From an optimization exercise on the open Yosys and OpenROAD flow, aimed at small area and a short achievable clock period; shortcuts taken in it are not production practice. Where RTL was checked, it was by simulation tests only, not by an equivalence proof against the original. The series may have gaps, and a smaller design here may also do less where the tests do not look. Only the layout flow was run in runs 8 and 12 to 14; the RTL was not checked for function there. Power and IR drop assume default switching activity.

--- flow/design.v: outline only ---
// module fa: 10 lines
// module sel16: 9 lines
// module FIR: 7798 lines
module FIR (
	input  wire        rst_n,
	input  wire        CLK,
	input  wire [15:0] sample_in,
	input  wire        En_FIR,
	output wire [31:0] sample_out
);
  // ...
==> flow/run.sh <==
#!/bin/bash
# synth_recipe.tcl (not shown) runs the flow's synth.tcl, then flattens the netlist and writes it again
# the make line also repeats each setting of config.mk as NAME=value (left out here)
make -C /OpenROAD-flow-scripts/flow DESIGN_CONFIG=/design/flow/config.mk WORK_HOME=/design/flow/orfs CLKGATE_MAP_FILE= SYNTH_SCRIPT=/design/flow/synth_recipe.tcl finish
==> flow/config.mk <==
export PLATFORM = sky130hd
export DESIGN_NAME = FIR
export DESIGN_NICKNAME = FIR
export VERILOG_FILES = /design/flow/design.v
export SDC_FILE = /design/flow/constraint.sdc
export NUM_CORES = 8
export LEC_CHECK = 0
export CAP_MARGIN = 20
export CORE_MARGIN = 2
export CORE_UTILIZATION = 40
export SLEW_MARGIN = 20
export SYNTH_HIERARCHICAL = 1
==> flow/constraint.sdc <==
create_clock -name core_clock -period 24.0 [get_ports {CLK}]
set_input_delay 4.8000 -clock core_clock [delete_from_list [all_inputs] [get_ports {CLK}]]
set_output_delay 4.8000 -clock core_clock [all_outputs]
set_load 0.01 [all_outputs]
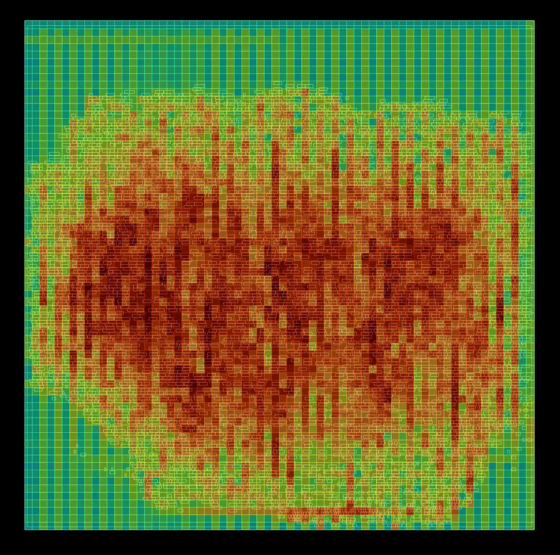
Figure 1: run 1, track usage over the die.
met3 usage: 5.89%
Core Util, Final: 42.7%
M1 GR Usage: 35.4%
GR peak layer: met2

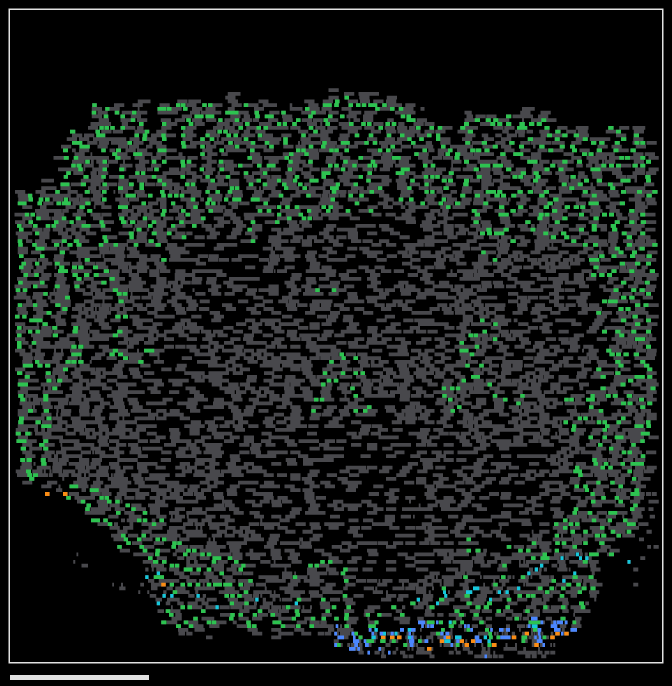
Figure 2: run 1, selected gate families.
Scale bar: 100 microns.
Key: green = non-inverting ao/oa cells [cells 1,156, most used a22o_1, where spread over the die]; orange = xor and xnor cells [cells 19, most used xnor2_1]; cyan = and/or cells [cells 45, most used and2_1]; blue = aoi and oai cells [cells 71, most used a21oi_1]

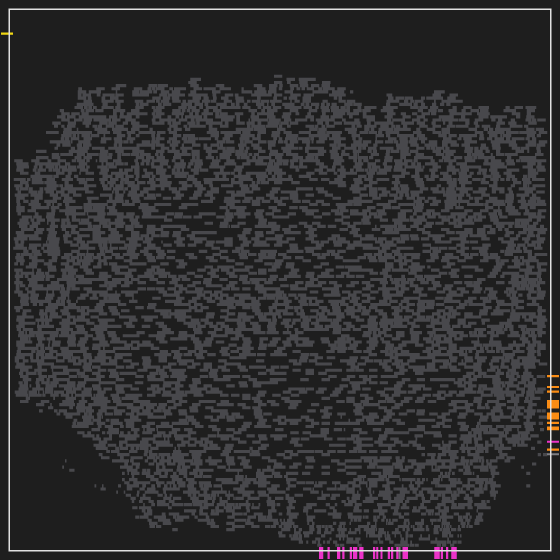
Figure 3: run 1, pin placement.
Pins as bars across the die edge, other pins in grey.
Key: magenta = `sample_out` [pins 32, direction output, edge 31 bottom, 1 right]; yellow = `CLK` [pins 1, direction input, edge left]; orange = `sample_in` [pins 16, direction input, edge right]
All pins by edge: 32 bottom, 18 right, 1 left.

==> reports/metrics.yaml, run 1 <==
met2_length_microns: 149000
cts_tree: "yes"
cp.arrival_ns: 7.76
synth_async_sr_flop_share_pct: 0.0892
grt.overflow.total: 0
cpPeakStageDelay_ns: 0.72
rows: 170
drt_iter0_drc: 5202
synth_cell_types: 55
met2_usage_pct: 45.9
htreeDepth: 3
yosysTopAreaCell: "fa_1"
drive_above_1_share_pct: 12.4
hp-class: "reg2reg"
yosysSeqAreaShare_pct: 25.9
cap_violations: 0
synth-edff-count: 0
synth_cells: 5445
period_minus_slack_ns: 12.56
status: "timing/DRC/antenna clean"
setup_violations: 0
coreArea_sq_um: 215000
gp_routability_congestion: 1.02
clk_pin_slew_ns: 0.06
whs_path_depth: 1
worstSetupEndpointType: "primary output"
synth_area_sq_um: 86800
cts_root_buf: "clkbuf_16"
cp.depth: 7
ys_ff_latch: 1121
path_cells: "buf_4, nand2_2, inv_8, buf_4, nand2_1, mux2i_1, clkdlybuf4s50_1"
nFillCells: 19310
cts_resized: 0
clock_latency_ns: 0.81
layout_common_cells: "fa_1, dfxtp_1, a22o_1"
top_layer_used: "met5"
antenna_found_initial: 5
relSlewSlack_pct: 17.2
peakVddDrop_mv: 0.0585
ys_top_cells_by_count: "fa_1, dfxtp_1, a22o_1"
dr_wl_met3_microns: 21400
die_area_sq_um: 221000
grt_pass1_wl_microns: 437000
finalPower_mw: 4.76
yosys-top-cells-area: "fa_1, dfxtp_1, a22o_1"
yosysMostFrequentCell: "fa_1"
dp.cells: 8099
crit_buf_inv: 4
required_ns: 19.20
final_common_cell: "fa_1"
areaGrowthSynthToFinish_pct: 5.90
die_x_microns: 470
synth_flop_cell: "dfxtp_1"
crit_type: "in2out"
grt_pass1_vias: 54494
post-route-period-util_pct: 52.4
worstPathMaxFanout: 127
chipHeight_microns: 470
skew_ns: 0.0541
fmax_ghz: 0.0796
crit_top_cell: "buf_4"
dr_total_vias: 49003
startpoint_type: "input port"
first_pass_iters: 7
cp_slowest_cell: "buf_4"
tns_ns: 0
hold_viol: 0
dp_hpwl_microns: 274000
drc: 0
r2r_setup_slack_ns: 14.15
ios: 51
cts_setup_buffers: 0
cts_hold_buf: 0
yosysWarnings: 7
p_leak_nw: 43.7
port_buffers: 50
rsz0062_at_grt: "no"
wirelength_microns: 317000
drv_slew: 0
ant_nets: 0
grt_max_degree: 264
grt.total_usage_pct: 29.0
pwr_density_cell_nw_per_um2: 51.8
clock_sink_count: 1121
fin_area_sq_um: 91900
cts_buffers: 121
cts.path.max_buffers: 3
wl_per_cell_microns: 38.1
synth_top_area_share_pct: 53.4
tightest_slew_ns: 1.24
final_nets: 7859
reg2reg_depth: 23
start_util_pct: 40.3
layoutNonFillerInstCount: 8323
viasPerCell: 5.89
synth.avg_cell_area_sq_um: 15.9
crit_family: "buffers and inverters"
wl_met1_microns: 118000
## run 1: power by group
part / switching (mW) / internal, mW / leakage (nW)
Sequential: 0.0281 / 1.90 / 9.05
Clock: 0.831 / 1.07 / 1.96
Combinational: 0.532 / 0.397 / 32.7
## run 1: metrics by stage
stage / hold WS (ns) / setup WS [ns]
6_report: 0.474 / 11.44
5_1_grt: 0.486 / 11.14
4_1_cts: 0.474 / 10.93
3_5_place_dp: 0.456 / 10.93
3_3_place_gp: 0.453 / 11.03
2_1_floorplan: 0.440 / 12.07
## run 1: logic make-up after synthesis
kind of cell / count (synthesis) / share of synthesized area, %
fa+ha+maj: 2455 / 55.4
compound gates: 1227 / 12.8
flops: 1121 / 25.9
buf+inv: 442 / 4.64
simple gates: 177 / 1.07
xor+xnor: 19 / 0.192
other cells: 2 / 0.00866
mux: 2 / 0.0231
## run 1: cell type report
type / count / area [sq um] / share of cell area [%]
multi-input cells: 3889 / 60300 / 65.7
inverters: 145 / 552 / 0.601
diodes: 3 / 7.51 / 0.00817
well taps: 2838 / 3550 / 3.86
clock buffers: 174 / 3440 / 3.74
flip-flops and latches: 1121 / 22400 / 24.4
repair buffers: 107 / 978 / 1.06
clock inverters: 46 / 582 / 0.633
Figure 4. Port wiring (run 1).
Scale bar: 100 microns.
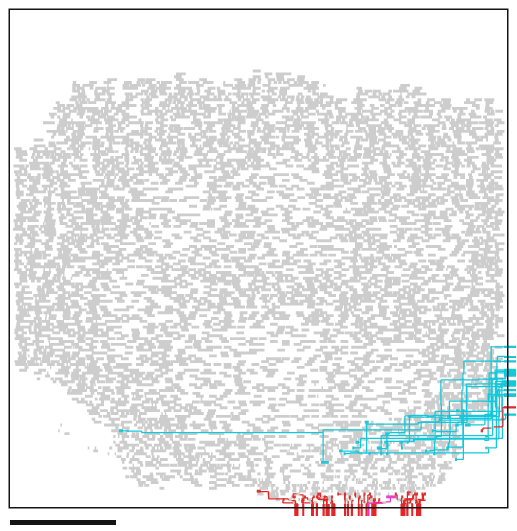

==> run 2: too many edits to list; what changed since run 1 <==
flow/design.v: 7817 -> 8666 lines; modules unchanged: 2
  sel1: new, 9 lines
  FIR: edited, 7798 -> 8638 lines
==> module sel1 as of run 2 <==
module sel1 (
	input  wire s1,
	input  wire s0,
	input  wire a,
	input  wire b,
	output wire y
);
assign y = (s1 & a) | (s0 & b);
endmodule
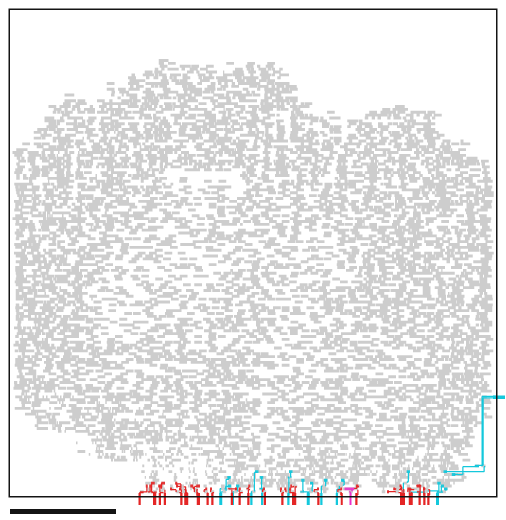
Figure 5: run 2, port wiring.
Scale bar: 100 microns.
Key: magenta = `rst_n` [bits 1, direction input, edge bottom, end cells 1, buffers 1, wire 7.50 microns]; red = `sample_out` [bits 32, direction output, edge bottom, end cells 32, buffers 32, wire 347 microns]; cyan = `sample_in` [bits 16, direction input, edge 14 bottom, 2 right, end cells 16, buffers 16, wire 500 microns]

==> run 2 against run 1 <==
Count of clock-buffer cells in the layout decreased by 5. Sequential share of layout area up 0.082 points. Fmax is 3.7% higher. Global-route usage up 2.2 points. Critical path type unchanged. Critical endpoint is now sample_out[22]. Largest cell class unchanged. Highest routed layer unchanged.
==> reports/metrics.yaml, run 2 <==
rsz0062_at_grt: "no"
yosysMostFrequentCell: "fa_1"
r2r_setup_slack_ns: 14.74  # +0.59 ns
hp-class: "reg2reg"
fmax_ghz: 0.0825  # +3.7%
cp.arrival_ns: 7.32  # -0.44 ns
pwr_density_cell_nw_per_um2: 52.8  # +1.9%
ant_nets: 0  # unchanged
grt_max_degree: 254  # -3.8%
dp_slack_ns: 11.90  # +0.969 ns
reg2reg_depth: 20  # -13%
path_cells: "clkdlybuf4s50_1, buf_4, nand2_1, buf_4, inv_8, nand3_1, o211ai_1, clkdlybuf4s50_1"
grt_pass1_wl_microns: 444000  # +1.5%
relSlewSlack_pct: 21.0  # +3.8 points
cts_resized: 0  # unchanged
die_area_sq_um: 212000  # -4.1%
synth_cell_types: 57  # +3.6%
skew_ns: 0.0444  # -0.00972 ns
drv_slew: 0  # unchanged
comb_power_share_pct: 20.9  # +1.4 points
port_buffers: 50  # unchanged
grt_pass1_vias: 54446  # -0.088%
clock_sink_count: 1121  # unchanged
grt.overflow.total: 0  # unchanged
whs_path_depth: 1  # unchanged
dp.cells: 8052  # -0.58%
antenna_found_initial: 3  # -2
yosysSeqAreaShare_pct: 27.0  # +1.1 points
coreArea_sq_um: 207000  # -3.8%
cts.path.max_buffers: 3  # unchanged
regArea_sq_um: 22400  # about the same
chipHeight_microns: 460  # -2.1%
crit_buf_inv: 5  # +1
cpPeakStageDelay_ns: 0.56  # -0.16 ns
cts_root_buf: "clkbuf_16"
hold-worst-slack_ns: 0.469  # -0.00497 ns
worstPathMaxFanout: 89  # -30%
synth_cells: 5243  # -3.7%
htreeDepth: 3  # unchanged
finalPower_mw: 4.83  # +1.6%
nFillCells: 18388  # -4.8%
fin_area_sq_um: 91600  # -0.34%
final_common_cell: "fa_1"
synth_flop_cell: "dfxtp_1"
synth.avg_cell_area_sq_um: 15.9  # -0.48%
dr_total_vias: 49880  # +1.8%
ys_top_cells_by_count: "fa_1, a22o_1, dfxtp_1"
yosys-top-cells-area: "fa_1, dfxtp_1, a22o_1"
yosysWarnings: 7  # unchanged
yosysTopAreaCell: "fa_1"
die_x_microns: 460  # -2.1%
cts_buffers: 119  # -1.7%
cts_hold_buf: 0  # unchanged
status: "timing/DRC/antenna clean"
grt.total_usage_pct: 31.2  # +2.2 points
p_leak_nw: 43.8  # +0.27%
ios: 51  # unchanged
tns_ns: 0  # unchanged
crit_family: "buffers and inverters"
start_util_pct: 40.2  # -0.15 points
rows: 167  # -1.8%
layoutNonFillerInstCount: 8273  # -0.60%
areaGrowthSynthToFinish_pct: 10.1
startpoint_type: "input port"
period_minus_slack_ns: 12.12  # -0.447 ns
setup_slack_ns: 11.88  # +0.447 ns
clk_pin_slew_ns: 0.06  # about the same
required_ns: 19.20  # about the same
synth_async_sr_flop_share_pct: 0.0892  # unchanged
synth-edff-count: 0  # unchanged
worstSetupEndpointType: "primary output"
cp_slowest_cell: "clkdlybuf4s50_1"
final_nets: 7946  # +1.1%
power_frac_seq_pct: 39.5  # -0.9 points
crit_type: "in2out"
drt_iter0_drc: 5739  # +10%
synth_top_area_share_pct: 56.0  # +2.6 points
switching_share_pct: 30.0  # +0.75 points
hold_viol: 0  # unchanged
synth_area_sq_um: 83100  # -4.2%
cap_violations: 0  # unchanged
drc: 0  # unchanged
multi_input_area_sq_um: 59600  # -1.1%
post-route-period-util_pct: 50.5  # -1.9 points
clock_power_share_pct: 39.6  # -0.4 points
cp.depth: 8  # +1
gp_routability_congestion: 1.04  # +1.7%
viasPerCell: 6.03  # +2.4%
wirelength_microns: 324000  # +2.1%
wl_per_cell_microns: 39.2  # +2.7%
layout_common_cells: "fa_1, a22o_1, dfxtp_1"
ys_ff_latch: 1121  # unchanged
cts_setup_buffers: 0  # unchanged
setup_violations: 0  # unchanged
first_pass_iters: 6  # -1
tightest_slew_ns: 1.18  # -0.0572 ns
dpl_cell_area_sq_um: 87500
final_core_util_pct: 44.3  # +1.5 points
clock_latency_ns: 0.81  # about the same
cts_tree: "yes"
dp_hpwl_microns: 278000  # +1.5%
drive_above_1_share_pct: 4.83  # -7.6 points
power_report.internal_total_mw: 3.38  # +0.50%
power_switching_mw: 1.45  # +4.2%
peakVddDrop_mv: 0.0575  # -1.6%
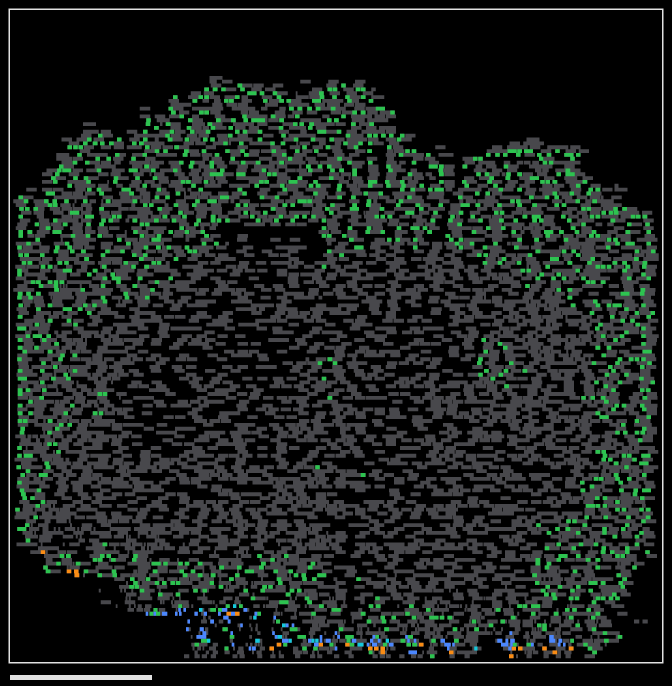
Figure 6: run 2, selected gate families.
Scale bar: 100 microns.
Key: green = non-inverting ao/oa cells [cells 1,149, most used a22o_1, where spread over the die]; orange = xor and xnor cells [cells 22, most used xnor2_1]; cyan = and/or cells [cells 13, most used and2_1, where bottom middle]; blue = aoi and oai cells [cells 79, most used a21oi_1]

-- run 2: cells by family after synthesis --
logic type      count (synthesis)  synth area share, %
fa+ha+maj                    2458                 58.0
other cells                     2              0.00903
mux                             4               0.0482
compound gates               1228                 12.7
buf+inv                       281                 1.32
flops                        1121                 27.0
xor+xnor                       22                0.232
simple gates                  127                0.743
-- run 2: area by class of cell --
cell class | instances | area share [%]
timing repair buffer | 113 | 1.11
clock inverter | 49 | 0.739
clock buffer | 169 | 3.71
tap | 2704 | 3.69
antenna | 3 | 0.00820
sequential | 1121 | 24.5
inverter | 265 | 1.09
multi-input combinational | 3849 | 65.1
-- run 2: per-layer routing --
layer  track usage (%)  wire [microns]  share of wire, %  vias to the layer above
li1                  -               -                 -                    18701
met1              36.0          112000                35                    27380
met2              48.3          149000                46                     2727
met3              8.21           26800               8.3                     1070
met4              27.2           36400                11                        2
met5                 0              13            0.0040                        -
-- run 2: power by group through the flow --
stage	clock network [mW]	registers, mW	logic, mW
floorplan	0	1.94	0.706
CTS	1.95	1.91	1.02
global placement	0	1.95	1.00
global route	2.03	1.91	1.12
finish	1.92	1.91	1.01
detailed placement	0	1.95	1.01
Figure 7. Pin placement (run 2).
Pins as bars across the die edge, other pins in grey.
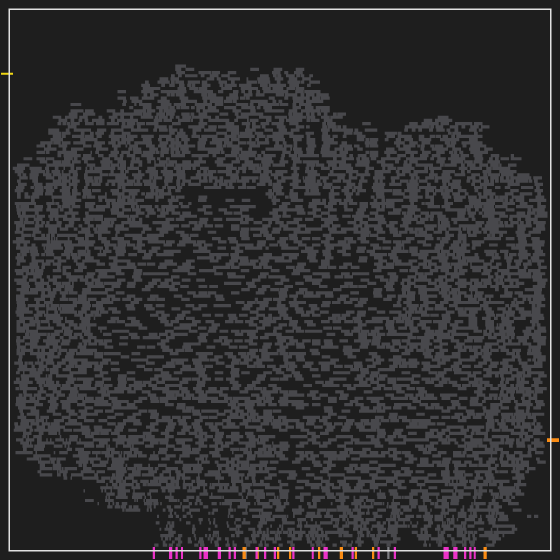

--- run 3 (diff from run 2) ---
--- a/flow/design.v
+++ b/flow/design.v
@@ -26,6 +26,13 @@
 );
 assign y = (s1 & a) | (s0 & b);
 endmodule
+module og1 (
+	input  wire en,
+	input  wire v,
+	output wire y
+);
+assign y = en & v;
+endmodule
 module FIR (
 	input  wire        rst_n,
 	input  wire        CLK,
@@ -8662,5 +8669,37 @@
   qb <= db;
 end
 wire [31:0] sum = qa + qb - {{13{x0[15]}}, x0, 3'b000};
-assign sample_out = (En_FIR & flag) ? sum : 32'd0;
+wire [31:0] osum = {32{flag}} & sum;
+og1 u_og_0 (.en(En_FIR), .v(osum[0]), .y(sample_out[0]));
+og1 u_og_1 (.en(En_FIR), .v(osum[1]), .y(sample_out[1]));
+og1 u_og_2 (.en(En_FIR), .v(osum[2]), .y(sample_out[2]));
+og1 u_og_3 (.en(En_FIR), .v(osum[3]), .y(sample_out[3]));
+og1 u_og_4 (.en(En_FIR), .v(osum[4]), .y(sample_out[4]));
+og1 u_og_5 (.en(En_FIR), .v(osum[5]), .y(sample_out[5]));
+og1 u_og_6 (.en(En_FIR), .v(osum[6]), .y(sample_out[6]));
+og1 u_og_7 (.en(En_FIR), .v(osum[7]), .y(sample_out[7]));
+og1 u_og_8 (.en(En_FIR), .v(osum[8]), .y(sample_out[8]));
+og1 u_og_9 (.en(En_FIR), .v(osum[9]), .y(sample_out[9]));
+og1 u_og_10 (.en(En_FIR), .v(osum[10]), .y(sample_out[10]));
+og1 u_og_11 (.en(En_FIR), .v(osum[11]), .y(sample_out[11]));
+og1 u_og_12 (.en(En_FIR), .v(osum[12]), .y(sample_out[12]));
+og1 u_og_13 (.en(En_FIR), .v(osum[13]), .y(sample_out[13]));
+og1 u_og_14 (.en(En_FIR), .v(osum[14]), .y(sample_out[14]));
+og1 u_og_15 (.en(En_FIR), .v(osum[15]), .y(sample_out[15]));
+og1 u_og_16 (.en(En_FIR), .v(osum[16]), .y(sample_out[16]));
+og1 u_og_17 (.en(En_FIR), .v(osum[17]), .y(sample_out[17]));
+og1 u_og_18 (.en(En_FIR), .v(osum[18]), .y(sample_out[18]));
+og1 u_og_19 (.en(En_FIR), .v(osum[19]), .y(sample_out[19]));
+og1 u_og_20 (.en(En_FIR), .v(osum[20]), .y(sample_out[20]));
+og1 u_og_21 (.en(En_FIR), .v(osum[21]), .y(sample_out[21]));
+og1 u_og_22 (.en(En_FIR), .v(osum[22]), .y(sample_out[22]));
+og1 u_og_23 (.en(En_FIR), .v(osum[23]), .y(sample_out[23]));
+og1 u_og_24 (.en(En_FIR), .v(osum[24]), .y(sample_out[24]));
+og1 u_og_25 (.en(En_FIR), .v(osum[25]), .y(sample_out[25]));
+og1 u_og_26 (.en(En_FIR), .v(osum[26]), .y(sample_out[26]));
+og1 u_og_27 (.en(En_FIR), .v(osum[27]), .y(sample_out[27]));
+og1 u_og_28 (.en(En_FIR), .v(osum[28]), .y(sample_out[28]));
+og1 u_og_29 (.en(En_FIR), .v(osum[29]), .y(sample_out[29]));
+og1 u_og_30 (.en(En_FIR), .v(osum[30]), .y(sample_out[30]));
+og1 u_og_31 (.en(En_FIR), .v(osum[31]), .y(sample_out[31]));
 endmodule
==> flow/flow/run.sh (new file) <==
#!/bin/bash
# Own flow: the standard layout (standard.sh, unchanged synthesis), with
# timing repair aimed below the achieved period instead of the 24 ns clock,
# and port buffers of a plain buffer cell.  Each tool's output goes to its
# own log in this folder.
set -euo pipefail
export SETUP_SLACK_MARGIN=13.5
export BUFFER_PORTS_ARGS="-buffer_cell sky130_fd_sc_hd__buf_4"
bash standard.sh synth      > synth.log 2>&1
bash standard.sh floorplan  > floorplan.log 2>&1
bash standard.sh place      > place.log 2>&1
bash standard.sh cts        > cts.log 2>&1
bash standard.sh route      > route.log 2>&1
bash standard.sh finish     > finish.log 2>&1
==> flow/standard.sh (new file) <==
#!/bin/bash
# synth_recipe.tcl (not shown) runs the flow's synth.tcl, then flattens the netlist and writes it again
# the make line also repeats each setting of config.mk as NAME=value (left out here)
make -C /OpenROAD-flow-scripts/flow DESIGN_CONFIG=/design/flow/config.mk WORK_HOME=/design/flow/orfs CLKGATE_MAP_FILE= SYNTH_SCRIPT=/design/flow/synth_recipe.tcl "${@:-finish}"
removed: flow/run.sh
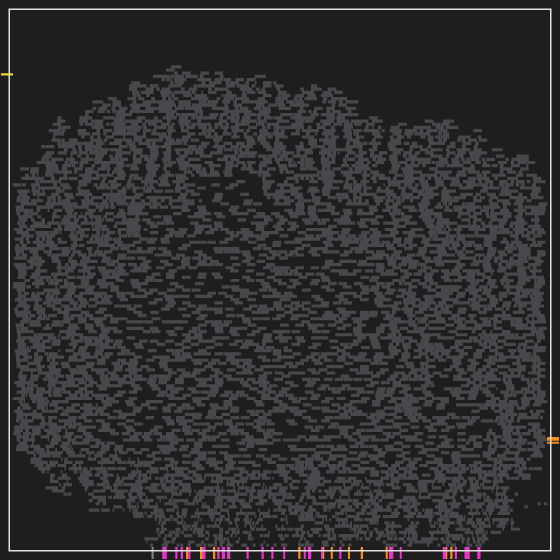
Figure 8: run 3, pin placement.
Pins as bars across the die edge, other pins in grey.
Key: orange = `sample_in` [pins 16, direction input, edge 13 bottom, 3 right]; magenta = `sample_out` [pins 32, direction output, edge bottom]; yellow = `CLK` [pins 1, direction input, edge left]

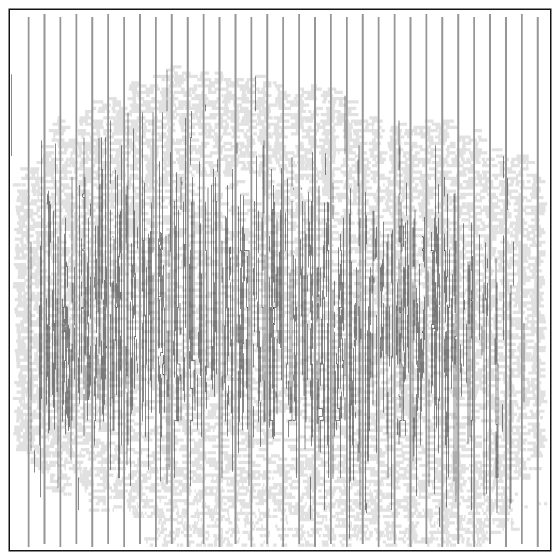
Figure 9: run 3, the metal 4 layer.
Supply wires on this layer in grey. Cells faint in the background.
The layer holds 12% of the routed length. The wires run mostly vertical. The longest straight run is 284 microns. 389 nets have wire on it. The layer carries 37.4 mm of wire.

==> run 3 against run 2 <==
Clock power about the same. Flip-flop and latch count unchanged. Die area up 0.28%. Synthesized area up 0.28%. Global-route usage about the same. Non-clock buffer count down 2. Count of clock-buffer cells in the layout up 10. Combinational power about the same. Worst setup slack better by 1.8 ns. Synthesized cell count up 0.19%.
==> reports/metrics.yaml, run 3 <==
rows: 167  # unchanged
synth_area_sq_um: 83400  # +0.28%
grtUsageMet1_pct: 36.3  # +0.35 points
finalPower_mw: 4.80  # -0.74%
clock_latency_ns: 0.82  # about the same
grt.overflow.total: 0  # unchanged
peakVddDrop_mv: 0.0610  # +5.9%
clk_pin_slew_ns: 0.06  # about the same
tightest_slew_ns: 1.33  # +0.143 ns
cp.arrival_ns: 5.57  # -1.75 ns
crit_type: "in2out"
fmax_ghz: 0.0965  # +17%
synth_top_area_share_pct: 55.9  # -0.16 points
ant_nets: 0  # unchanged
synth_async_sr_flop_share_pct: 0.0892  # unchanged
cpPeakStageDelay_ns: 0.41  # -0.15 ns
drive_above_1_share_pct: 5.76  # +0.92 points
dr_total_vias: 50052  # +0.34%
wl_per_cell_microns: 38.8  # -1.1%
worstSetupEndpointType: "primary output"
cp.depth: 3  # -5
r2r_setup_slack_ns: 14.68  # -0.06 ns
setup_violations: 0  # unchanged
dr_wl_met3_microns: 25500  # -4.8%
tns_ns: 0  # unchanged
grt_pass1_vias: 54687  # +0.44%
crit_family: "buffers and inverters"
coreArea_sq_um: 207000  # +0.10%
first_pass_iters: 5  # -1
cts_setup_buffers: 0  # unchanged
met2_length_microns: 147000  # -1.2%
yosys-top-cells-area: "fa_1, dfxtp_1, a22o_1"
post-route-period-util_pct: 43.2  # -7.3 points
synth.avg_cell_area_sq_um: 15.9  # about the same
grt_max_degree: 260  # +2.4%
period_minus_slack_ns: 10.37  # -1.75 ns
skew_ns: 0.0546  # +0.0102 ns
worstPathMaxFanout: 50  # -44%
path_cells: "buf_4, and2_1, buf_4"
antenna_found_initial: 5  # +2
htreeDepth: 3  # unchanged
startpoint_type: "input port"
required_ns: 19.20  # about the same
drv_slew: 0  # unchanged
met2_usage_pct: 47.7  # -0.61 points
grt_pass1_wl_microns: 445000  # +0.18%
gp_routability_congestion: 1.05  # +1.1%
yosysWarnings: 7  # unchanged
areaGrowthSynthToFinish_pct: 9.93
yosysTopAreaCell: "fa_1"
final_core_util_pct: 44.3  # about the same
final_nets: 7953  # +0.088%
cts_tree: "yes"
final_common_cell: "fa_1"
cts_buffers: 118  # -0.84%
layout_common_cells: "fa_1, a22o_1, dfxtp_1"
yosysMostFrequentCell: "fa_1"
chipHeight_microns: 461  # +0.14%
synth_cell_types: 64  # +12%
rsz0062_at_grt: "no"
busiest_layer: "met2"
wl_met1_microns: 114000  # +2.1%
drc: 0  # unchanged
grt.total_usage_pct: 31.2  # about the same
whs_path_depth: 1  # unchanged
yosysSeqAreaShare_pct: 26.9  # -0.075 points
relSlewSlack_pct: 11.4  # -9.6 points
status: "timing/DRC/antenna clean"
top_layer_used: "met5"
hold-worst-slack_ns: 0.468  # -0.00158 ns
pwr_density_cell_nw_per_um2: 52.4  # -0.83%
hold_viol: 0  # unchanged
hp-class: "reg2reg"
cts_resized: 0  # unchanged
ys_top_cells_by_count: "fa_1, a22o_1, dfxtp_1"
die_x_microns: 461  # +0.14%
ys_ff_latch: 1121  # unchanged
crit_buf_inv: 2  # -3
clock_sink_count: 1121  # unchanged
reg2reg_depth: 19  # -5.0%
cts.path.max_buffers: 3  # unchanged
## run 3: metrics by stage
stage / setup slack [ns] / instance area, sq um
floorplan: 6.59 / 83400
global placement: 13.58 / 87600
detailed placement: 13.48 / 87600
CTS: 13.63 / 91600
global route: 13.55 / 91600
finish: 13.63 / 91700
## run 3: kinds of logic (layout without fill, tap and decap cells)
kind of cell,after synthesis,after routing,synth area share [%]
AO/OA/AOI/OAI,1232,1232,12.7
XOR/XNOR,19,19,0.200
adder cells (fa/ha/maj),2458,2458,57.8
buffers and inverters,281,596,1.40
flip-flops,1121,1121,26.9
multiplexers,6,6,0.0720
other,2,16,0.00901
AND/OR/NAND/NOR,134,134,0.834
## run 3: final cells by class
type	instances	area, sq um	share of cell area, %
diodes	6	15.0	0.0164
clock buffers	179	3520	3.84
clock inverters	41	529	0.577
inverters	265	995	1.09
multi-input cells	3859	59800	65.3
flip-flops and latches	1121	22400	24.5
well taps	2788	3490	3.81
repair buffers	111	850	0.927
## run 3: where the power goes
part | internal [mW] | switching [mW] | total, mW
logic | 0.397 | 0.587 | 0.984
registers | 1.89 | 0.0193 | 1.91
clock network | 1.09 | 0.816 | 1.91
total | 3.38 | 1.42 | 4.80
Figure 10. Port wiring (run 3).
Scale bar: 100 microns.
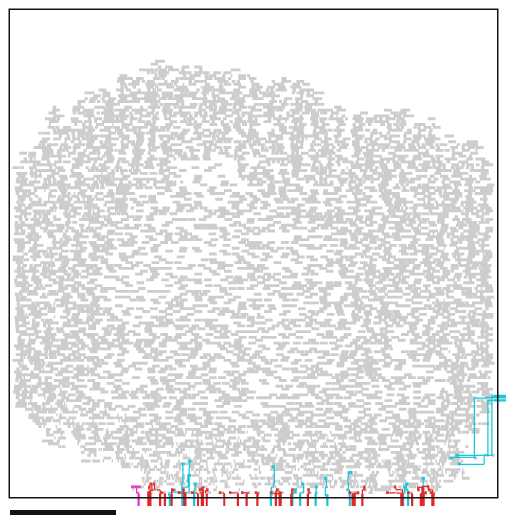

--- run 4 (diff from run 3) ---
--- a/flow/flow/run.sh
+++ b/flow/flow/run.sh
@@ -4,7 +4,7 @@
 # and port buffers of a plain buffer cell.  Each tool's output goes to its
 # own log in this folder.
 set -euo pipefail
-export SETUP_SLACK_MARGIN=13.5
+export SETUP_SLACK_MARGIN=14.0
 export BUFFER_PORTS_ARGS="-buffer_cell sky130_fd_sc_hd__buf_4"
 bash standard.sh synth      > synth.log 2>&1
 bash standard.sh floorplan  > floorplan.log 2>&1
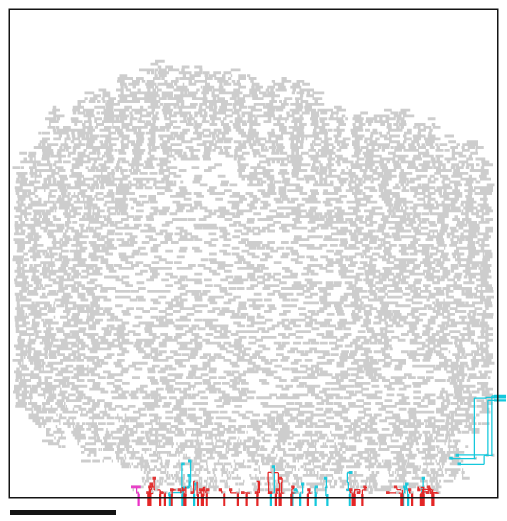
Figure 11: run 4, port wiring.
Scale bar: 100 microns.
Key: cyan = `sample_in` [bits 16, direction input, edge 13 bottom, 3 right, end cells 16, buffers 16, wire 578 microns]; red = `sample_out` [bits 32, direction output, edge bottom, end cells 32, buffers 32, wire 449 microns]; magenta = `rst_n` [bits 1, direction input, edge bottom, end cells 1, buffers 1, wire 11.1 microns]

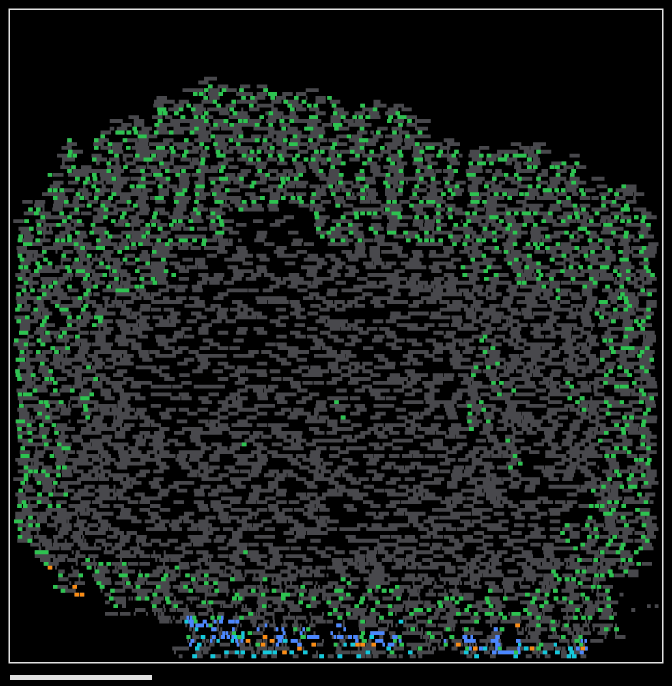
Figure 12: run 4, selected gate families.
Scale bar: 100 microns.
Key: orange = xor and xnor cells [cells 19, most used xor2_1]; green = non-inverting ao/oa cells [cells 1,144, most used a22o_1, where spread over the die]; cyan = and/or cells [cells 45, most used and2_4]; blue = aoi and oai cells [cells 88, most used a21oi_1]

==> run 4 against run 3 <==
Still clean. Synthesized cell count stayed put. Via count hardly changed. Non-clock buffer count is 7 higher. Count of clock-buffer cells in the layout stayed put. Largest power group unchanged. Highest routed layer unchanged.
==> reports/metrics.yaml, run 4 <==
synth_cells: 5253
synth_async_sr_flop_share_pct: 0.0892  # unchanged
drt_iter0_drc: 5551
whs_path_depth: 1  # unchanged
die_area_sq_um: 212000
multi_input_area_sq_um: 59900  # +0.13%
cts.path.max_buffers: 3  # unchanged
dp_hpwl_microns: 278000
clock_latency_ns: 0.82  # about the same
start_util_pct: 40.3
clock_power_share_pct: 39.4  # -0.4 points
dr_total_vias: 50051  # -0.0020%
required_ns: 19.20  # about the same
drc: 0  # unchanged
ant_nets: 0  # unchanged
synth_flop_cell: "dfxtp_1"
final_core_util_pct: 44.4  # +0.18 points
dp.cells: 8144
cts_hold_buf: 0
grt.overflow.total: 0  # unchanged
synth_compound_area_share_pct: 12.7  # unchanged
fmax_ghz: 0.0998  # +3.5%
hold_viol: 0  # unchanged
synth.avg_cell_area_sq_um: 15.9  # unchanged
fin_area_sq_um: 92000  # +0.41%
setup_violations: 0  # unchanged
synth_top_family_by_area: "adder cells"
finalPower_mw: 4.84  # +0.76%
yosys-top-cells-area: "fa_1, dfxtp_1, a22o_1"
final_nets: 7960  # +0.088%
cts_buffers: 118  # unchanged
drive_above_1_share_pct: 6.45  # +0.69 points
yosysSeqAreaShare_pct: 26.9  # unchanged
skew_ns: 0.0546  # -0.0000425 ns
yosysWarnings: 7  # unchanged
dpl_cell_area_sq_um: 87600  # unchanged
tns_ns: 0  # unchanged
worstSetupEndpointType: "primary output"
switching_share_pct: 29.6  # -0.059 points
cts_root_buf: "clkbuf_16"
clock_sink_count: 1121  # unchanged
setup_slack_ns: 13.98  # +0.347 ns
synthMuxAreaShare_pct: 0.0720  # unchanged
power_frac_seq_pct: 39.4  # -0.3 points
power.group.top: "registers"
hp-class: "reg2reg"
coreArea_sq_um: 207000  # unchanged
port_buffers: 50
rows: 167  # unchanged
synth-xor-area-share_pct: 0.200  # unchanged
power_report.internal_total_mw: 3.40  # +0.84%
grt_max_degree: 260  # unchanged
ios: 51
final_common_cell: "fa_1"
comb_power_share_pct: 21.2  # +0.7 points
chipHeight_microns: 461  # unchanged
cts_tree: "yes"
htreeDepth: 3  # unchanged
path_cells: "buf_16, and2_4, buf_6"
antenna_found_initial: 5  # unchanged
startpoint_type: "input port"
nFillCells: 18460
drv_slew: 0  # unchanged
gp_routability_congestion: 1.05  # unchanged
synth_top_area_share_pct: 55.9  # unchanged
synthSimpleGateAreaFrac_pct: 0.834  # unchanged
synth_area_sq_um: 83400  # unchanged
cp.arrival_ns: 5.22  # -0.35 ns
synth_cell_types: 64  # unchanged
cap_violations: 0
crit_type: "in2out"
grt.total_usage_pct: 31.4  # +0.15 points
regArea_sq_um: 22400  # unchanged
yosysTopAreaCell: "fa_1"
cp_slowest_cell: "and2_4"
hold-worst-slack_ns: 0.468  # -0.0000120 ns
grt_pass1_vias: 54795  # +0.20%
layoutNonFillerInstCount: 8376
cpPeakStageDelay_ns: 0.16  # -0.25 ns
r2r_setup_slack_ns: 14.66  # -0.02 ns
wirelength_microns: 326000
status: "timing/DRC/antenna clean"
powerSeq_mw: 1.91  # about the same
first_pass_iters: 5  # unchanged
yosysMostFrequentCell: "fa_1"
tightest_slew_ns: 1.31  # -0.0198 ns
ys_top_cells_by_count: "fa_1, a22o_1, dfxtp_1"
dp_slack_ns: 13.48  # unchanged
die_x_microns: 461  # unchanged
p_leak_nw: 44.1
layout_common_cells: "fa_1, a22o_1, dfxtp_1"
wl_per_cell_microns: 38.9  # +0.36%
reg2reg_depth: 19  # unchanged
synthAdderAreaFrac_pct: 57.8  # unchanged
pwr_density_cell_nw_per_um2: 52.5  # +0.34%
synth-edff-count: 0
ys_ff_latch: 1121  # unchanged
power_switching_mw: 1.43  # +0.55%
clk_pin_slew_ns: 0.06  # about the same
worstPathMaxFanout: 6  # -88%
powerClk_mw: 1.91  # about the same
pg_comb_mw: 1.02  # +4%
grt_pass1_wl_microns: 446000  # +0.41%
peakVddDrop_mv: 0.0615  # +0.83%
period_minus_slack_ns: 10.02  # -0.347 ns
areaGrowthSynthToFinish_pct: 10.4
viasPerCell: 5.98
post-route-period-util_pct: 41.7  # -1.4 points
rsz0062_at_grt: "yes"
relSlewSlack_pct: 12.7  # +1.3 points
## run 4: cell types whose count changed in the layout (fill, tap and decap cells not counted)
cell | previous run | this run
and2_1 | 35 | 3
and2_4 | 1 | 33
buf_6 | 1 | 33
buf_4 | 109 | 78
buf_16 | 0 | 5
bufbuf_16 | 0 | 1
diode_2 | 6 | 5
## run 4: layout make-up
| type | count | area share [%] |
|---|---|---|
| multi-input combinational | 3859 | 65.1 |
| sequential | 1121 | 24.4 |
| clock buffer | 179 | 3.83 |
| tap | 2788 | 3.79 |
| timing repair buffer | 118 | 1.25 |
| inverter | 265 | 1.08 |
| clock inverter | 41 | 0.575 |
| antenna | 5 | 0.0136 |
## run 4: routing by layer
layer  track usage [%]  part of all wire (%)
met1              36.6                    35
met2              47.8                    45
met3              8.06                   7.8
met4              27.9                    11
met5            0.0230                 0.020
## run 4: timing repair
action                                  4_1_cts  5_1_grt
cloned                                        5        0
endpoints found under the hold margin         0        0
pin swaps                                    11        8
setup buffers                                 2        0
gates resized for setup                      70        2
endpoints found under the setup margin       32       21
## run 4: critical path: cells and delay by family
family        cells  cell delay [ns]
simple gates      1             0.16
buf+inv           2             0.25
Figure 13. The metal 4 layer (run 4).
Supply wires on this layer in grey. Cells faint in the background.
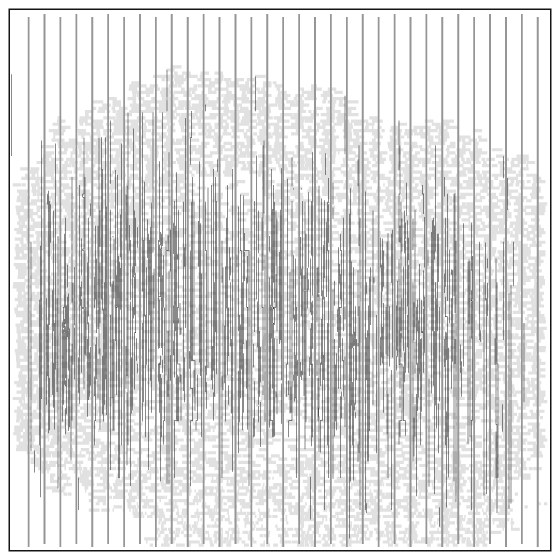

--- run 5 (diff from run 4) ---
--- a/flow/flow/run.sh
+++ b/flow/flow/run.sh
@@ -4,7 +4,7 @@
 # and port buffers of a plain buffer cell.  Each tool's output goes to its
 # own log in this folder.
 set -euo pipefail
-export SETUP_SLACK_MARGIN=14.0
+export SETUP_SLACK_MARGIN=14.4
 export BUFFER_PORTS_ARGS="-buffer_cell sky130_fd_sc_hd__buf_4"
 bash standard.sh synth      > synth.log 2>&1
 bash standard.sh floorplan  > floorplan.log 2>&1
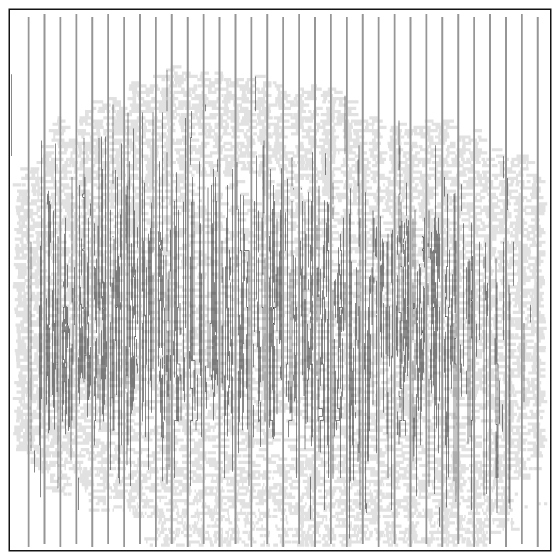
Figure 14: run 5, the metal 4 layer.
Supply wires on this layer in grey. Cells faint in the background.
The layer holds 11% of the routed length. The longest straight run is 284 microns.

==> run 5 against run 4 <==
Still clean on timing, DRC and antenna. Synthesized cell count did not move. Sequential power about the same. Flip-flop and latch count is the same. Power is essentially flat. Critical endpoint unchanged. Largest power group unchanged. Highest routed layer unchanged.
==> reports/metrics.yaml, run 5 <==
status: "timing/DRC/antenna clean"
r2r_setup_slack_ns: 14.64  # -0.02 ns
fmax_ghz: 0.0998  # about the same
synth_async_sr_flop_share_pct: 0.0892  # unchanged
wirelength_microns: 326000  # about the same
cp.arrival_ns: 5.22  # about the same
whs_path_depth: 1  # unchanged
cts_buffers: 118  # unchanged
peakVddDrop_mv: 0.0609  # -0.84%
skew_ns: 0.0520  # -0.00256 ns
synthSimpleGateAreaFrac_pct: 0.834  # unchanged
crit_type: "in2out"
relSlewSlack_pct: 17.4  # +4.7 points
cp_slowest_cell: "and2_4"
grt.total_usage_pct: 31.4  # about the same
setup_slack_ns: 13.98  # +0.000600 ns
wl_per_cell_microns: 38.9  # -0.10%
dr_total_vias: 50133  # +0.16%
viasPerCell: 5.98  # +0.15%
areaGrowthSynthToFinish_pct: 10.4  # about the same
die_area_sq_um: 212000  # unchanged
synth_compound_area_share_pct: 12.7  # unchanged
synth_cells: 5253  # unchanged
crit_buf_inv: 2  # unchanged
nFillCells: 18461  # +0.0054%
yosysWarnings: 7  # unchanged
grt_max_degree: 260  # unchanged
drt_iter0_drc: 5584  # +0.59%
drc: 0  # unchanged
final_nets: 7960  # unchanged
yosys-top-cells-area: "fa_1, dfxtp_1, a22o_1"
port_buffers: 50  # unchanged
period_minus_slack_ns: 10.02  # -0.000600 ns
setup_violations: 0  # unchanged
pwr_density_cell_nw_per_um2: 52.6  # about the same
rsz0062_at_grt: "yes"
yosysSeqAreaShare_pct: 26.9  # unchanged
coreArea_sq_um: 207000  # unchanged
grt_pass1_vias: 54776  # -0.035%
dp_slack_ns: 13.48  # unchanged
cp.depth: 3  # unchanged
dp_hpwl_microns: 278000  # unchanged
fin_area_sq_um: 92000  # about the same
synth_top_area_share_pct: 55.9  # unchanged
yosysTopAreaCell: "fa_1"
synth-xor-area-share_pct: 0.200  # unchanged
tightest_slew_ns: 1.24  # -0.0699 ns
antenna_found_initial: 5  # unchanged
yosysMostFrequentCell: "fa_1"
worstSetupEndpointType: "primary output"
finalPower_mw: 4.84  # about the same
synth-edff-count: 0  # unchanged
synth_area_sq_um: 83400  # unchanged
tns_ns: 0  # unchanged
die_x_microns: 461  # unchanged
reg2reg_depth: 19  # unchanged
first_pass_iters: 7  # +2
gp_routability_congestion: 1.05  # unchanged
clock_sink_count: 1121  # unchanged
clock_latency_ns: 0.81  # about the same
final_core_util_pct: 44.4  # about the same
hold-worst-slack_ns: 0.468  # -0.00000500 ns
layout_common_cells: "fa_1, a22o_1, dfxtp_1"
clk_pin_slew_ns: 0.06  # about the same
synthAdderAreaFrac_pct: 57.8  # unchanged
synth_flop_cell: "dfxtp_1"
cts_root_buf: "clkbuf_16"
post-route-period-util_pct: 41.7  # about the same
synth_cell_types: 64  # unchanged
ios: 51  # unchanged
hp-class: "reg2reg"
dp.cells: 8144  # unchanged
startpoint_type: "input port"
cts_hold_buf: 0  # unchanged
start_util_pct: 40.3  # unchanged
cts_tree: "yes"
cap_violations: 0  # unchanged
rows: 167  # unchanged
required_ns: 19.20  # about the same
synth.avg_cell_area_sq_um: 15.9  # unchanged
synth_top_family_by_area: "adder cells"
grt_pass1_wl_microns: 446000  # about the same
cts.path.max_buffers: 3  # unchanged
dpl_cell_area_sq_um: 87600  # unchanged
p_leak_nw: 44.1  # about the same
ys_top_cells_by_count: "fa_1, a22o_1, dfxtp_1"
layoutNonFillerInstCount: 8377  # +0.012%
final_common_cell: "fa_1"
drive_above_1_share_pct: 6.45  # unchanged
worstPathMaxFanout: 6  # unchanged
synthMuxAreaShare_pct: 0.0720  # unchanged
ant_nets: 0  # unchanged
cpPeakStageDelay_ns: 0.16  # about the same
chipHeight_microns: 461  # unchanged
hold_viol: 0  # unchanged
ys_ff_latch: 1121  # unchanged
htreeDepth: 3  # unchanged
grt.overflow.total: 0  # unchanged
path_cells: "buf_16, and2_4, buf_6"
crit_family: "buffers and inverters"
drv_slew: 0  # unchanged
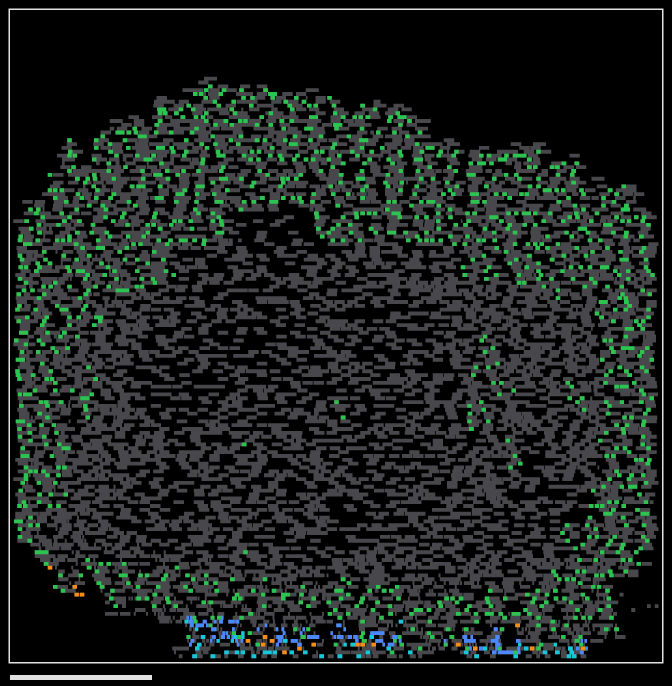
Figure 15: run 5, selected gate families.
Scale bar: 100 microns.
Key: cyan = and/or cells [cells 45, most used and2_4]; orange = xor and xnor cells [cells 19, most used xor2_1]; blue = aoi and oai cells [cells 88, most used a21oi_1]; green = non-inverting ao/oa cells [cells 1,144, most used a22o_1, where spread over the die]

run 5: report_power, final:
part           leakage (nW)  internal [mW]  switching [mW]
logic                  33.1          0.425           0.598
clock network          1.98           1.09           0.816
registers              9.05           1.89          0.0192
run 5: cells by family after synthesis:
family                     count (synthesis)
DFF                                     1121
adders and majority gates               2458
and+or+nand+nor                          134
xor gates and xnor gates                  19
AOI/OAI and AO/OA                       1232
other                                      2
muxes                                      6
buffers and inverters                    281
run 5: metal layers:
metal / up-vias / wire, microns / GRT usage (%)
li1: 18780 / - / -
met1: 27591 / 115000 / 36.7
met2: 2652 / 148000 / 47.8
met3: 1100 / 25900 / 8.02
met4: 10 / 37400 / 27.9
met5: - / 67 / 0.0230
run 5: cell type report:
class,instances,area [sq um],share of cell area (%)
timing repair buffer,118,1150,1.25
antenna,6,15.0,0.0163
clock buffer,179,3520,3.83
sequential,1121,22400,24.4
multi-input combinational,3859,59900,65.1
tap,2788,3490,3.79
inverter,265,995,1.08
clock inverter,41,529,0.575
run 5: repair_timing:
action	in CTS	in global routing
setup endpoints to repair	124	124
setup buffers	2	0
gates resized for setup	72	2
pin swaps	18	1
gates cloned	5	0
Figure 16. Track usage over the die (run 5).
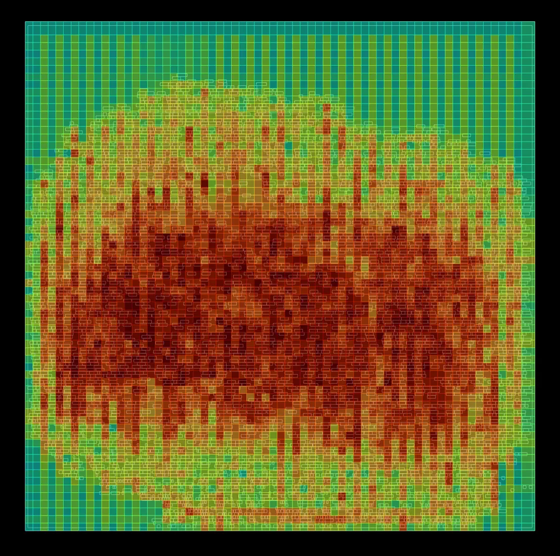

--- run 6 (diff from run 5) ---
--- a/flow/config.mk
+++ b/flow/config.mk
@@ -7,6 +7,8 @@
 export LEC_CHECK = 0
 export CAP_MARGIN = 20
 export CORE_MARGIN = 2
-export CORE_UTILIZATION = 40
+export CORE_UTILIZATION = 55
+export CTS_BUF_LIST = sky130_fd_sc_hd__clkbuf_4
+export PLACE_DENSITY = 0.7
 export SLEW_MARGIN = 20
 export SYNTH_HIERARCHICAL = 1
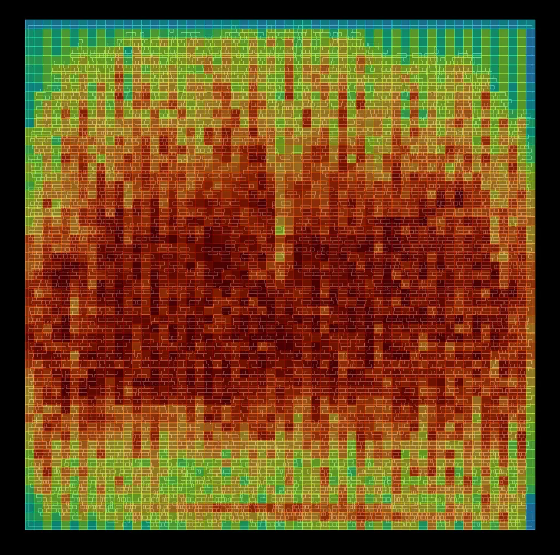
Figure 17: run 6, track usage over the die.
All-Layer GR Usage: 43.6%
M2 GR Usage: 63.8%
M1 GR Usage: 48.6%
Core Util, Final: 60.4%

==> run 6 against run 5 <==
Still clean on timing, DRC and antenna. Clock power fell by 13%. Hold slack got worse by 0.047 ns. First-iteration DRC count rose by 9.7%. Sequential share of layout area rose by 0.38 points. Cell count fell by 5.8%. Critical endpoint unchanged.
==> reports/metrics.yaml, run 6 <==
reg2reg_depth: 19  # unchanged
antenna_found_initial: 15  # +10
whs_path_depth: 1  # unchanged
cts_hold_buf: 0  # unchanged
met2_length_microns: 147000  # -0.68%
finalPower_mw: 4.60  # -5.0%
cpPeakStageDelay_ns: 0.16  # about the same
wl_met1_microns: 105000  # -8.3%
synth.avg_cell_area_sq_um: 15.9  # unchanged
clock_sink_count: 1121  # unchanged
die_x_microns: 393  # -15%
drv_slew: 0  # unchanged
wl_per_cell_microns: 41.6  # +7.1%
yosys-top-cells-area: "fa_1, dfxtp_1, a22o_1"
clock_latency_ns: 1.45  # +0.64 ns
port_buffers: 50  # unchanged
cts_root_buf: "clkbuf_4"
coreArea_sq_um: 150000  # -27%
dp_slack_ns: 13.66  # +0.179 ns
pwr_density_cell_nw_per_um2: 50.7  # -3.5%
worstSetupEndpointType: "primary output"
crit_type: "in2out"
cp_slowest_cell: "and2_4"
ios: 51  # unchanged
setup_slack_ns: 13.99  # +0.0101 ns
yosysMostFrequentCell: "fa_1"
ys_ff_latch: 1121  # unchanged
peakVddDrop_mv: 0.0540  # -11%
worstPathMaxFanout: 7  # +1
first_pass_iters: 5  # -2
synth_flop_cell: "dfxtp_1"
period_minus_slack_ns: 10.01  # -0.0101 ns
grt_max_degree: 211  # -19%
grt.overflow.total: 0  # unchanged
start_util_pct: 55.5  # +15 points
cts_setup_buffers: 2  # unchanged
areaGrowthSynthToFinish_pct: 8.70
hp-class: "reg2reg"
ant_nets: 0  # unchanged
layoutNonFillerInstCount: 7887  # -5.8%
tns_ns: 0  # unchanged
nFillCells: 11639  # -37%
yosysSeqAreaShare_pct: 26.9  # unchanged
yosysWarnings: 7  # unchanged
p_leak_nw: 44.2  # +0.31%
cts.path.max_buffers: 4  # +1
cts_buffers: 313  # +170%
dp_hpwl_microns: 268000  # -3.5%
final_nets: 8150  # +2.4%
synth_cells: 5253  # unchanged
viasPerCell: 6.65  # +11%
dr_total_vias: 52474  # +4.7%
final_common_cell: "fa_1"
clk_pin_slew_ns: 0.07  # about the same
hold-worst-slack_ns: 0.420  # -0.0474 ns
grt_pass1_vias: 56633  # +3.4%
gp_routability_congestion: 1.12  # +6.8%
cts_tree: "yes"
skew_ns: 0.114  # +0.0619 ns
crit_buf_inv: 2  # unchanged
startpoint_type: "input port"
drc: 0  # unchanged
fmax_ghz: 0.0999  # +0.10%
htreeDepth: 5  # +2
drive_above_1_share_pct: 10.5  # +4.1 points
wirelength_microns: 328000  # +0.82%
ys_top_cells_by_count: "fa_1, a22o_1, dfxtp_1"
dp.cells: 7364  # -9.6%
die_area_sq_um: 155000  # -27%
status: "timing/DRC/antenna clean"
rows: 142  # -15%
hold_viol: 0  # unchanged
path_cells: "buf_16, and2_4, buf_6"
regArea_sq_um: 22400  # about the same
cp.depth: 3  # unchanged
relSlewSlack_pct: 14.0  # -3.4 points
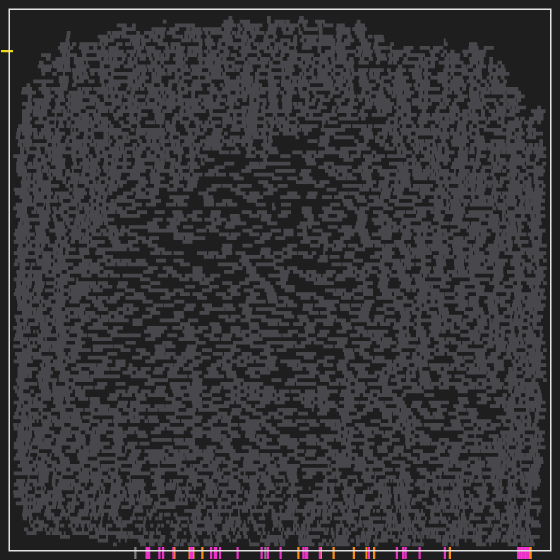
Figure 18: run 6, pin placement.
Pins as bars across the die edge, other pins in grey.
Key: orange = `sample_in` [pins 16, direction input, edge bottom]; yellow = `CLK` [pins 1, direction input, edge left]; magenta = `sample_out` [pins 32, direction output, edge bottom]

run 6: metal layers:
| layer | GRT usage, % | vias up |
|---|---|---|
| met4 | 44.6 | 14 |
| met2 | 63.8 | 3577 |
| met1 | 48.6 | 28104 |
| met3 | 14.9 | 1485 |
| li1 | - | 19294 |
| met5 | 0 | - |
run 6: logic make-up (layout without fill, tap and decap cells):
kind of cell    Yosys count  after routing  synth area share [%]
mux                       6              6                0.0720
flops                  1121           1121                  26.9
other cells               2             28               0.00901
buf+inv                 281            873                  1.40
simple gates            134            134                 0.834
xor+xnor                 19             19                 0.200
compound gates         1232           1232                  12.7
fa+ha+maj              2458           2458                  57.8
run 6: where the power goes:
group / switching [mW] / internal, mW / total, mW
registers: 0.0221 / 1.89 / 1.91
clock network: 0.824 / 0.834 / 1.66
logic: 0.602 / 0.426 / 1.03
run 6: area by class of cell:
class	instances	share of cell area, %
multi-input cells	3859	66.1
repair buffers	113	1.28
inverters	265	1.10
flip-flops and latches	1121	24.8
well taps	2016	2.78
clock buffers	419	3.47
diodes	18	0.0497
clock inverters	76	0.422
Figure 19. The metal 4 layer (run 6).
Supply wires on this layer in grey. Cells faint in the background.
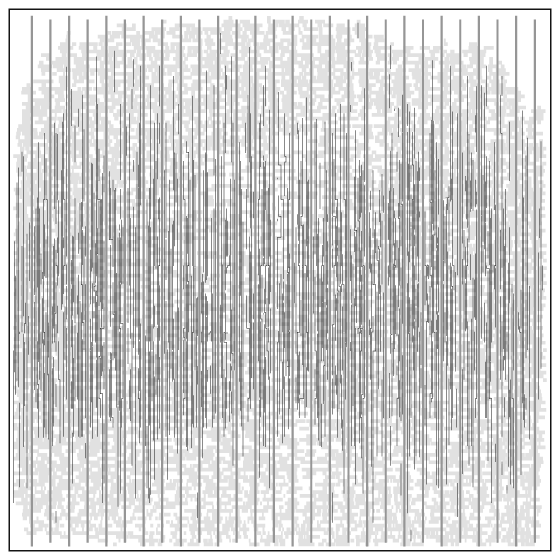

--- run 7 (diff from run 6) ---
==> flow/run.sh (new file) <==
#!/bin/bash
# synth_recipe.tcl (not shown) runs the flow's synth.tcl, then flattens the netlist and writes it again
# the make line also repeats each setting of config.mk as NAME=value (left out here)
make -C /OpenROAD-flow-scripts/flow DESIGN_CONFIG=/design/flow/config.mk WORK_HOME=/design/flow/orfs CLKGATE_MAP_FILE= SYNTH_SCRIPT=/design/flow/synth_recipe.tcl finish
--- a/flow/config.mk
+++ b/flow/config.mk
@@ -7,8 +7,6 @@
 export LEC_CHECK = 0
 export CAP_MARGIN = 20
 export CORE_MARGIN = 2
-export CORE_UTILIZATION = 55
-export CTS_BUF_LIST = sky130_fd_sc_hd__clkbuf_4
-export PLACE_DENSITY = 0.7
+export CORE_UTILIZATION = 40
 export SLEW_MARGIN = 20
 export SYNTH_HIERARCHICAL = 1
removed: flow/flow/run.sh
removed: flow/standard.sh
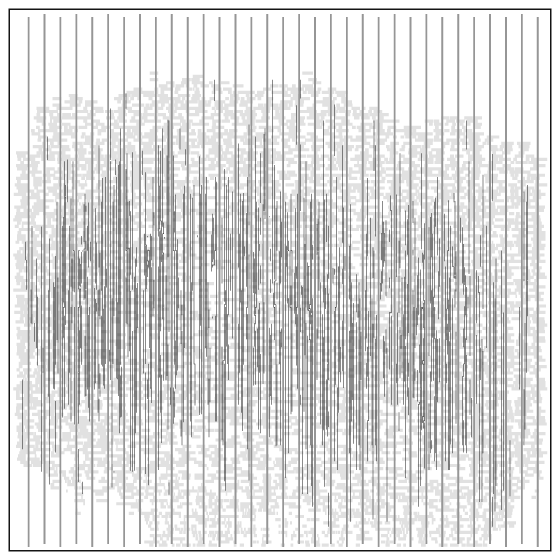
Figure 20: run 7, the metal 4 layer.
Supply wires on this layer in grey. Cells faint in the background.
The layer carries 35.5 mm of wire. The wires run mostly vertical. The layer holds 11% of the routed length.

==> run 7 against run 6 <==
Power rose by 4.6%. Clock skew fell by 0.072 ns. Synthesized cell count did not move. Critical endpoint is now sample_out[2]. Highest routed layer unchanged.
==> reports/metrics.yaml, run 7 <==
final_core_util_pct: 44.3  # -16 points
synth_area_sq_um: 83400
areaGrowthSynthToFinish_pct: 10.0
ios: 51  # unchanged
cts_buffers: 117  # -63%
rows: 167  # +18%
final_nets: 7946  # -2.5%
ys_ff_latch: 1121  # unchanged
worstSetupEndpointType: "primary output"
status: "timing/DRC/antenna clean"
dp_hpwl_microns: 281000  # +4.7%
start_util_pct: 40.3  # -15 points
coreArea_sq_um: 207000  # +38%
drive_above_1_share_pct: 4.88  # -5.6 points
period_minus_slack_ns: 11.10  # +1.09 ns
grt.overflow.total: 0  # unchanged
crit_type: "in2out"
hold_viol: 0  # unchanged
grt_pass1_vias: 54165  # -4.4%
startpoint_type: "input port"
viasPerCell: 5.93  # -11%
cts_tree: "yes"
final_common_cell: "fa_1"
drc: 0  # unchanged
pwr_density_cell_nw_per_um2: 52.4  # +3.4%
clock_latency_ns: 0.79  # -0.66 ns
gp_routability_congestion: 1.04  # -7.2%
reg2reg_depth: 19  # unchanged
die_area_sq_um: 212000  # +37%
path_cells: "buf_2, and2_1, clkdlybuf4s50_1"
drv_slew: 0  # unchanged
synth_flop_cell: "dfxtp_1"
drt_iter0_drc: 5233
synth_cell_types: 64
peakVddDrop_mv: 0.0628  # +16%
grt.total_usage_pct: 31.3  # -12 points
cp.depth: 3  # unchanged
crit_family: "buffers and inverters"
relSlewSlack_pct: 19.2  # +5.2 points
die_x_microns: 461  # +17%
skew_ns: 0.0418  # -0.0721 ns
synth-edff-count: 0
port_buffers: 50  # unchanged
dp_slack_ns: 12.91  # -0.755 ns
nFillCells: 18453  # +59%
antenna_found_initial: 5  # -10
ys_top_cells_by_count: "fa_1, a22o_1, dfxtp_1"
synth.avg_cell_area_sq_um: 15.9  # unchanged
layoutNonFillerInstCount: 8359  # +6.0%
cts_setup_buffers: 0  # -2
yosys-top-cells-area: "fa_1, dfxtp_1, a22o_1"
setup_slack_ns: 12.90  # -1.09 ns
dr_total_vias: 49593  # -5.5%
yosysSeqAreaShare_pct: 26.9  # unchanged
clock_sink_count: 1121  # unchanged
p_leak_nw: 43.8  # -0.89%
htreeDepth: 3  # -2
synth_cells: 5253  # unchanged
cts_root_buf: "clkbuf_16"
grt_max_degree: 237  # +12%
yosysMostFrequentCell: "fa_1"
first_pass_iters: 7  # +2
rsz0062_at_grt: "no"
crit_buf_inv: 2  # unchanged
regArea_sq_um: 22400  # about the same
wirelength_microns: 325000  # -0.93%
fmax_ghz: 0.0901  # -9.9%
cp_slowest_cell: "buf_2"
whs_path_depth: 1  # unchanged
synth_top_area_share_pct: 55.9
wl_per_cell_microns: 38.9  # -6.5%
dp.cells: 8138  # +11%
cpPeakStageDelay_ns: 0.68  # +0.52 ns
ant_nets: 0  # unchanged
cts_hold_buf: 0  # unchanged
worstPathMaxFanout: 50  # +43
finalPower_mw: 4.81  # +4.6%
hp-class: "reg2reg"
tns_ns: 0  # unchanged
hold-worst-slack_ns: 0.466  # +0.0458 ns
yosysWarnings: 7  # unchanged
cts.path.max_buffers: 3  # -1
clk_pin_slew_ns: 0.06  # about the same
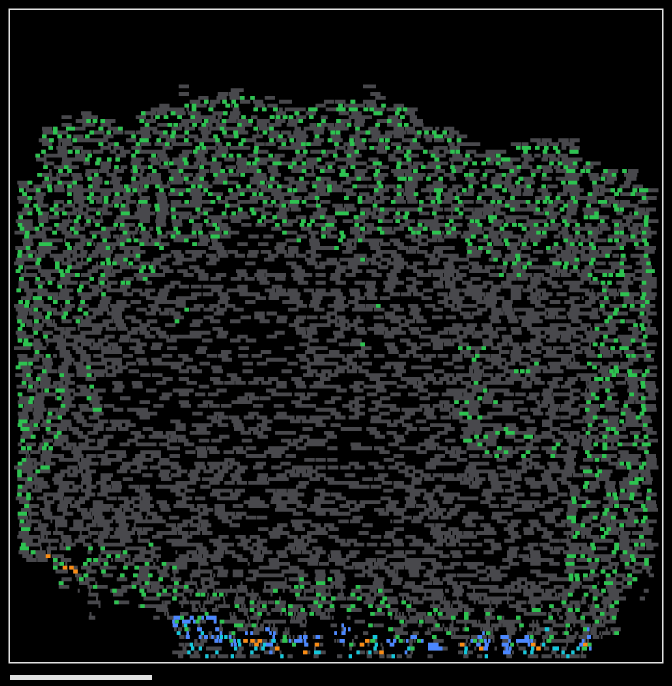
Figure 21: run 7, selected gate families.
Scale bar: 100 microns.
Key: green = non-inverting ao/oa cells [cells 1,144, most used a22o_1, where spread over the die]; blue = aoi and oai cells [cells 88, most used a21oi_1]; cyan = and/or cells [cells 45, most used and2_1]; orange = xor and xnor cells [cells 19, most used xor2_1]

==> run 7: cell families after synthesis <==
| kind of cell | count (synthesis) | synth area share (%) |
|---|---|---|
| XOR/XNOR | 19 | 0.200 |
| adder cells (fa/ha/maj) | 2458 | 57.8 |
| AO/OA/AOI/OAI | 1232 | 12.7 |
| multiplexers | 6 | 0.0720 |
| AND/OR/NAND/NOR | 134 | 0.834 |
| other | 2 | 0.00901 |
| buffers and inverters | 281 | 1.40 |
| flip-flops | 1121 | 26.9 |
==> run 7: routing by layer <==
layer	GRT usage [%]	routed length [microns]
met5	0.321	139
met4	26.9	35500
met3	7.42	24100
met2	48.6	151000
met1	36.7	115000
==> run 7: cell type report <==
class,instances,share of cell area (%)
Antenna cell,2,0.00546
Clock buffer,163,3.67
Clock inverter,56,0.749
Inverter,265,1.08
Multi-Input combinational cell,3859,65.2
Sequential cell,1121,24.5
Tap cell,2788,3.80
Timing Repair Buffer,105,1.03
==> run 7: where the power goes <==
group / internal [mW] / total [mW] / leakage [nW] / switching, mW
sequential: 1.89 / 1.91 / 9.05 / 0.0189
combinational: 0.406 / 0.999 / 32.8 / 0.593
clock: 1.09 / 1.90 / 1.99 / 0.818
Figure 22. Port wiring (run 7).
Scale bar: 100 microns.
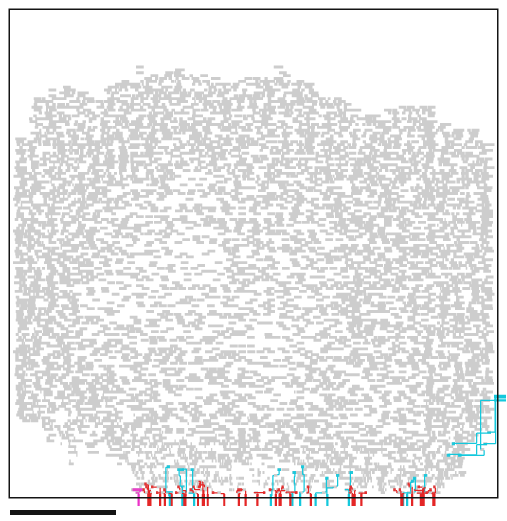

## Run 8: large edit since run 7, in outline
flow/design.v: 8705 -> 8395 lines; modules unchanged: 4
  FIR: edited, 8670 -> 8360 lines
==> flow/flow/run.sh (new file) <==
#!/bin/bash
# Own flow: the standard layout (standard.sh, unchanged synthesis), with
# timing repair aimed below the achieved period instead of the 24 ns clock,
# and port buffers of a plain buffer cell.  Each tool's output goes to its
# own log in this folder.
set -euo pipefail
export SETUP_SLACK_MARGIN=14.4
export BUFFER_PORTS_ARGS="-buffer_cell sky130_fd_sc_hd__buf_4"
bash standard.sh synth      > synth.log 2>&1
bash standard.sh floorplan  > floorplan.log 2>&1
bash standard.sh place      > place.log 2>&1
bash standard.sh cts        > cts.log 2>&1
bash standard.sh route      > route.log 2>&1
bash standard.sh finish     > finish.log 2>&1
==> flow/standard.sh (new file) <==
#!/bin/bash
# synth_recipe.tcl (not shown) runs the flow's synth.tcl, then flattens the netlist and writes it again
# the make line also repeats each setting of config.mk as NAME=value (left out here)
make -C /OpenROAD-flow-scripts/flow DESIGN_CONFIG=/design/flow/config.mk WORK_HOME=/design/flow/orfs CLKGATE_MAP_FILE= SYNTH_SCRIPT=/design/flow/synth_recipe.tcl "${@:-finish}"
--- a/flow/config.mk
+++ b/flow/config.mk
@@ -8,5 +8,7 @@
 export CAP_MARGIN = 20
 export CORE_MARGIN = 2
-export CORE_UTILIZATION = 40
+export CORE_UTILIZATION = 55
+export CTS_BUF_LIST = sky130_fd_sc_hd__clkbuf_4
+export PLACE_DENSITY = 0.7
 export SLEW_MARGIN = 20
 export SYNTH_HIERARCHICAL = 1
removed: flow/run.sh
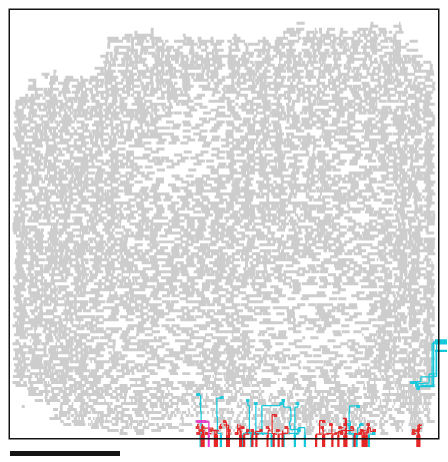
Figure 23: run 8, port wiring.
Scale bar: 100 microns.
Key: red = `sample_out` [bits 32, direction output, edge bottom, end cells 32, buffers 32, wire 482 microns]; magenta = `rst_n` [bits 1, direction input, edge bottom, end cells 1, buffers 1, wire 19.5 microns]; cyan = `sample_in` [bits 16, direction input, edge 12 bottom, 4 right, end cells 16, buffers 16, wire 685 microns]

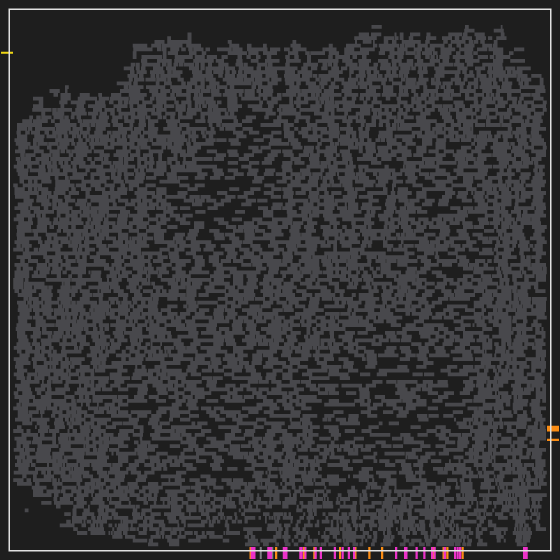
Figure 24: run 8, pin placement.
Pins as bars across the die edge, other pins in grey.
Key: orange = `sample_in` [pins 16, direction input, edge 12 bottom, 4 right]; magenta = `sample_out` [pins 32, direction output, edge bottom]; yellow = `CLK` [pins 1, direction input, edge left]

==> run 8 against run 7 <==
Still clean. Count of clock-buffer cells in the layout is 286 higher. First-iteration DRC count is 8.9% higher. Register-to-register slack worse by 0.27 ns. Fmax is 11% higher. Clock skew is 0.065 ns higher. Flip-flop and latch count stayed put. Synthesized area is 2.3% lower. Global-route usage is 6.7 points higher. Critical path type unchanged. Critical endpoint is now sample_out[17]. Largest power group unchanged.
==> reports/metrics.yaml, run 8 <==
peakVddDrop_mv: 0.0582  # -7.3%
period_minus_slack_ns: 10.01  # -1.10 ns
grt.total_usage_pct: 38.0  # +6.7 points
cts_root_buf: "clkbuf_4"
pwr_density_cell_nw_per_um2: 52.3  # -0.19%
synth_cells: 5135  # -2.2%
synth_cell_types: 48  # -25%
drv_slew: 0  # unchanged
dr_total_vias: 50054  # +0.93%
dp.cells: 7147  # -12%
hold_viol: 0  # unchanged
relSlewSlack_pct: 17.8  # -1.4 points
grt_max_degree: 245  # +3.4%
gp_routability_congestion: 1.04  # -0.60%
start_util_pct: 55.3  # +15 points
antenna_found_initial: 5  # unchanged
die_area_sq_um: 151000  # -29%
cts_hold_buf: 0  # unchanged
ys_top_cells_by_count: "fa_1, a22o_1, dfxtp_1"
cts_tree: "yes"
layoutNonFillerInstCount: 7686  # -8.1%
worstSetupEndpointType: "primary output"
port_buffers: 50  # unchanged
dp_slack_ns: 13.65  # +0.745 ns
reg2reg_depth: 21  # +2
coreArea_sq_um: 147000  # -29%
final_nets: 7931  # -0.19%
grt_pass1_vias: 54724  # +1.0%
tns_ns: 0  # unchanged
clock_latency_ns: 1.28  # +0.49 ns
cts_buffers: 319  # +170%
clock_sink_count: 1121  # unchanged
dp_hpwl_microns: 234000  # -17%
ant_nets: 0  # unchanged
synth_area_sq_um: 81400  # -2.3%
yosys-top-cells-area: "fa_1, dfxtp_1, a22o_1"
first_pass_iters: 5  # -2
final_common_cell: "fa_1"
yosysMostFrequentCell: "fa_1"
hold-worst-slack_ns: 0.463  # -0.00254 ns
wl_per_cell_microns: 36.4  # -6.5%
synth.avg_cell_area_sq_um: 15.9  # about the same
worstPathMaxFanout: 7  # -86%
rows: 141  # -16%
htreeDepth: 5  # +2
wirelength_microns: 280000  # -14%
grt.overflow.total: 0  # unchanged
hp-class: "reg2reg"
drt_iter0_drc: 5697  # +8.9%
synth_top_area_share_pct: 55.6  # -0.29 points
status: "timing/DRC/antenna clean"
whs_path_depth: 1  # unchanged
cts.path.max_buffers: 4  # +1
startpoint_type: "input port"
viasPerCell: 6.51  # +9.8%
synth_flop_cell: "dfxtp_1"
fmax_ghz: 0.0999  # +11%
p_leak_nw: 43.0  # -1.8%
final_core_util_pct: 60.4  # +16 points
drc: 0  # unchanged
cts_setup_buffers: 4  # +4
ios: 51  # unchanged
yosysWarnings: 7  # unchanged
synth-edff-count: 0  # unchanged
clk_pin_slew_ns: 0.06  # about the same
ys_ff_latch: 1121  # unchanged
## run 8: cell families after synthesis
group,Yosys count,synth area share (%)
flip-flops,1121,27.6
AO/OA/AOI/OAI,1227,12.9
buffers and inverters,271,1.25
adder cells (fa/ha/maj),2364,57.2
AND/OR/NAND/NOR,123,0.794
XOR/XNOR,21,0.226
multiplexers,6,0.0738
other,2,0.00922
## run 8: per-layer routing
metal | part of all wire (%) | routed length (microns) | global-route usage, % | up-vias
met2 | 46 | 130000 | 57.9 | 3024
met1 | 36 | 99400 | 48.1 | 27176
li1 | - | - | - | 18890
met4 | 8.9 | 24800 | 27.1 | 4
met3 | 9.2 | 25800 | 9.35 | 960
met5 | 0.011 | 31 | 0 | -
## run 8: layout make-up
class / count / area [sq um]
diodes: 14 / 35.0
clock buffers: 449 / 3370
clock inverters: 66 / 474
fillers: 11422 / 58400
inverters: 263 / 987
multi-input cells: 3751 / 58200
flip-flops and latches: 1121 / 22400
well taps: 1930 / 2410
repair buffers: 92 / 985
## run 8: where the power goes
part	internal [mW]	switching, mW
registers	1.89	0.0203
clock network	0.939	0.817
logic	0.417	0.572
total	3.24	1.41
## run 8: critical path, cell delays in order
cell and delay [ns]:
buf_16 0.13, and2_4 0.16, buf_6 0.11
Figure 25. Track usage over the die (run 8).
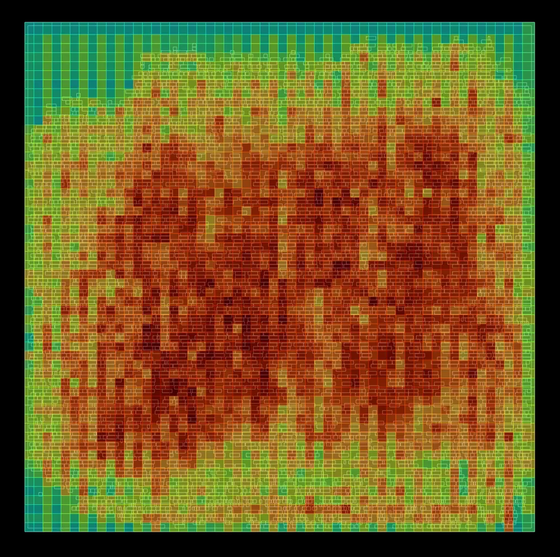

## Run 9: large edit since run 8, in outline
flow/design.v: 8395 -> 7870 lines; modules unchanged: 4
  FIR: edited, 8360 -> 7835 lines
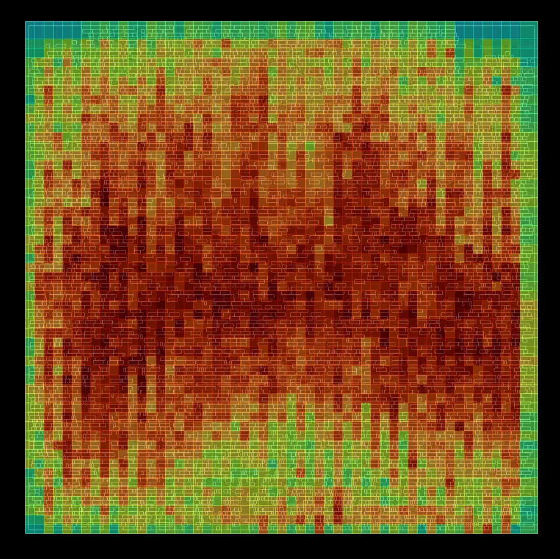
Figure 26: run 9, track usage over the die.
All-Layer GR Usage: 42.3%
average wire per standard cell: 38.6 microns
met3 usage: 10.2%

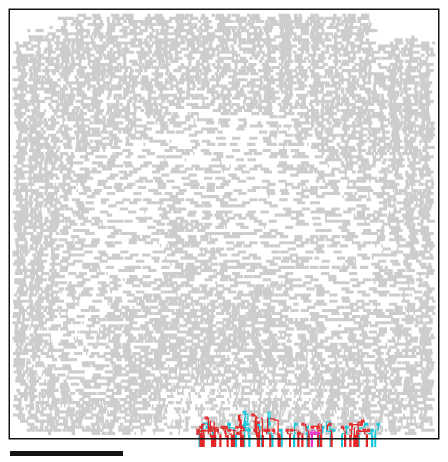
Figure 27: run 9, port wiring.
Scale bar: 100 microns.
Key: cyan = `sample_in` [bits 16, direction input, edge bottom, end cells 16, buffers 16, wire 318 microns]; magenta = `rst_n` [bits 1, direction input, edge bottom, end cells 1, buffers 1, wire 11.5 microns]; red = `sample_out` [bits 32, direction output, edge bottom, end cells 32, buffers 32, wire 524 microns]

==> run 9 against run 8 <==
Fmax is essentially flat. Design area shrank 5.3%. Synthesized area down 5.2%. Count of clock-buffer cells in the layout is 24 lower. Critical endpoint is now sample_out[14]. Power rose by 21%. Flip-flop and latch count unchanged. Synthesized cell count up 1.3%. Combinational power increased by 100%. Largest power group is now combinational logic. Global-route usage rose by 4.3 points.
==> reports/metrics.yaml, run 9 <==
hp-class: "reg2reg"
grt_max_degree: 249  # +1.6%
synth-edff-count: 0  # unchanged
fin_area_sq_um: 84200
relSlewSlack_pct: 20.9  # +3.2 points
tns_ns: 0  # unchanged
met2_usage_pct: 65.1  # +7.2 points
cts.path.max_buffers: 4  # unchanged
cp.arrival_ns: 5.21
synth_flop_cell: "dfxtp_1"
die_area_sq_um: 143000  # -5.1%
grtUsageMet1_pct: 48.6  # +0.47 points
first_pass_iters: 5  # unchanged
synth.avg_cell_area_sq_um: 14.8  # -6.4%
required_ns: 19.20
cts_tree: "yes"
die_x_microns: 379
rows: 137  # -2.8%
drive_above_1_share_pct: 10.0
hold_viol: 0  # unchanged
yosysSeqAreaShare_pct: 29.1
final_nets: 7766  # -2.1%
status: "timing/DRC/antenna clean"
synth_compound_area_share_pct: 13.6  # +0.68 points
final_common_cell: "fa_1"
finalPower_mw: 5.61
gp_routability_congestion: 1.10  # +6.6%
r2r_setup_slack_ns: 14.52
synth_cells: 5203  # +1.3%
tightest_slew_ns: 1.19
fmax_ghz: 0.0999  # about the same
grt.overflow.total: 0  # unchanged
synthSimpleGateAreaFrac_pct: 1.08  # +0.29 points
grt_pass1_vias: 51627  # -5.7%
start_util_pct: 55.4  # +0.12 points
synth_top_area_share_pct: 49.6  # -6.0 points
drt_iter0_drc: 4896  # -14%
synthMuxAreaShare_pct: 0.117  # +0.043 points
final_core_util_pct: 60.4  # about the same
post-route-period-util_pct: 41.7
worstPathMaxFanout: 7  # unchanged
areaGrowthSynthToFinish_pct: 9.06
whs_path_depth: 1  # unchanged
synth_area_sq_um: 77200  # -5.2%
top_layer_used: "met5"
yosysMostFrequentCell: "fa_1"
period_minus_slack_ns: 10.01  # +0.00150 ns
ant_nets: 0  # unchanged
met2_length_microns: 137000  # +5.4%
htreeDepth: 5  # unchanged
wirelength_microns: 295000  # +5.5%
wl_met1_microns: 101000  # +1.8%
port_buffers: 50  # unchanged
ios: 51  # unchanged
worstSetupEndpointType: "primary output"
p_leak_nw: 39.4  # -8.6%
cts_buffers: 308  # -3.4%
yosys-top-cells-area: "fa_1, dfxtp_1, a22o_1"
nFillCells: 11021  # -3.5%
skew_ns: 0.115
drc: 0  # unchanged
layout_common_cells: "fa_1, a22o_1, dfxtp_1"
grt_pass1_wl_microns: 403000
chipHeight_microns: 379
hold-worst-slack_ns: 0.408  # -0.0551 ns
cap_violations: 0
busiest_layer: "met2"
drv_slew: 0  # unchanged
layoutNonFillerInstCount: 7647  # -0.51%
dp.cells: 7158  # +0.15%
synth-xor-area-share_pct: 0.170  # -0.056 points
yosysWarnings: 7  # unchanged
setup_slack_ns: 13.99
rsz0062_at_grt: "yes"
reg2reg_depth: 20  # -4.8%
startpoint_type: "input port"
pwr_density_cell_nw_per_um2: 66.7  # +27%
cts_root_buf: "clkbuf_4"
ys_top_cells_by_count: "fa_1, a22o_1, dfxtp_1"
dp_hpwl_microns: 255000  # +8.9%
dp_slack_ns: 13.73  # +0.0772 ns
viasPerCell: 6.34  # -2.7%
peakVddDrop_mv: 0.126  # +120%
yosysTopAreaCell: "fa_1"
synthAdderAreaFrac_pct: 53.4  # -3.8 points
setup_violations: 0
clk_pin_slew_ns: 0.06  # about the same
ys_ff_latch: 1121  # unchanged
dpl_cell_area_sq_um: 80200
antenna_found_initial: 11  # +6
dr_total_vias: 48452  # -3.2%
synth_async_sr_flop_share_pct: 0.0892
dr_wl_met3_microns: 22600  # -12%
synth_cell_types: 54  # +13%
synth_top_family_by_area: "adder cells"
cts_hold_buf: 0  # unchanged
clock_latency_ns: 1.35  # +0.07 ns
crit_type: "in2out"
clock_sink_count: 1121  # unchanged
coreArea_sq_um: 139000  # -5.4%
==> run 9: cell count changes after synthesis, moves of 4 or more <==
cell | previous run | this run
nor3_1 | 5 | 20
and2_1 | 40 | 36
fa_1 | 2261 | 1914
o21a_1 | 3 | 10
a21o_1 | 14 | 6
nand3_1 | 3 | 10
ha_1 | 103 | 232
xnor2_1 | 16 | 11
inv_1 | 263 | 513
nand2_1 | 26 | 38
==> run 9: layout make-up <==
type	instances	area [sq um]	share of cell area, %
multi-input combinational	3568	52900	62.8
clock buffer	425	3190	3.79
sequential	1121	22400	26.7
tap	1876	2350	2.79
clock inverter	46	365	0.434
antenna	9	22.5	0.0267
inverter	514	1930	2.29
timing repair buffer	88	988	1.17
==> run 9: report_power, final <==
| part | switching [mW] | internal [mW] | leakage, nW |
|---|---|---|---|
| combinational | 1.10 | 0.921 | 28.2 |
| clock | 0.795 | 0.880 | 2.14 |
| sequential | 0.0193 | 1.90 | 9.05 |
==> run 9: what timing repair did <==
action	in CTS	in global routing
pin swaps	2	0
cloned	5	1
buffers inserted	1	1
gates resized for setup	72	3
setup endpoints to repair	32	33
==> run 9: worst max-delay path, cell delays in order <==
cell and delay, ns:
buf_16 0.13, and2_4 0.16, buf_6 0.11
Figure 28. Selected gate families (run 9).
Scale bar: 100 microns.
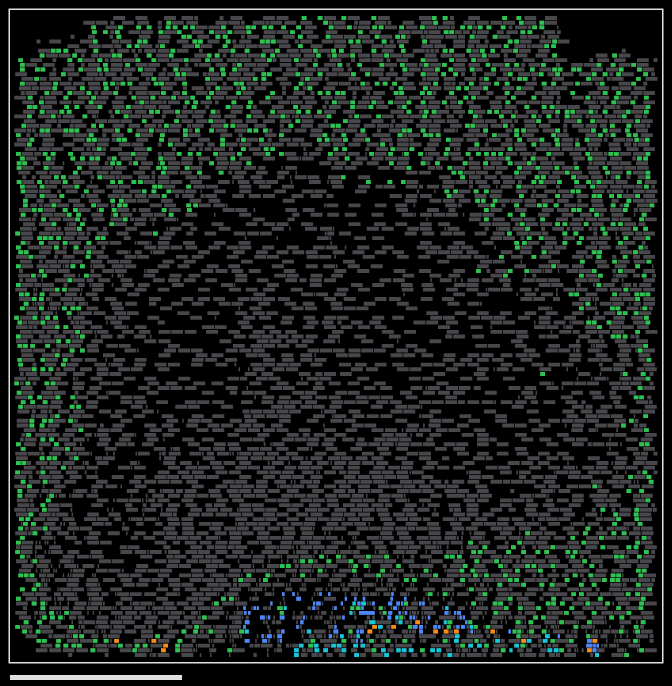

--- run 10 (diff from run 9) ---
==> flow/flow/run.sh (replaced) <==
#!/bin/bash
# Own flow: the standard layout (standard.sh, unchanged synthesis), with
# timing repair aimed below the achieved period instead of the 24 ns clock,
# port buffers of a plain buffer cell, and a clock tree with larger sink
# clusters.  Each tool's output goes to its own log in this folder.
set -euo pipefail
export SETUP_SLACK_MARGIN=14.4
export BUFFER_PORTS_ARGS="-buffer_cell sky130_fd_sc_hd__buf_4"
export CTS_ARGS="-sink_clustering_enable -repair_clock_nets -buf_list sky130_fd_sc_hd__clkbuf_16 -sink_clustering_size 24 -sink_clustering_max_diameter 60 -dont_use_dummy_load"
bash standard.sh synth      > synth.log 2>&1
bash standard.sh floorplan  > floorplan.log 2>&1
bash standard.sh place      > place.log 2>&1
bash standard.sh cts        > cts.log 2>&1
bash standard.sh route      > route.log 2>&1
bash standard.sh finish     > finish.log 2>&1
--- a/flow/config.mk
+++ b/flow/config.mk
@@ -8,7 +8,6 @@
 export CAP_MARGIN = 20
 export CORE_MARGIN = 2
 export CORE_UTILIZATION = 55
-export CTS_BUF_LIST = sky130_fd_sc_hd__clkbuf_4
 export PLACE_DENSITY = 0.7
 export SLEW_MARGIN = 20
 export SYNTH_HIERARCHICAL = 1
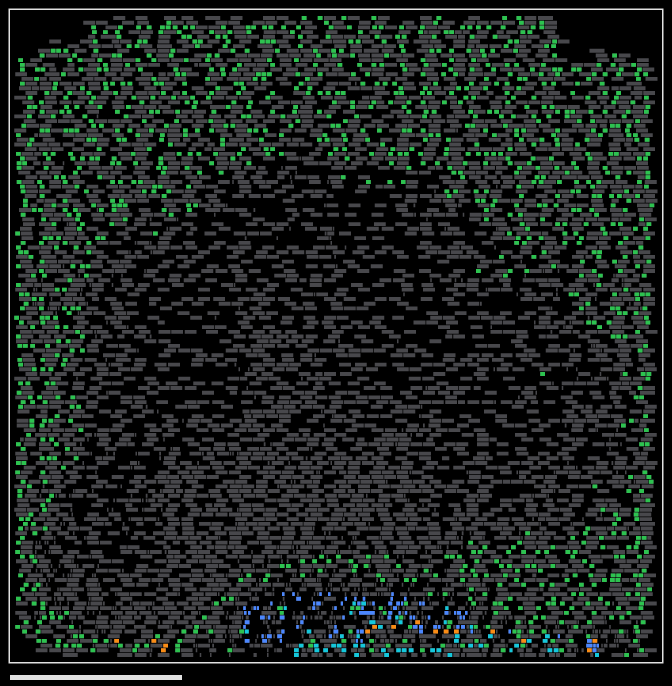
Figure 29: run 10, selected gate families.
Scale bar: 100 microns.
Key: orange = xor and xnor cells [cells 15, most used xnor2_1]; cyan = and/or cells [cells 48, most used and2_4]; blue = aoi and oai cells [cells 83, most used a21oi_1, where bottom middle]; green = non-inverting ao/oa cells [cells 1,140, most used a22o_1, where spread over the die]

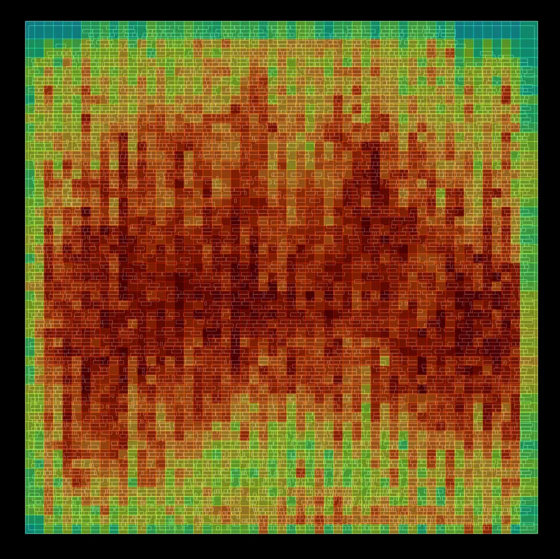
Figure 30: run 10, track usage over the die.
met3 usage: 7.92%
All-Layer GR Usage: 41.7%
average wire per standard cell: 40.1 microns
M2 GR Usage: 64.7%
M1 GR Usage: 49.4%

==> run 10 against run 9 <==
Fmax about the same. Sequential power hardly changed. Via count down 3.3%. Still clean on timing, DRC and antenna. Non-clock buffer count grew 1. Synthesized area unchanged. Register-to-register slack got worse by 0.02 ns. First-iteration DRC count up 2.1%. Critical endpoint is now sample_out[18]. Count of clock-buffer cells in the layout decreased by 342. Clock power shrank 25%. Highest routed layer unchanged. Global-route usage decreased by 0.60 points. Flip-flop and latch count unchanged. Power is 7.6% lower.
==> reports/metrics.yaml, run 10 <==
clock_sink_count: 1121  # unchanged
final_nets: 7542  # -2.9%
wirelength_microns: 291000  # -1.4%
cpPeakStageDelay_ns: 0.16  # about the same
grt_pass1_vias: 49446  # -4.2%
grt_pass1_wl_microns: 396000  # -1.6%
crit_type: "in2out"
cts_root_buf: "clkbuf_16"
status: "timing/DRC/antenna clean"
synth_async_sr_flop_share_pct: 0.0892  # unchanged
synth_top_family_by_area: "adder cells"
synth_area_sq_um: 77200  # unchanged
relSlewSlack_pct: 25.1  # +4.1 points
ys_ff_latch: 1121  # unchanged
required_ns: 19.20  # about the same
hold_viol: 0  # unchanged
drt_iter0_drc: 5001  # +2.1%
tightest_slew_ns: 1.12  # -0.0622 ns
gp_routability_congestion: 1.10  # unchanged
die_x_microns: 379  # unchanged
skew_ns: 0.128  # +0.0128 ns
fmax_ghz: 0.100  # about the same
drc: 0  # unchanged
whs_path_depth: 1  # unchanged
cts_hold_buf: 0  # unchanged
synth_cell_types: 54  # unchanged
hold-worst-slack_ns: 0.431  # +0.0226 ns
chipHeight_microns: 379  # unchanged
tns_ns: 0  # unchanged
pwr_density_cell_nw_per_um2: 62.7  # -5.9%
r2r_setup_slack_ns: 14.50  # -0.02 ns
path_cells: "buf_16, and2_4, buf_6"
worstSetupEndpointType: "primary output"
synth_flop_cell: "dfxtp_1"
ios: 51  # unchanged
finalPower_mw: 5.19  # -7.6%
ys_top_cells_by_count: "fa_1, a22o_1, dfxtp_1"
reg2reg_depth: 20  # unchanged
yosysMostFrequentCell: "fa_1"
dp_hpwl_microns: 255000  # unchanged
worstPathMaxFanout: 7  # unchanged
dp_slack_ns: 13.73  # unchanged
yosys-top-cells-area: "fa_1, dfxtp_1, a22o_1"
start_util_pct: 55.4  # unchanged
cts.path.max_buffers: 3  # -1
dr_total_vias: 46842  # -3.3%
yosysSeqAreaShare_pct: 29.1  # unchanged
synth-edff-count: 0  # unchanged
multi_input_area_sq_um: 52900  # about the same
die_area_sq_um: 143000  # unchanged
p_leak_nw: 38.2  # -2.8%
htreeDepth: 3  # -2
synth_top_area_share_pct: 49.6  # unchanged
port_buffers: 50  # unchanged
cts_buffers: 83  # -73%
hp-class: "reg2reg"
nFillCells: 11023  # +0.018%
cp.arrival_ns: 5.20  # about the same
areaGrowthSynthToFinish_pct: 7.15
rsz0062_at_grt: "yes"
viasPerCell: 6.45  # +1.9%
drv_slew: 0  # unchanged
synth_compound_area_share_pct: 13.6  # unchanged
post-route-period-util_pct: 41.7  # about the same
layoutNonFillerInstCount: 7258  # -5.1%
layout_common_cells: "fa_1, a22o_1, dfxtp_1"
ant_nets: 0  # unchanged
period_minus_slack_ns: 10.00  # -0.00480 ns
grt.overflow.total: 0  # unchanged
cts_tree: "yes"
yosysTopAreaCell: "fa_1"
dp.cells: 7158  # unchanged
antenna_found_initial: 5  # -6
synth-xor-area-share_pct: 0.170  # unchanged
drive_above_1_share_pct: 4.09  # -5.9 points
cp_slowest_cell: "and2_4"
synth.avg_cell_area_sq_um: 14.8  # unchanged
setup_slack_ns: 14.00  # +0.00480 ns
peakVddDrop_mv: 0.124  # -1.9%
cap_violations: 0  # unchanged
clock_latency_ns: 0.78  # -0.57 ns
yosysWarnings: 7  # unchanged
grt_max_degree: 249  # unchanged
first_pass_iters: 7  # +2
regArea_sq_um: 22400  # unchanged
final_common_cell: "fa_1"
startpoint_type: "input port"
synthAdderAreaFrac_pct: 53.4  # unchanged
setup_violations: 0  # unchanged
synthSimpleGateAreaFrac_pct: 1.08  # unchanged
synth_cells: 5203  # unchanged
rows: 137  # unchanged
clk_pin_slew_ns: 0.08  # +0.02 ns
coreArea_sq_um: 139000  # unchanged
synthMuxAreaShare_pct: 0.117  # unchanged
-- run 10: cell counts after synthesis --
Identical to the previous run, type by type.
-- run 10: worst max-delay path, delay by kind of cell --
family	cells	cell delay, ns
AND/OR/NAND/NOR	1	0.16
buffers and inverters	2	0.24
-- run 10: metal layers --
layer,vias up,track usage (%),wire length [microns]
li1,18267,-,-
met1,25441,49.4,102000
met2,2200,64.7,135000
met3,932,7.92,19400
met4,2,38.7,34100
met5,-,0,13
-- run 10: final cells by class --
type,instances,area share [%]
flip-flops and latches,1121,27.1
diodes,7,0.0212
clock buffers,83,2.51
well taps,1876,2.84
inverters,514,2.33
multi-input cells,3568,64.0
repair buffers,89,1.20
-- run 10: where the power goes --
group / switching, mW / internal, mW
registers: 0.0195 / 1.89
clock network: 0.640 / 0.608
logic: 1.10 / 0.922
total: 1.76 / 3.42
-- run 10: metrics by stage --
stage | utilization (%) | area [sq um]
global route | 59.4 | 82700
CTS | 59.3 | 82600
detailed placement | 57.5 | 80200
global placement | 57.5 | 80200
finish | 59.4 | 82700
floorplan | - | 77300
-- run 10: what timing repair did --
item	in CTS	in global routing
cloned	5	1
resized for setup	72	4
endpoints found under the setup margin	32	33
setup buffers	2	1
pin swaps	2	0
Figure 31. Pin placement (run 10).
Pins as bars across the die edge, other pins in grey.
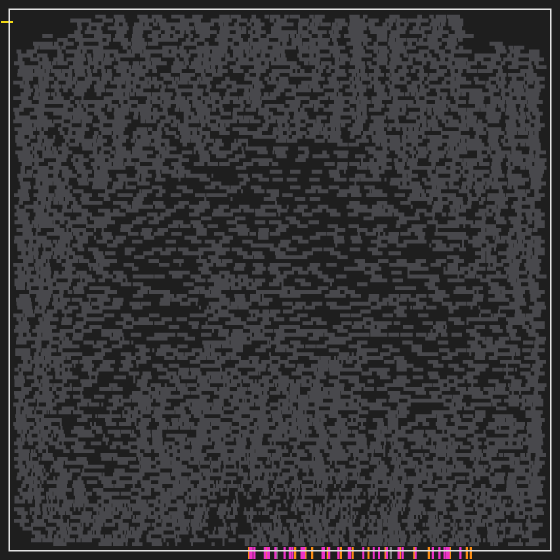

--- run 11 (diff from run 10) ---
--- a/flow/flow/run.sh
+++ b/flow/flow/run.sh
@@ -6,7 +6,7 @@
 set -euo pipefail
 export SETUP_SLACK_MARGIN=14.4
 export BUFFER_PORTS_ARGS="-buffer_cell sky130_fd_sc_hd__buf_4"
-export CTS_ARGS="-sink_clustering_enable -repair_clock_nets -buf_list sky130_fd_sc_hd__clkbuf_16 -sink_clustering_size 24 -sink_clustering_max_diameter 60 -dont_use_dummy_load"
+export CTS_ARGS="-sink_clustering_enable -repair_clock_nets -buf_list sky130_fd_sc_hd__clkbuf_8 -sink_clustering_size 12 -sink_clustering_max_diameter 50 -dont_use_dummy_load"
 bash standard.sh synth      > synth.log 2>&1
 bash standard.sh floorplan  > floorplan.log 2>&1
 bash standard.sh place      > place.log 2>&1
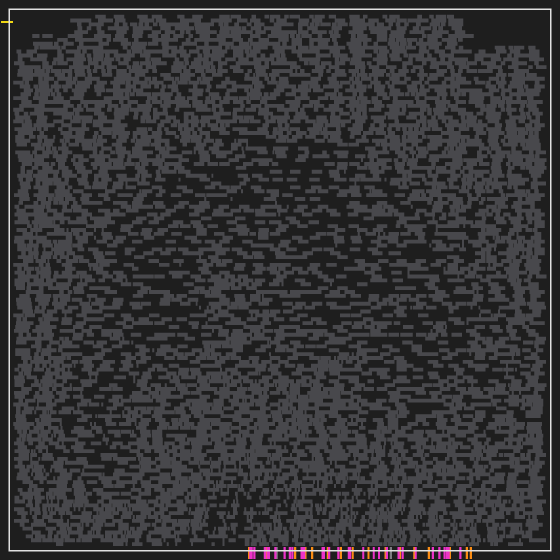
Figure 32: run 11, pin placement.
Pins as bars across the die edge, other pins in grey.
Key: orange = `sample_in` [pins 16, direction input, edge bottom]; magenta = `sample_out` [pins 32, direction output, edge bottom]; yellow = `CLK` [pins 1, direction input, edge left]
All pins by edge: 50 bottom, 1 left.

==> run 11 against run 10 <==
Highest routed layer unchanged. Non-clock buffer count decreased by 2. Core utilization is 0.36 points lower. Via count shrank 0.22%. Largest power group unchanged. Wire length grew 0.10%. Cell count grew 0.43%. Sequential share of layout area grew 0.16 points.
==> reports/metrics.yaml, run 11 <==
whs_path_depth: 1  # unchanged
power_report.internal_total_mw: 3.25  # -5.2%
die_area_sq_um: 143000  # unchanged
worstPathMaxFanout: 7  # unchanged
synth-xor-area-share_pct: 0.170  # unchanged
synth_area_sq_um: 77200  # unchanged
layout_common_cells: "fa_1, a22o_1, dfxtp_1"
yosysSeqAreaShare_pct: 29.1  # unchanged
startpoint_type: "input port"
hp-class: "reg2reg"
grt.total_usage_pct: 41.7  # about the same
grt_pass1_wl_microns: 397000  # about the same
power.group.top: "combinational logic"
pg_comb_mw: 2.02  # about the same
setup_violations: 0  # unchanged
chipHeight_microns: 379  # unchanged
drv_slew: 0  # unchanged
path_cells: "buf_16, and2_4, buf_6"
hold_viol: 0  # unchanged
drive_above_1_share_pct: 4.66  # +0.57 points
final_core_util_pct: 59.0  # -0.36 points
grt_max_degree: 249  # unchanged
rsz0062_at_grt: "yes"
r2r_setup_slack_ns: 14.48  # -0.02 ns
ys_top_cells_by_count: "fa_1, a22o_1, dfxtp_1"
port_buffers: 50  # unchanged
relSlewSlack_pct: 10.1  # -15 points
met3_usage_pct: 9.18  # +1.3 points
cts_tree: "yes"
setup_slack_ns: 13.99  # -0.00820 ns
cp_slowest_cell: "and2_4"
nFillCells: 11089  # +0.60%
top_layer_used: "met5"
p_leak_nw: 38.0  # -0.49%
tightest_slew_ns: 1.35  # +0.225 ns
synth_cells: 5203  # unchanged
dr_total_vias: 46739  # -0.22%
fmax_ghz: 0.0999  # about the same
switching_share_pct: 35.2  # +1.2 points
busiest_layer: "met2"
yosys-top-cells-area: "fa_1, dfxtp_1, a22o_1"
ios: 51  # unchanged
tns_ns: 0  # unchanged
crit_buf_inv: 2  # unchanged
cts_setup_buffers: 1  # -1
period_minus_slack_ns: 10.01  # +0.00820 ns
peakVddDrop_mv: 0.126  # +1.6%
dp_hpwl_microns: 255000  # unchanged
synth_cell_types: 54  # unchanged
final_nets: 7575  # +0.44%
first_pass_iters: 7  # unchanged
wirelength_microns: 291000  # +0.10%
synth.avg_cell_area_sq_um: 14.8  # unchanged
die_x_microns: 379  # unchanged
synth_top_family_by_area: "adder cells"
wl_per_cell_microns: 39.9  # -0.33%
power_switching_mw: 1.76  # about the same
met2_usage_pct: 64.7  # +0.072 points
required_ns: 19.20  # about the same
synth_compound_area_share_pct: 13.6  # unchanged
cap_violations: 0  # unchanged
antenna_found_initial: 10  # +5
ant_nets: 0  # unchanged
grt_pass1_vias: 49762  # +0.64%
crit_family: "buffers and inverters"
cp.arrival_ns: 5.21  # about the same
clock_power_share_pct: 21.4  # -2.7 points
coreArea_sq_um: 139000  # unchanged
powerSeq_mw: 1.91  # about the same
ys_ff_latch: 1121  # unchanged
reg2reg_depth: 21  # +5.0%
regArea_sq_um: 22400  # unchanged
post-route-period-util_pct: 41.7  # about the same
yosysTopAreaCell: "fa_1"
worstSetupEndpointType: "primary output"
synth_flop_cell: "dfxtp_1"
htreeDepth: 3  # unchanged
multi_input_area_sq_um: 52900  # about the same
met2_length_microns: 135000  # -0.17%
yosysMostFrequentCell: "fa_1"
skew_ns: 0.120  # -0.00777 ns
yosysWarnings: 7  # unchanged
comb_power_share_pct: 40.4  # +1.4 points
powerClk_mw: 1.07  # -14%
synthMuxAreaShare_pct: 0.117  # unchanged
wl_met1_microns: 101000  # -1.1%
clk_pin_slew_ns: 0.09  # about the same
power_frac_seq_pct: 38.2  # +1.3 points
areaGrowthSynthToFinish_pct: 6.51
cts_hold_buf: 0  # unchanged
drc: 0  # unchanged
cts_buffers: 118  # +42%
synth-edff-count: 0  # unchanged
final_common_cell: "fa_1"
gp_routability_congestion: 1.10  # unchanged
viasPerCell: 6.41  # -0.64%
start_util_pct: 55.4  # unchanged
grt.overflow.total: 0  # unchanged
cts_resized: 72  # unchanged
synth_async_sr_flop_share_pct: 0.0892  # unchanged
pwr_density_cell_nw_per_um2: 60.9  # -2.9%
synthAdderAreaFrac_pct: 53.4  # unchanged
cts_root_buf: "clkbuf_8"
rows: 137  # unchanged
dr_wl_met3_microns: 20600  # +6.1%
synth_top_area_share_pct: 49.6  # unchanged
clock_sink_count: 1121  # unchanged
crit_type: "in2out"
cp.depth: 3  # unchanged
dp_slack_ns: 13.73  # unchanged
drt_iter0_drc: 4610  # -7.8%
cts.path.max_buffers: 3  # unchanged
cpPeakStageDelay_ns: 0.16  # about the same
synthSimpleGateAreaFrac_pct: 1.08  # unchanged
grtUsageMet1_pct: 48.6  # -0.75 points
clock_latency_ns: 0.93  # +0.15 ns
status: "timing/DRC/antenna clean"
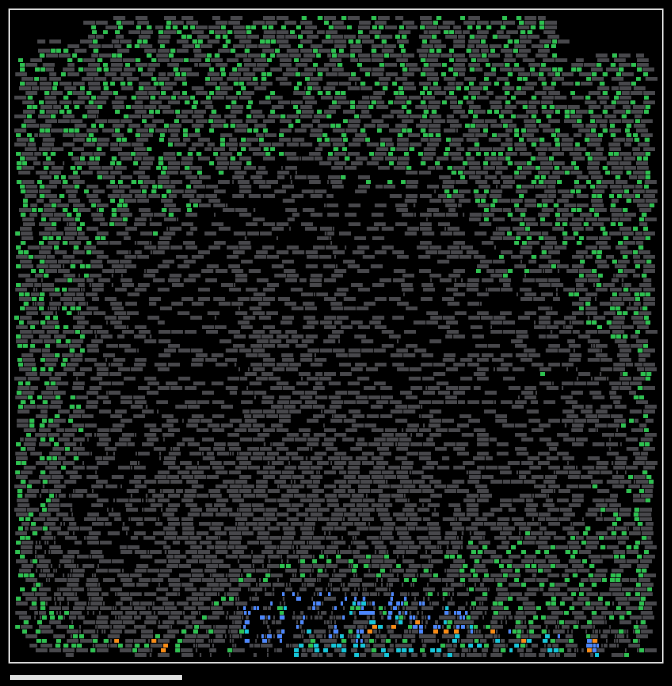
Figure 33: run 11, selected gate families.
Scale bar: 100 microns.
Key: blue = aoi and oai cells [cells 83, most used a21oi_1, where bottom middle]; orange = xor and xnor cells [cells 15, most used xnor2_1]; green = non-inverting ao/oa cells [cells 1,140, most used a22o_1, where spread over the die]; cyan = and/or cells [cells 48, most used and2_4]

==> run 11: cell types whose count changed in the layout (fill, tap and decap cells not counted), sizes merged <==
| cell | change |
|---|---|
| buf | -2 |
| clkbuf | +35 |
| diode | -2 |
==> run 11: logic make-up (layout without fill, tap and decap cells) <==
group                      after synthesis  in the layout
buffers and inverters                  524            719
adders and majority gates             2146           2146
xor gates and xnor gates                15             15
other                                    2             17
DFF                                   1121           1121
muxes                                    9              9
AOI/OAI and AO/OA                     1223           1223
and+or+nand+nor                        163            163
==> run 11: cell type report <==
| type | count | area share (%) |
|---|---|---|
| antenna | 5 | 0.0152 |
| clock buffer | 118 | 1.97 |
| inverter | 514 | 2.35 |
| multi-input combinational | 3568 | 64.3 |
| sequential | 1121 | 27.3 |
| tap | 1876 | 2.85 |
| timing repair buffer | 87 | 1.17 |
==> run 11: through the flow <==
step / total power [mW] / cells / hold slack (ns) / instance area [sq um]
floorplan: 3.46 / 5213 / 0.439 / 77300
global placement: 3.93 / 7158 / 0.452 / 80200
detailed placement: 3.98 / 7158 / 0.453 / 80200
CTS: 5.08 / 7282 / 0.385 / 82200
global route: 5.40 / 7287 / 0.406 / 82200
finish: 5.01 / 7289 / 0.385 / 82200
Figure 34. The metal 4 layer (run 11).
Supply wires on this layer in grey. Cells faint in the background.
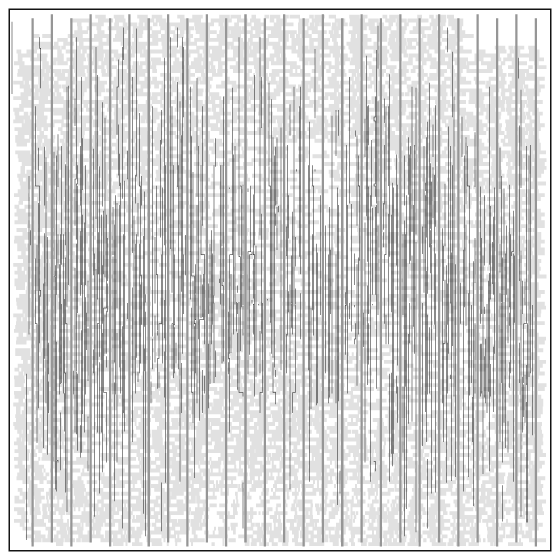

--- run 12: outline of the changes from run 11 ---
flow/design.v: 7870 -> 7722 lines; modules unchanged: 4
  ha: new, 9 lines
  sel1s: new, 10 lines
  FIR: edited, 7835 -> 7668 lines
==> module sel1s as of run 12 <==
module sel1s (
	input  wire s1,
	input  wire s0,
	input  wire c,
	input  wire a,
	input  wire b,
	output wire y
);
assign y = (s1 & a) | (s0 & b) | c;
endmodule
==> module ha as of run 12 <==
module ha (
	input  wire a,
	input  wire b,
	output wire s,
	output wire co
);
assign s  = a ^ b;
assign co = a & b;
endmodule
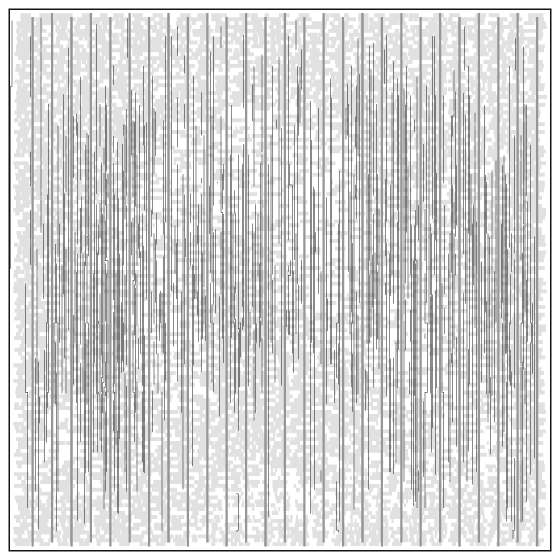
Figure 35: run 12, the metal 4 layer.
Supply wires on this layer in grey. Cells faint in the background.
The wires run mostly vertical. The layer holds 12% of the routed length. 327 nets have wire on it.

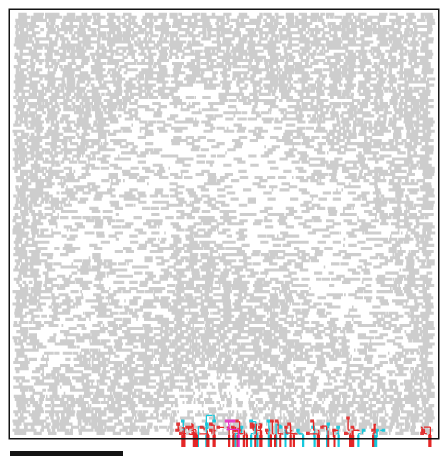
Figure 36: run 12, port wiring.
Scale bar: 100 microns.
Key: cyan = `sample_in` [bits 16, direction input, edge bottom, end cells 16, buffers 16, wire 234 microns]; red = `sample_out` [bits 32, direction output, edge bottom, end cells 32, buffers 32, wire 442 microns]; magenta = `rst_n` [bits 1, direction input, edge bottom, end cells 1, buffers 1, wire 27.8 microns]

==> run 12 against run 11 <==
Cell count fell by 1.4%. Hold slack improved by 0.024 ns. Worst setup slack gained 0.0080 ns. Design area grew 0.67%. Combinational power rose by 28%. Via count is 0.22% lower. Synthesized cell count decreased by 2.6%. Largest cell class unchanged. Largest power group unchanged.
==> reports/metrics.yaml, run 12 <==
yosysMostFrequentCell: "fa_1"
dr_wl_met3_microns: 19700  # -4.1%
hp-class: "reg2reg"
rsz0062_at_grt: "yes"
final_nets: 7485  # -1.2%
power_switching_mw: 2.05  # +16%
synth_cell_types: 52  # -3.7%
comb_power_share_pct: 46.5  # +6.1 points
layout_common_cells: "fa_1, dfxtp_1, a22o_1"
grtUsageMet1_pct: 50.2  # +1.6 points
ios: 51  # unchanged
fmax_ghz: 0.100  # about the same
hold_viol: 0  # unchanged
grt.total_usage_pct: 42.9  # +1.2 points
synth_top_area_share_pct: 49.6  # -0.057 points
hold-worst-slack_ns: 0.409  # +0.0243 ns
yosys-top-cells-area: "fa_1, dfxtp_1, a22o_1"
drive_above_1_share_pct: 9.51  # +4.8 points
dp_hpwl_microns: 262000  # +2.6%
power.group.top: "combinational logic"
final_common_cell: "fa_1"
grt_max_degree: 252  # +1.2%
whs_path_depth: 1  # unchanged
rows: 137  # unchanged
clock_latency_ns: 0.94  # about the same
drc: 0  # unchanged
powerClk_mw: 1.06  # about the same
clock_sink_count: 1121  # unchanged
n_tap_cell: 1876  # unchanged
drt_iter0_drc: 4940  # +7.2%
die_area_sq_um: 143000  # -0.51%
p_leak_nw: 37.4  # -1.8%
pg_comb_mw: 2.59  # +28%
n_all_inverters: 373  # -27%
crit_type: "in2out"
grt.overflow.total: 0  # unchanged
path_cells: "buf_16, and2_4, buf_6"
required_ns: 19.20  # about the same
cp.arrival_ns: 5.20  # about the same
synth_flop_cell: "dfxtp_1"
finalPower_mw: 5.58  # +11%
synth-edff-count: 0  # unchanged
grt_pass1_wl_microns: 404000  # +1.9%
final_core_util_pct: 59.5  # +0.54 points
r2r_setup_slack_ns: 14.45  # -0.03 ns
power_frac_seq_pct: 34.5  # -3.7 points
yosysSeqAreaShare_pct: 29.2  # +0.15 points
ys_ff_latch: 1121  # unchanged
cap_violations: 0  # unchanged
clk_pin_slew_ns: 0.07  # -0.02 ns
diodes: 6  # +1
pwr_density_cell_nw_per_um2: 67.4  # +11%
seq_area_share_pct: 27.1  # -0.16 points
cp.depth: 3  # unchanged
synth.avg_cell_area_sq_um: 15.2  # +2.2%
synth_area_sq_um: 76800  # -0.51%
startpoint_type: "input port"
wl_per_cell_microns: 41.5  # +3.9%
setup_slack_ns: 14.00  # +0.00800 ns
status: "timing/DRC/antenna clean"
nFillCells: 10855  # -2.1%
relSlewSlack_pct: 19.3  # +9.3 points
powerSeq_mw: 1.92  # about the same
die_x_microns: 378  # -0.25%
htreeDepth: 3  # unchanged
skew_ns: 0.168  # +0.0479 ns
multi_input_area_share_pct: 64.9  # +0.56 points
layoutNonFillerInstCount: 7184  # -1.4%
setup_violations: 0  # unchanged
first_pass_iters: 6  # -1
period_minus_slack_ns: 10.00  # -0.00800 ns
cts.path.max_buffers: 3  # unchanged
design.seq.count: 1121  # unchanged
buffers_excl_clock: 119  # +37%
fin_area_sq_um: 82800  # +0.67%
tightest_slew_ns: 1.21  # -0.139 ns
top_layer_used: "met5"
clk_share_pct: 1.95  # -0.030 points
dp_slack_ns: 13.71  # -0.0213 ns
met2_length_microns: 139000  # +3.0%
port_buffers: 50  # unchanged
cts_tree: "yes"
wl_met1_microns: 104000  # +3.3%
tns_ns: 0  # unchanged
dr_total_vias: 46637  # -0.22%
regArea_sq_um: 22500  # about the same
start_util_pct: 55.3  # -0.15 points
synth_async_sr_flop_share_pct: 0.0892  # unchanged
cts_buffers: 117  # -0.85%
met2_usage_pct: 66.7  # +2.0 points
busiest_layer: "met2"
drv_slew: 0  # unchanged
worstSetupEndpointType: "primary output"
area_dominant_class: "multi-input gates"
viasPerCell: 6.49  # +1.2%
areaGrowthSynthToFinish_pct: 7.78
grt_pass1_vias: 49678  # -0.17%
cpPeakStageDelay_ns: 0.15  # about the same
crit_buf_inv: 2  # unchanged
yosysWarnings: 7  # unchanged
post-route-period-util_pct: 41.7  # about the same
met3_usage_pct: 8.68  # -0.50 points
multi_input_area_sq_um: 53700  # +1.6%
worstPathMaxFanout: 6  # -1
cts_root_buf: "clkbuf_8"
bufAreaShareNonClock_pct: 1.47  # +0.30 points
synth_cells: 5066  # -2.6%
wirelength_microns: 298000  # +2.4%
gp_routability_congestion: 1.11  # +0.81%
peakVddDrop_mv: 0.181  # +44%
cp_slowest_cell: "and2_4"
ys_top_cells_by_count: "fa_1, dfxtp_1, a22o_1"
dpl_cell_area_sq_um: 79800  # -0.42%
switching_share_pct: 36.7  # +1.5 points
crit_family: "buffers and inverters"
ant_nets: 0  # unchanged
multi_input_cells: 3572  # +0.11%
coreArea_sq_um: 139000  # -0.25%
dp.cells: 7028  # -1.8%
clock_power_share_pct: 19.0  # -2.4 points
chipHeight_microns: 378  # -0.25%
antenna_found_initial: 5  # -5
yosysTopAreaCell: "fa_1"
power_report.internal_total_mw: 3.53  # +8.8%
nClkBuffers: 117  # -0.85%
cts_hold_buf: 0  # unchanged
reg2reg_depth: 24  # +14%
[run 12: changes by cell type after synthesis, moves of 5 or more]
| cell | change |
|---|---|
| ha_1 | +28 |
| nand3_1 | -8 |
| fa_1 | -12 |
| nand2_1 | -5 |
| buf_2 | +9 |
| a22o_1 | -14 |
| o21bai_1 | +6 |
| inv_1 | -140 |
| a221o_1 | +14 |
[run 12: what timing repair did]
item / in CTS / in global routing
resized for setup: 175 / 128
hold endpoints to repair: 0 / 0
pin swaps: 24 / 43
gates cloned: 5 / 0
endpoints found under the setup margin: 38 / 40
buffers inserted: 11 / 17
[run 12: cells by family (layout without fill, tap and decap cells)]
family | count (synthesis) | count (layout) | synth area share (%)
XOR/XNOR | 16 | 16 | 0.182
buffers and inverters | 388 | 609 | 1.91
adder cells (fa/ha/maj) | 2162 | 2162 | 53.8
flip-flops | 1121 | 1121 | 29.2
multiplexers | 8 | 8 | 0.104
AO/OA/AOI/OAI | 1227 | 1227 | 13.8
other | 2 | 23 | 0.00978
AND/OR/NAND/NOR | 142 | 142 | 0.959
Figure 37. Track usage over the die (run 12).
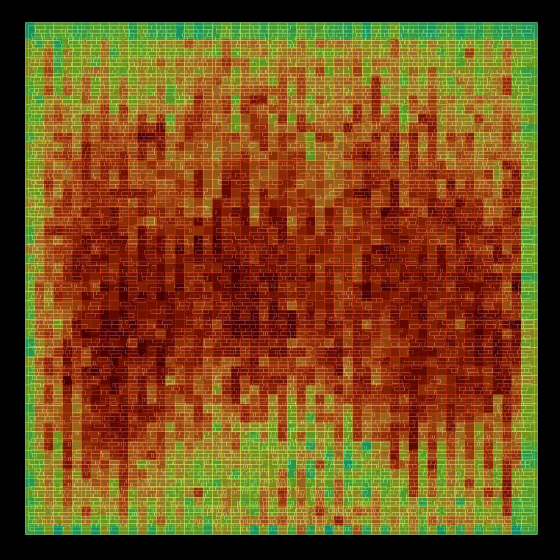

==> run 13: too many edits to list; what changed since run 12 <==
flow/design.v: 7722 -> 7461 lines; modules unchanged: 6
  FIR: edited, 7668 -> 7407 lines
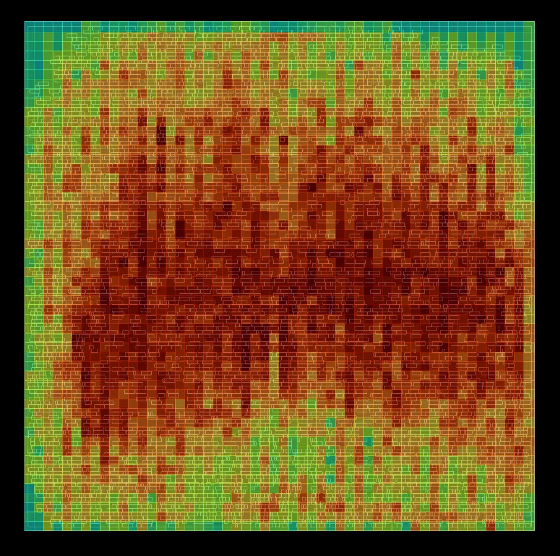
Figure 38: run 13, track usage over the die.
Core Util, Final: 60.1%
average wire per standard cell: 40.3 microns
M2 GR Usage: 64.5%
met3 usage: 8.52%

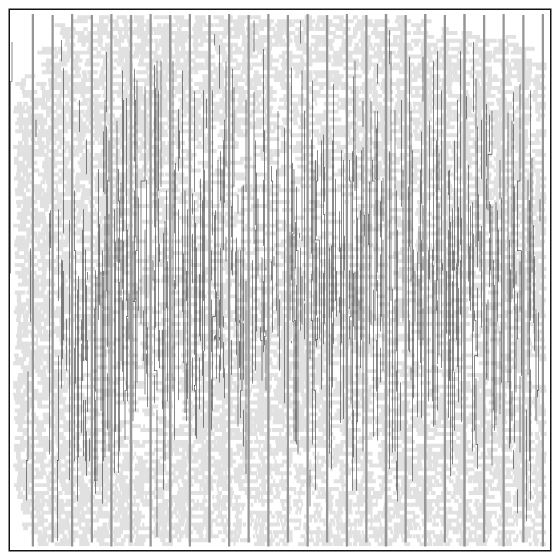
Figure 39: run 13, the metal 4 layer.
Supply wires on this layer in grey. Cells faint in the background.
The wires run mostly vertical. The layer carries 31.7 mm of wire. The layer holds 11% of the routed length.

==> run 13 against run 12 <==
Combinational power shrank about 20%. Power shrank 8.0%. First-iteration DRC count shrank 7.9%. Flip-flop and latch count is the same. Clock skew shrank 0.052 ns. Sequential share of layout area grew 0.45 points. Design area shrank 1.6%. Hold slack gained 0.053 ns. Critical path depth is the same. Non-clock buffer count grew 9. Critical path type unchanged. Largest cell class unchanged.
==> reports/metrics.yaml, run 13 <==
finalPower_mw: 5.13  # -8.0%
grt_max_degree: 244  # -3.2%
cts_root_buf: "clkbuf_8"
synth_area_sq_um: 75100  # -2.2%
peakVddDrop_mv: 0.127  # -30%
yosys-top-cells-area: "fa_1, dfxtp_1, a22o_1"
ant_nets: 0  # unchanged
grt_pass1_wl_microns: 387000  # -4.4%
crit_type: "in2out"
clock_sink_count: 1121  # unchanged
period_minus_slack_ns: 10.00  # +0.00180 ns
die_x_microns: 374  # -1.1%
synth.avg_cell_area_sq_um: 15.3  # +0.64%
gp_routability_congestion: 1.11  # about the same
cts_buffers: 130  # +11%
grt_pass1_vias: 48589  # -2.2%
hp-class: "reg2reg"
viasPerCell: 6.55  # +0.83%
areaGrowthSynthToFinish_pct: 8.44
chipHeight_microns: 374  # -1.1%
fmax_ghz: 0.100  # about the same
cts_tree: "yes"
htreeDepth: 4  # +1
worstSetupEndpointType: "primary output"
first_pass_iters: 6  # unchanged
worstPathMaxFanout: 9  # +3
start_util_pct: 55.5  # +0.20 points
antenna_found_initial: 7  # +2
drv_slew: 0  # unchanged
ys_top_cells_by_count: "fa_1, dfxtp_1, a22o_1"
synthMuxAreaShare_pct: 0.107  # +0.0023 points
yosysMostFrequentCell: "fa_1"
yosysTopAreaCell: "fa_1"
cp.depth: 3  # unchanged
grt.overflow.total: 0  # unchanged
drc: 0  # unchanged
yosysSeqAreaShare_pct: 29.9  # +0.66 points
tightest_slew_ns: 1.19  # -0.0223 ns
skew_ns: 0.116  # -0.0516 ns
rsz0062_at_grt: "yes"
yosysWarnings: 7  # unchanged
port_buffers: 50  # unchanged
grtUsageMet1_pct: 48.2  # -2.0 points
relSlewSlack_pct: 20.8  # +1.5 points
required_ns: 19.20  # about the same
synth_compound_area_share_pct: 14.1  # +0.31 points
cpPeakStageDelay_ns: 0.16  # about the same
cts_hold_buf: 0  # unchanged
coreArea_sq_um: 135000  # -2.6%
ys_ff_latch: 1121  # unchanged
layoutNonFillerInstCount: 6961  # -3.1%
grt.total_usage_pct: 41.0  # -1.9 points
synthSimpleGateAreaFrac_pct: 0.981  # +0.022 points
clock_latency_ns: 0.89  # -0.05 ns
cp_slowest_cell: "and2_4"
synthAdderAreaFrac_pct: 53.0  # -0.76 points
synth-xor-area-share_pct: 0.187  # +0.0041 points
drive_above_1_share_pct: 12.6  # +3.1 points
final_nets: 7269  # -2.9%
cp.arrival_ns: 5.20  # about the same
dp.cells: 6773  # -3.6%
dp_hpwl_microns: 243000  # -7.0%
dr_total_vias: 45563  # -2.3%
crit_family: "buffers and inverters"
startpoint_type: "input port"
setup_violations: 0  # unchanged
busiest_layer: "met2"
synth_cells: 4923  # -2.8%
whs_path_depth: 1  # unchanged
synth_flop_cell: "dfxtp_1"
wirelength_microns: 280000  # -5.9%
p_leak_nw: 36.3  # -2.8%
pwr_density_cell_nw_per_um2: 63.0  # -6.5%
status: "timing/DRC/antenna clean"
ios: 51  # unchanged
r2r_setup_slack_ns: 14.40  # -0.05 ns
crit_buf_inv: 2  # unchanged
synth_top_family_by_area: "adder cells"
synth_cell_types: 52  # unchanged
rows: 135  # -1.5%
clk_pin_slew_ns: 0.07  # about the same
path_cells: "buf_16, and2_4, buf_6"
synth_top_area_share_pct: 49.3  # -0.27 points
die_area_sq_um: 140000  # -2.2%
reg2reg_depth: 23  # -4.2%
post-route-period-util_pct: 41.7  # about the same
final_common_cell: "fa_1"
cap_violations: 0  # unchanged
synth_async_sr_flop_share_pct: 0.0892  # unchanged
synth-edff-count: 0  # unchanged
cts.path.max_buffers: 3  # unchanged
hold_viol: 0  # unchanged
layout_common_cells: "fa_1, a22o_1, dfxtp_1"
hold-worst-slack_ns: 0.462  # +0.0531 ns
tns_ns: 0  # unchanged
drt_iter0_drc: 4548  # -7.9%
## run 13: area by class of cell
class                           instances  area [sq um]
Antenna cell                            7          17.5
Clock buffer                          130          1790
Fill cell                           10480         54000
Tap cell                             1781          2230
Multi-Input combinational cell       3477         52500
Inverter                              317          1190
Timing Repair Buffer                  128          1290
Sequential cell                      1121         22500
## run 13: per-stage QoR
step	cell area [sq um]	worst slack [ns]	util, %
3_3_place_gp	77900	13.68	57.5
5_1_grt	81400	13.99	60.1
2_1_floorplan	75200	6.50	-
3_5_place_dp	77900	13.65	57.5
6_report	81500	14.00	60.1
4_1_cts	80900	14.00	59.7
## run 13: power breakdown
| group | internal (mW) | switching [mW] |
|---|---|---|
| Sequential | 1.90 | 0.0274 |
| Combinational | 0.950 | 1.13 |
| Clock | 0.480 | 0.645 |
| Total | 3.33 | 1.81 |
## run 13: what timing repair did
action,4_1_cts,5_1_grt
pin swaps,69,89
resized for setup,291,136
setup endpoints to repair,43,43
setup buffers,21,25
cloned,5,0
## run 13: per-layer routing
| metal | up-vias | share of wire (%) |
|---|---|---|
| met1 | 24686 | 35 |
| li1 | 17770 | - |
| met2 | 2229 | 47 |
| met4 | 4 | 11 |
| met5 | - | 0.012 |
| met3 | 874 | 6.8 |
Figure 40. Port wiring (run 13).
Scale bar: 100 microns.
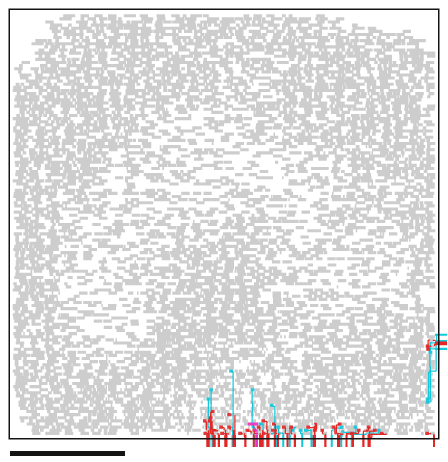

--- run 14 (diff from run 13) ---
--- a/flow/flow/run.sh
+++ b/flow/flow/run.sh
@@ -4,7 +4,7 @@
 # port buffers of a plain buffer cell, and a clock tree with larger sink
 # clusters.  Each tool's output goes to its own log in this folder.
 set -euo pipefail
-export SETUP_SLACK_MARGIN=14.4
+export SETUP_SLACK_MARGIN=14.05
 export BUFFER_PORTS_ARGS="-buffer_cell sky130_fd_sc_hd__buf_4"
 export CTS_ARGS="-sink_clustering_enable -repair_clock_nets -buf_list sky130_fd_sc_hd__clkbuf_8 -sink_clustering_size 12 -sink_clustering_max_diameter 50 -dont_use_dummy_load"
 bash standard.sh synth      > synth.log 2>&1
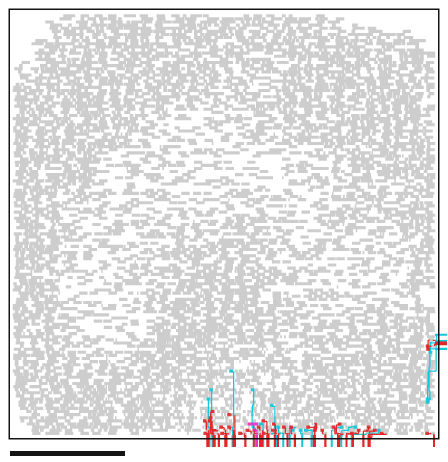
Figure 41: run 14, port wiring.
Scale bar: 100 microns.
Key: cyan = `sample_in` [bits 16, direction input, edge 13 bottom, 3 right, end cells 16, buffers 16, wire 503 microns]; magenta = `rst_n` [bits 1, direction input, edge bottom, end cells 1, buffers 1, wire 16.4 microns]; red = `sample_out` [bits 32, direction output, edge 30 bottom, 2 right, end cells 32, buffers 32, wire 412 microns]

==> run 14 against run 13 <==
Cell count fell by 0.65%. Sequential power barely moved. Combinational power fell by 2%. Largest cell class unchanged. Still clean. Critical endpoint unchanged. Fmax barely moved. Clock power barely moved. Sequential share of layout area rose by 0.37 points. Power fell by 0.89%. Synthesized area did not move. Wire length fell by 0.26%.
==> reports/metrics.yaml, run 14 <==
die_area_sq_um: 140000  # unchanged
finalPower_mw: 5.09  # -0.89%
synth_top_area_share_pct: 49.3  # unchanged
viasPerCell: 6.53  # -0.18%
cp.depth: 3  # unchanged
antenna_found_initial: 6  # -1
yosys-top-cells-area: "fa_1, dfxtp_1, a22o_1"
whs_path_depth: 1  # unchanged
design.seq.count: 1121  # unchanged
synth_cells: 4923  # unchanged
port_buffers: 50  # unchanged
setup_slack_ns: 13.99  # -0.000900 ns
ios: 51  # unchanged
grt_pass1_wl_microns: 386000  # -0.14%
cts_buffers: 130  # unchanged
n_all_inverters: 317  # unchanged
tns_ns: 0  # unchanged
seq_area_share_pct: 28.0  # +0.37 points
yosysMostFrequentCell: "fa_1"
layoutNonFillerInstCount: 6916  # -0.65%
die_x_microns: 374  # unchanged
fmax_ghz: 0.0999  # about the same
diodes: 4  # -3
grt.overflow.total: 0  # unchanged
setup_violations: 0  # unchanged
multi_input_area_sq_um: 51700  # -1.5%
crit_type: "in2out"
rows: 135  # unchanged
drive_above_1_share_pct: 6.59  # -6.0 points
drc: 0  # unchanged
dp_hpwl_microns: 243000  # unchanged
final_nets: 7227  # -0.58%
ys_top_cells_by_count: "fa_1, dfxtp_1, a22o_1"
regArea_sq_um: 22400  # -0.10%
dpl_cell_area_sq_um: 77900  # unchanged
layout_common_cells: "fa_1, dfxtp_1, a22o_1"
cts_tree: "yes"
dp_slack_ns: 13.65  # unchanged
areaGrowthSynthToFinish_pct: 6.90
cp_slowest_cell: "and2_4"
bufAreaShareNonClock_pct: 1.17  # -0.41 points
synth-edff-count: 0  # unchanged
hold_viol: 0  # unchanged
pwr_density_cell_nw_per_um2: 63.3  # +0.54%
cap_violations: 0  # unchanged
worstSetupEndpointType: "primary output"
synth.avg_cell_area_sq_um: 15.3  # unchanged
crit_family: "buffers and inverters"
worstPathMaxFanout: 9  # unchanged
fin_area_sq_um: 80300  # -1.4%
relSlewSlack_pct: 21.9  # +1.1 points
skew_ns: 0.112  # -0.00388 ns
start_util_pct: 55.5  # unchanged
r2r_setup_slack_ns: 14.08  # -0.32 ns
nFillCells: 10611  # +1.3%
n_tap_cell: 1781  # unchanged
grt_max_degree: 244  # unchanged
buffers_excl_clock: 86  # -33%
yosysWarnings: 7  # unchanged
synth_area_sq_um: 75100  # unchanged
cts.path.max_buffers: 3  # unchanged
first_pass_iters: 5  # -1
required_ns: 19.20  # about the same
post-route-period-util_pct: 41.7  # about the same
multi_input_area_share_pct: 64.4  # about the same
nClkBuffers: 130  # unchanged
status: "timing/DRC/antenna clean"
peakVddDrop_mv: 0.119  # -6.6%
hp-class: "reg2reg"
gp_routability_congestion: 1.11  # unchanged
ant_nets: 0  # unchanged
dr_total_vias: 45189  # -0.82%
synth_flop_cell: "dfxtp_1"
clk_share_pct: 2.23  # +0.032 points
reg2reg_depth: 20  # -13%
cts_root_buf: "clkbuf_8"
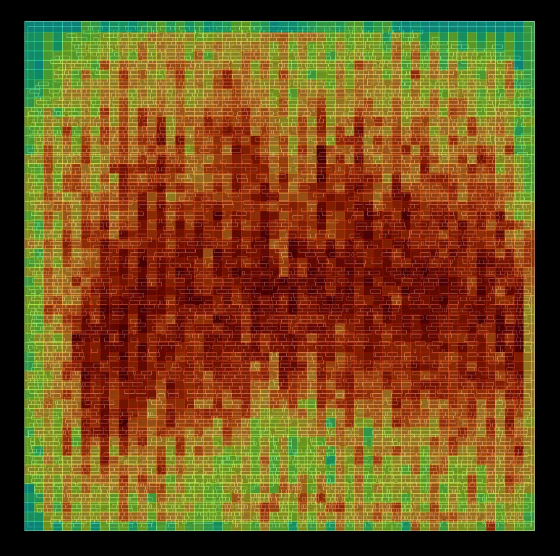
Figure 42: run 14, track usage over the die.
M1 GR Usage: 48.4%
All-Layer GR Usage: 41.0%
M2 GR Usage: 64.3%
Core Util, Final: 59.3%

run 14: cell types whose count changed in the layout (fill, tap and decap cells not counted), sizes merged:
| cell | delta |
|---|---|
| buf | -42 |
| diode | -3 |
run 14: cells by family (layout without fill, tap and decap cells):
| logic type | Yosys count | after routing | synth area share [%] |
|---|---|---|---|
| other cells | 2 | 13 | 0.0100 |
| xor+xnor | 16 | 16 | 0.187 |
| fa+ha+maj | 2075 | 2075 | 53.0 |
| buf+inv | 332 | 533 | 1.67 |
| flops | 1121 | 1121 | 29.9 |
| mux | 8 | 8 | 0.107 |
| simple gates | 142 | 142 | 0.981 |
| compound gates | 1227 | 1227 | 14.1 |
run 14: per-layer routing:
layer	track usage (%)	share of wire (%)	vias up
met5	0	0.017	-
met4	36.0	11	6
met3	8.23	6.5	846
met2	64.3	47	2036
met1	48.4	35	24618
li1	-	-	17683
run 14: what timing repair did:
action / CTS / global route
gates cloned: 5 / 0
setup endpoints to repair: 33 / 36
setup buffers: 2 / 2
pin swaps: 15 / 5
gates resized for setup: 75 / 63
run 14: power breakdown:
group	switching, mW	internal, mW	total, mW
logic	1.12	0.921	2.04
registers	0.0270	1.90	1.92
clock network	0.645	0.480	1.12

[re-timing with driven ports]
No port has a modelled driver above. Below, the same layouts with a new extraction and two added sets of constraints. Step 1 (the two cells are an assumption about what drives the block):
set clk [get_ports {CLK}]
set_driving_cell -lib_cell sky130_fd_sc_hd__clkbuf_16 $clk
set_driving_cell -lib_cell sky130_fd_sc_hd__buf_2 [delete_from_list [all_inputs] $clk]
Step 2 moves the port delays by t, midway between the first and last clock arrival at a register: inputs arrive t later, outputs are due t later. That takes back most of the time a late clock gives input paths. a / b / c = ideal / step 1 / step 2; a / b = the first two.
| run | t (ns) | setup WS [ns] | worst register clock-pin slew, ns | pins driven straight from the clock port |
|---|---|---|---|---|
| run 1 | 0.881 | 11.436 / 11.406 / 11.406 | 0.08 / 0.08 | 1 |
| run 2 | 0.881 | 11.882 / 11.857 / 11.857 | 0.08 / 0.08 | 1 |
| run 3 | 0.884 | 13.634 / 13.611 / 13.343 | 0.08 / 0.08 | 1 |
| run 4 | 0.881 | 13.980 / 13.624 / 13.195 | 0.08 / 0.08 | 1 |
| run 5 | 0.877 | 13.981 / 13.625 / 13.625 | 0.08 / 0.08 | 1 |
| run 6 | 1.466 | 13.991 / 13.619 / 13.619 | 0.09 / 0.09 | 1 |
| run 7 | 0.857 | 12.897 / 12.871 / 12.871 | 0.07 / 0.07 | 1 |
| run 8 | 1.300 | 13.994 / 13.546 / 13.546 | 0.08 / 0.08 | 1 |
| run 9 | 1.370 | 13.992 / 13.570 / 13.533 | 0.08 / 0.08 | 1 |
| run 10 | 0.791 | 13.997 / 13.579 / 13.565 | 0.09 / 0.09 | 1 |
| run 11 | 0.934 | 13.989 / 13.575 / 13.521 | 0.09 / 0.09 | 1 |
| run 12 | 0.931 | 13.997 / 13.622 / 13.622 | 0.09 / 0.09 | 1 |
| run 13 | 0.905 | 13.995 / 13.629 / 13.629 | 0.09 / 0.09 | 1 |
| run 14 | 0.910 | 13.994 / 13.628 / 13.628 | 0.09 / 0.09 | 1 |
After both steps every run listed still meets setup and hold. For run 4, which loses most, drivers alone change the setup slack by -0.356 ns; drivers and shift together by -0.785 ns.
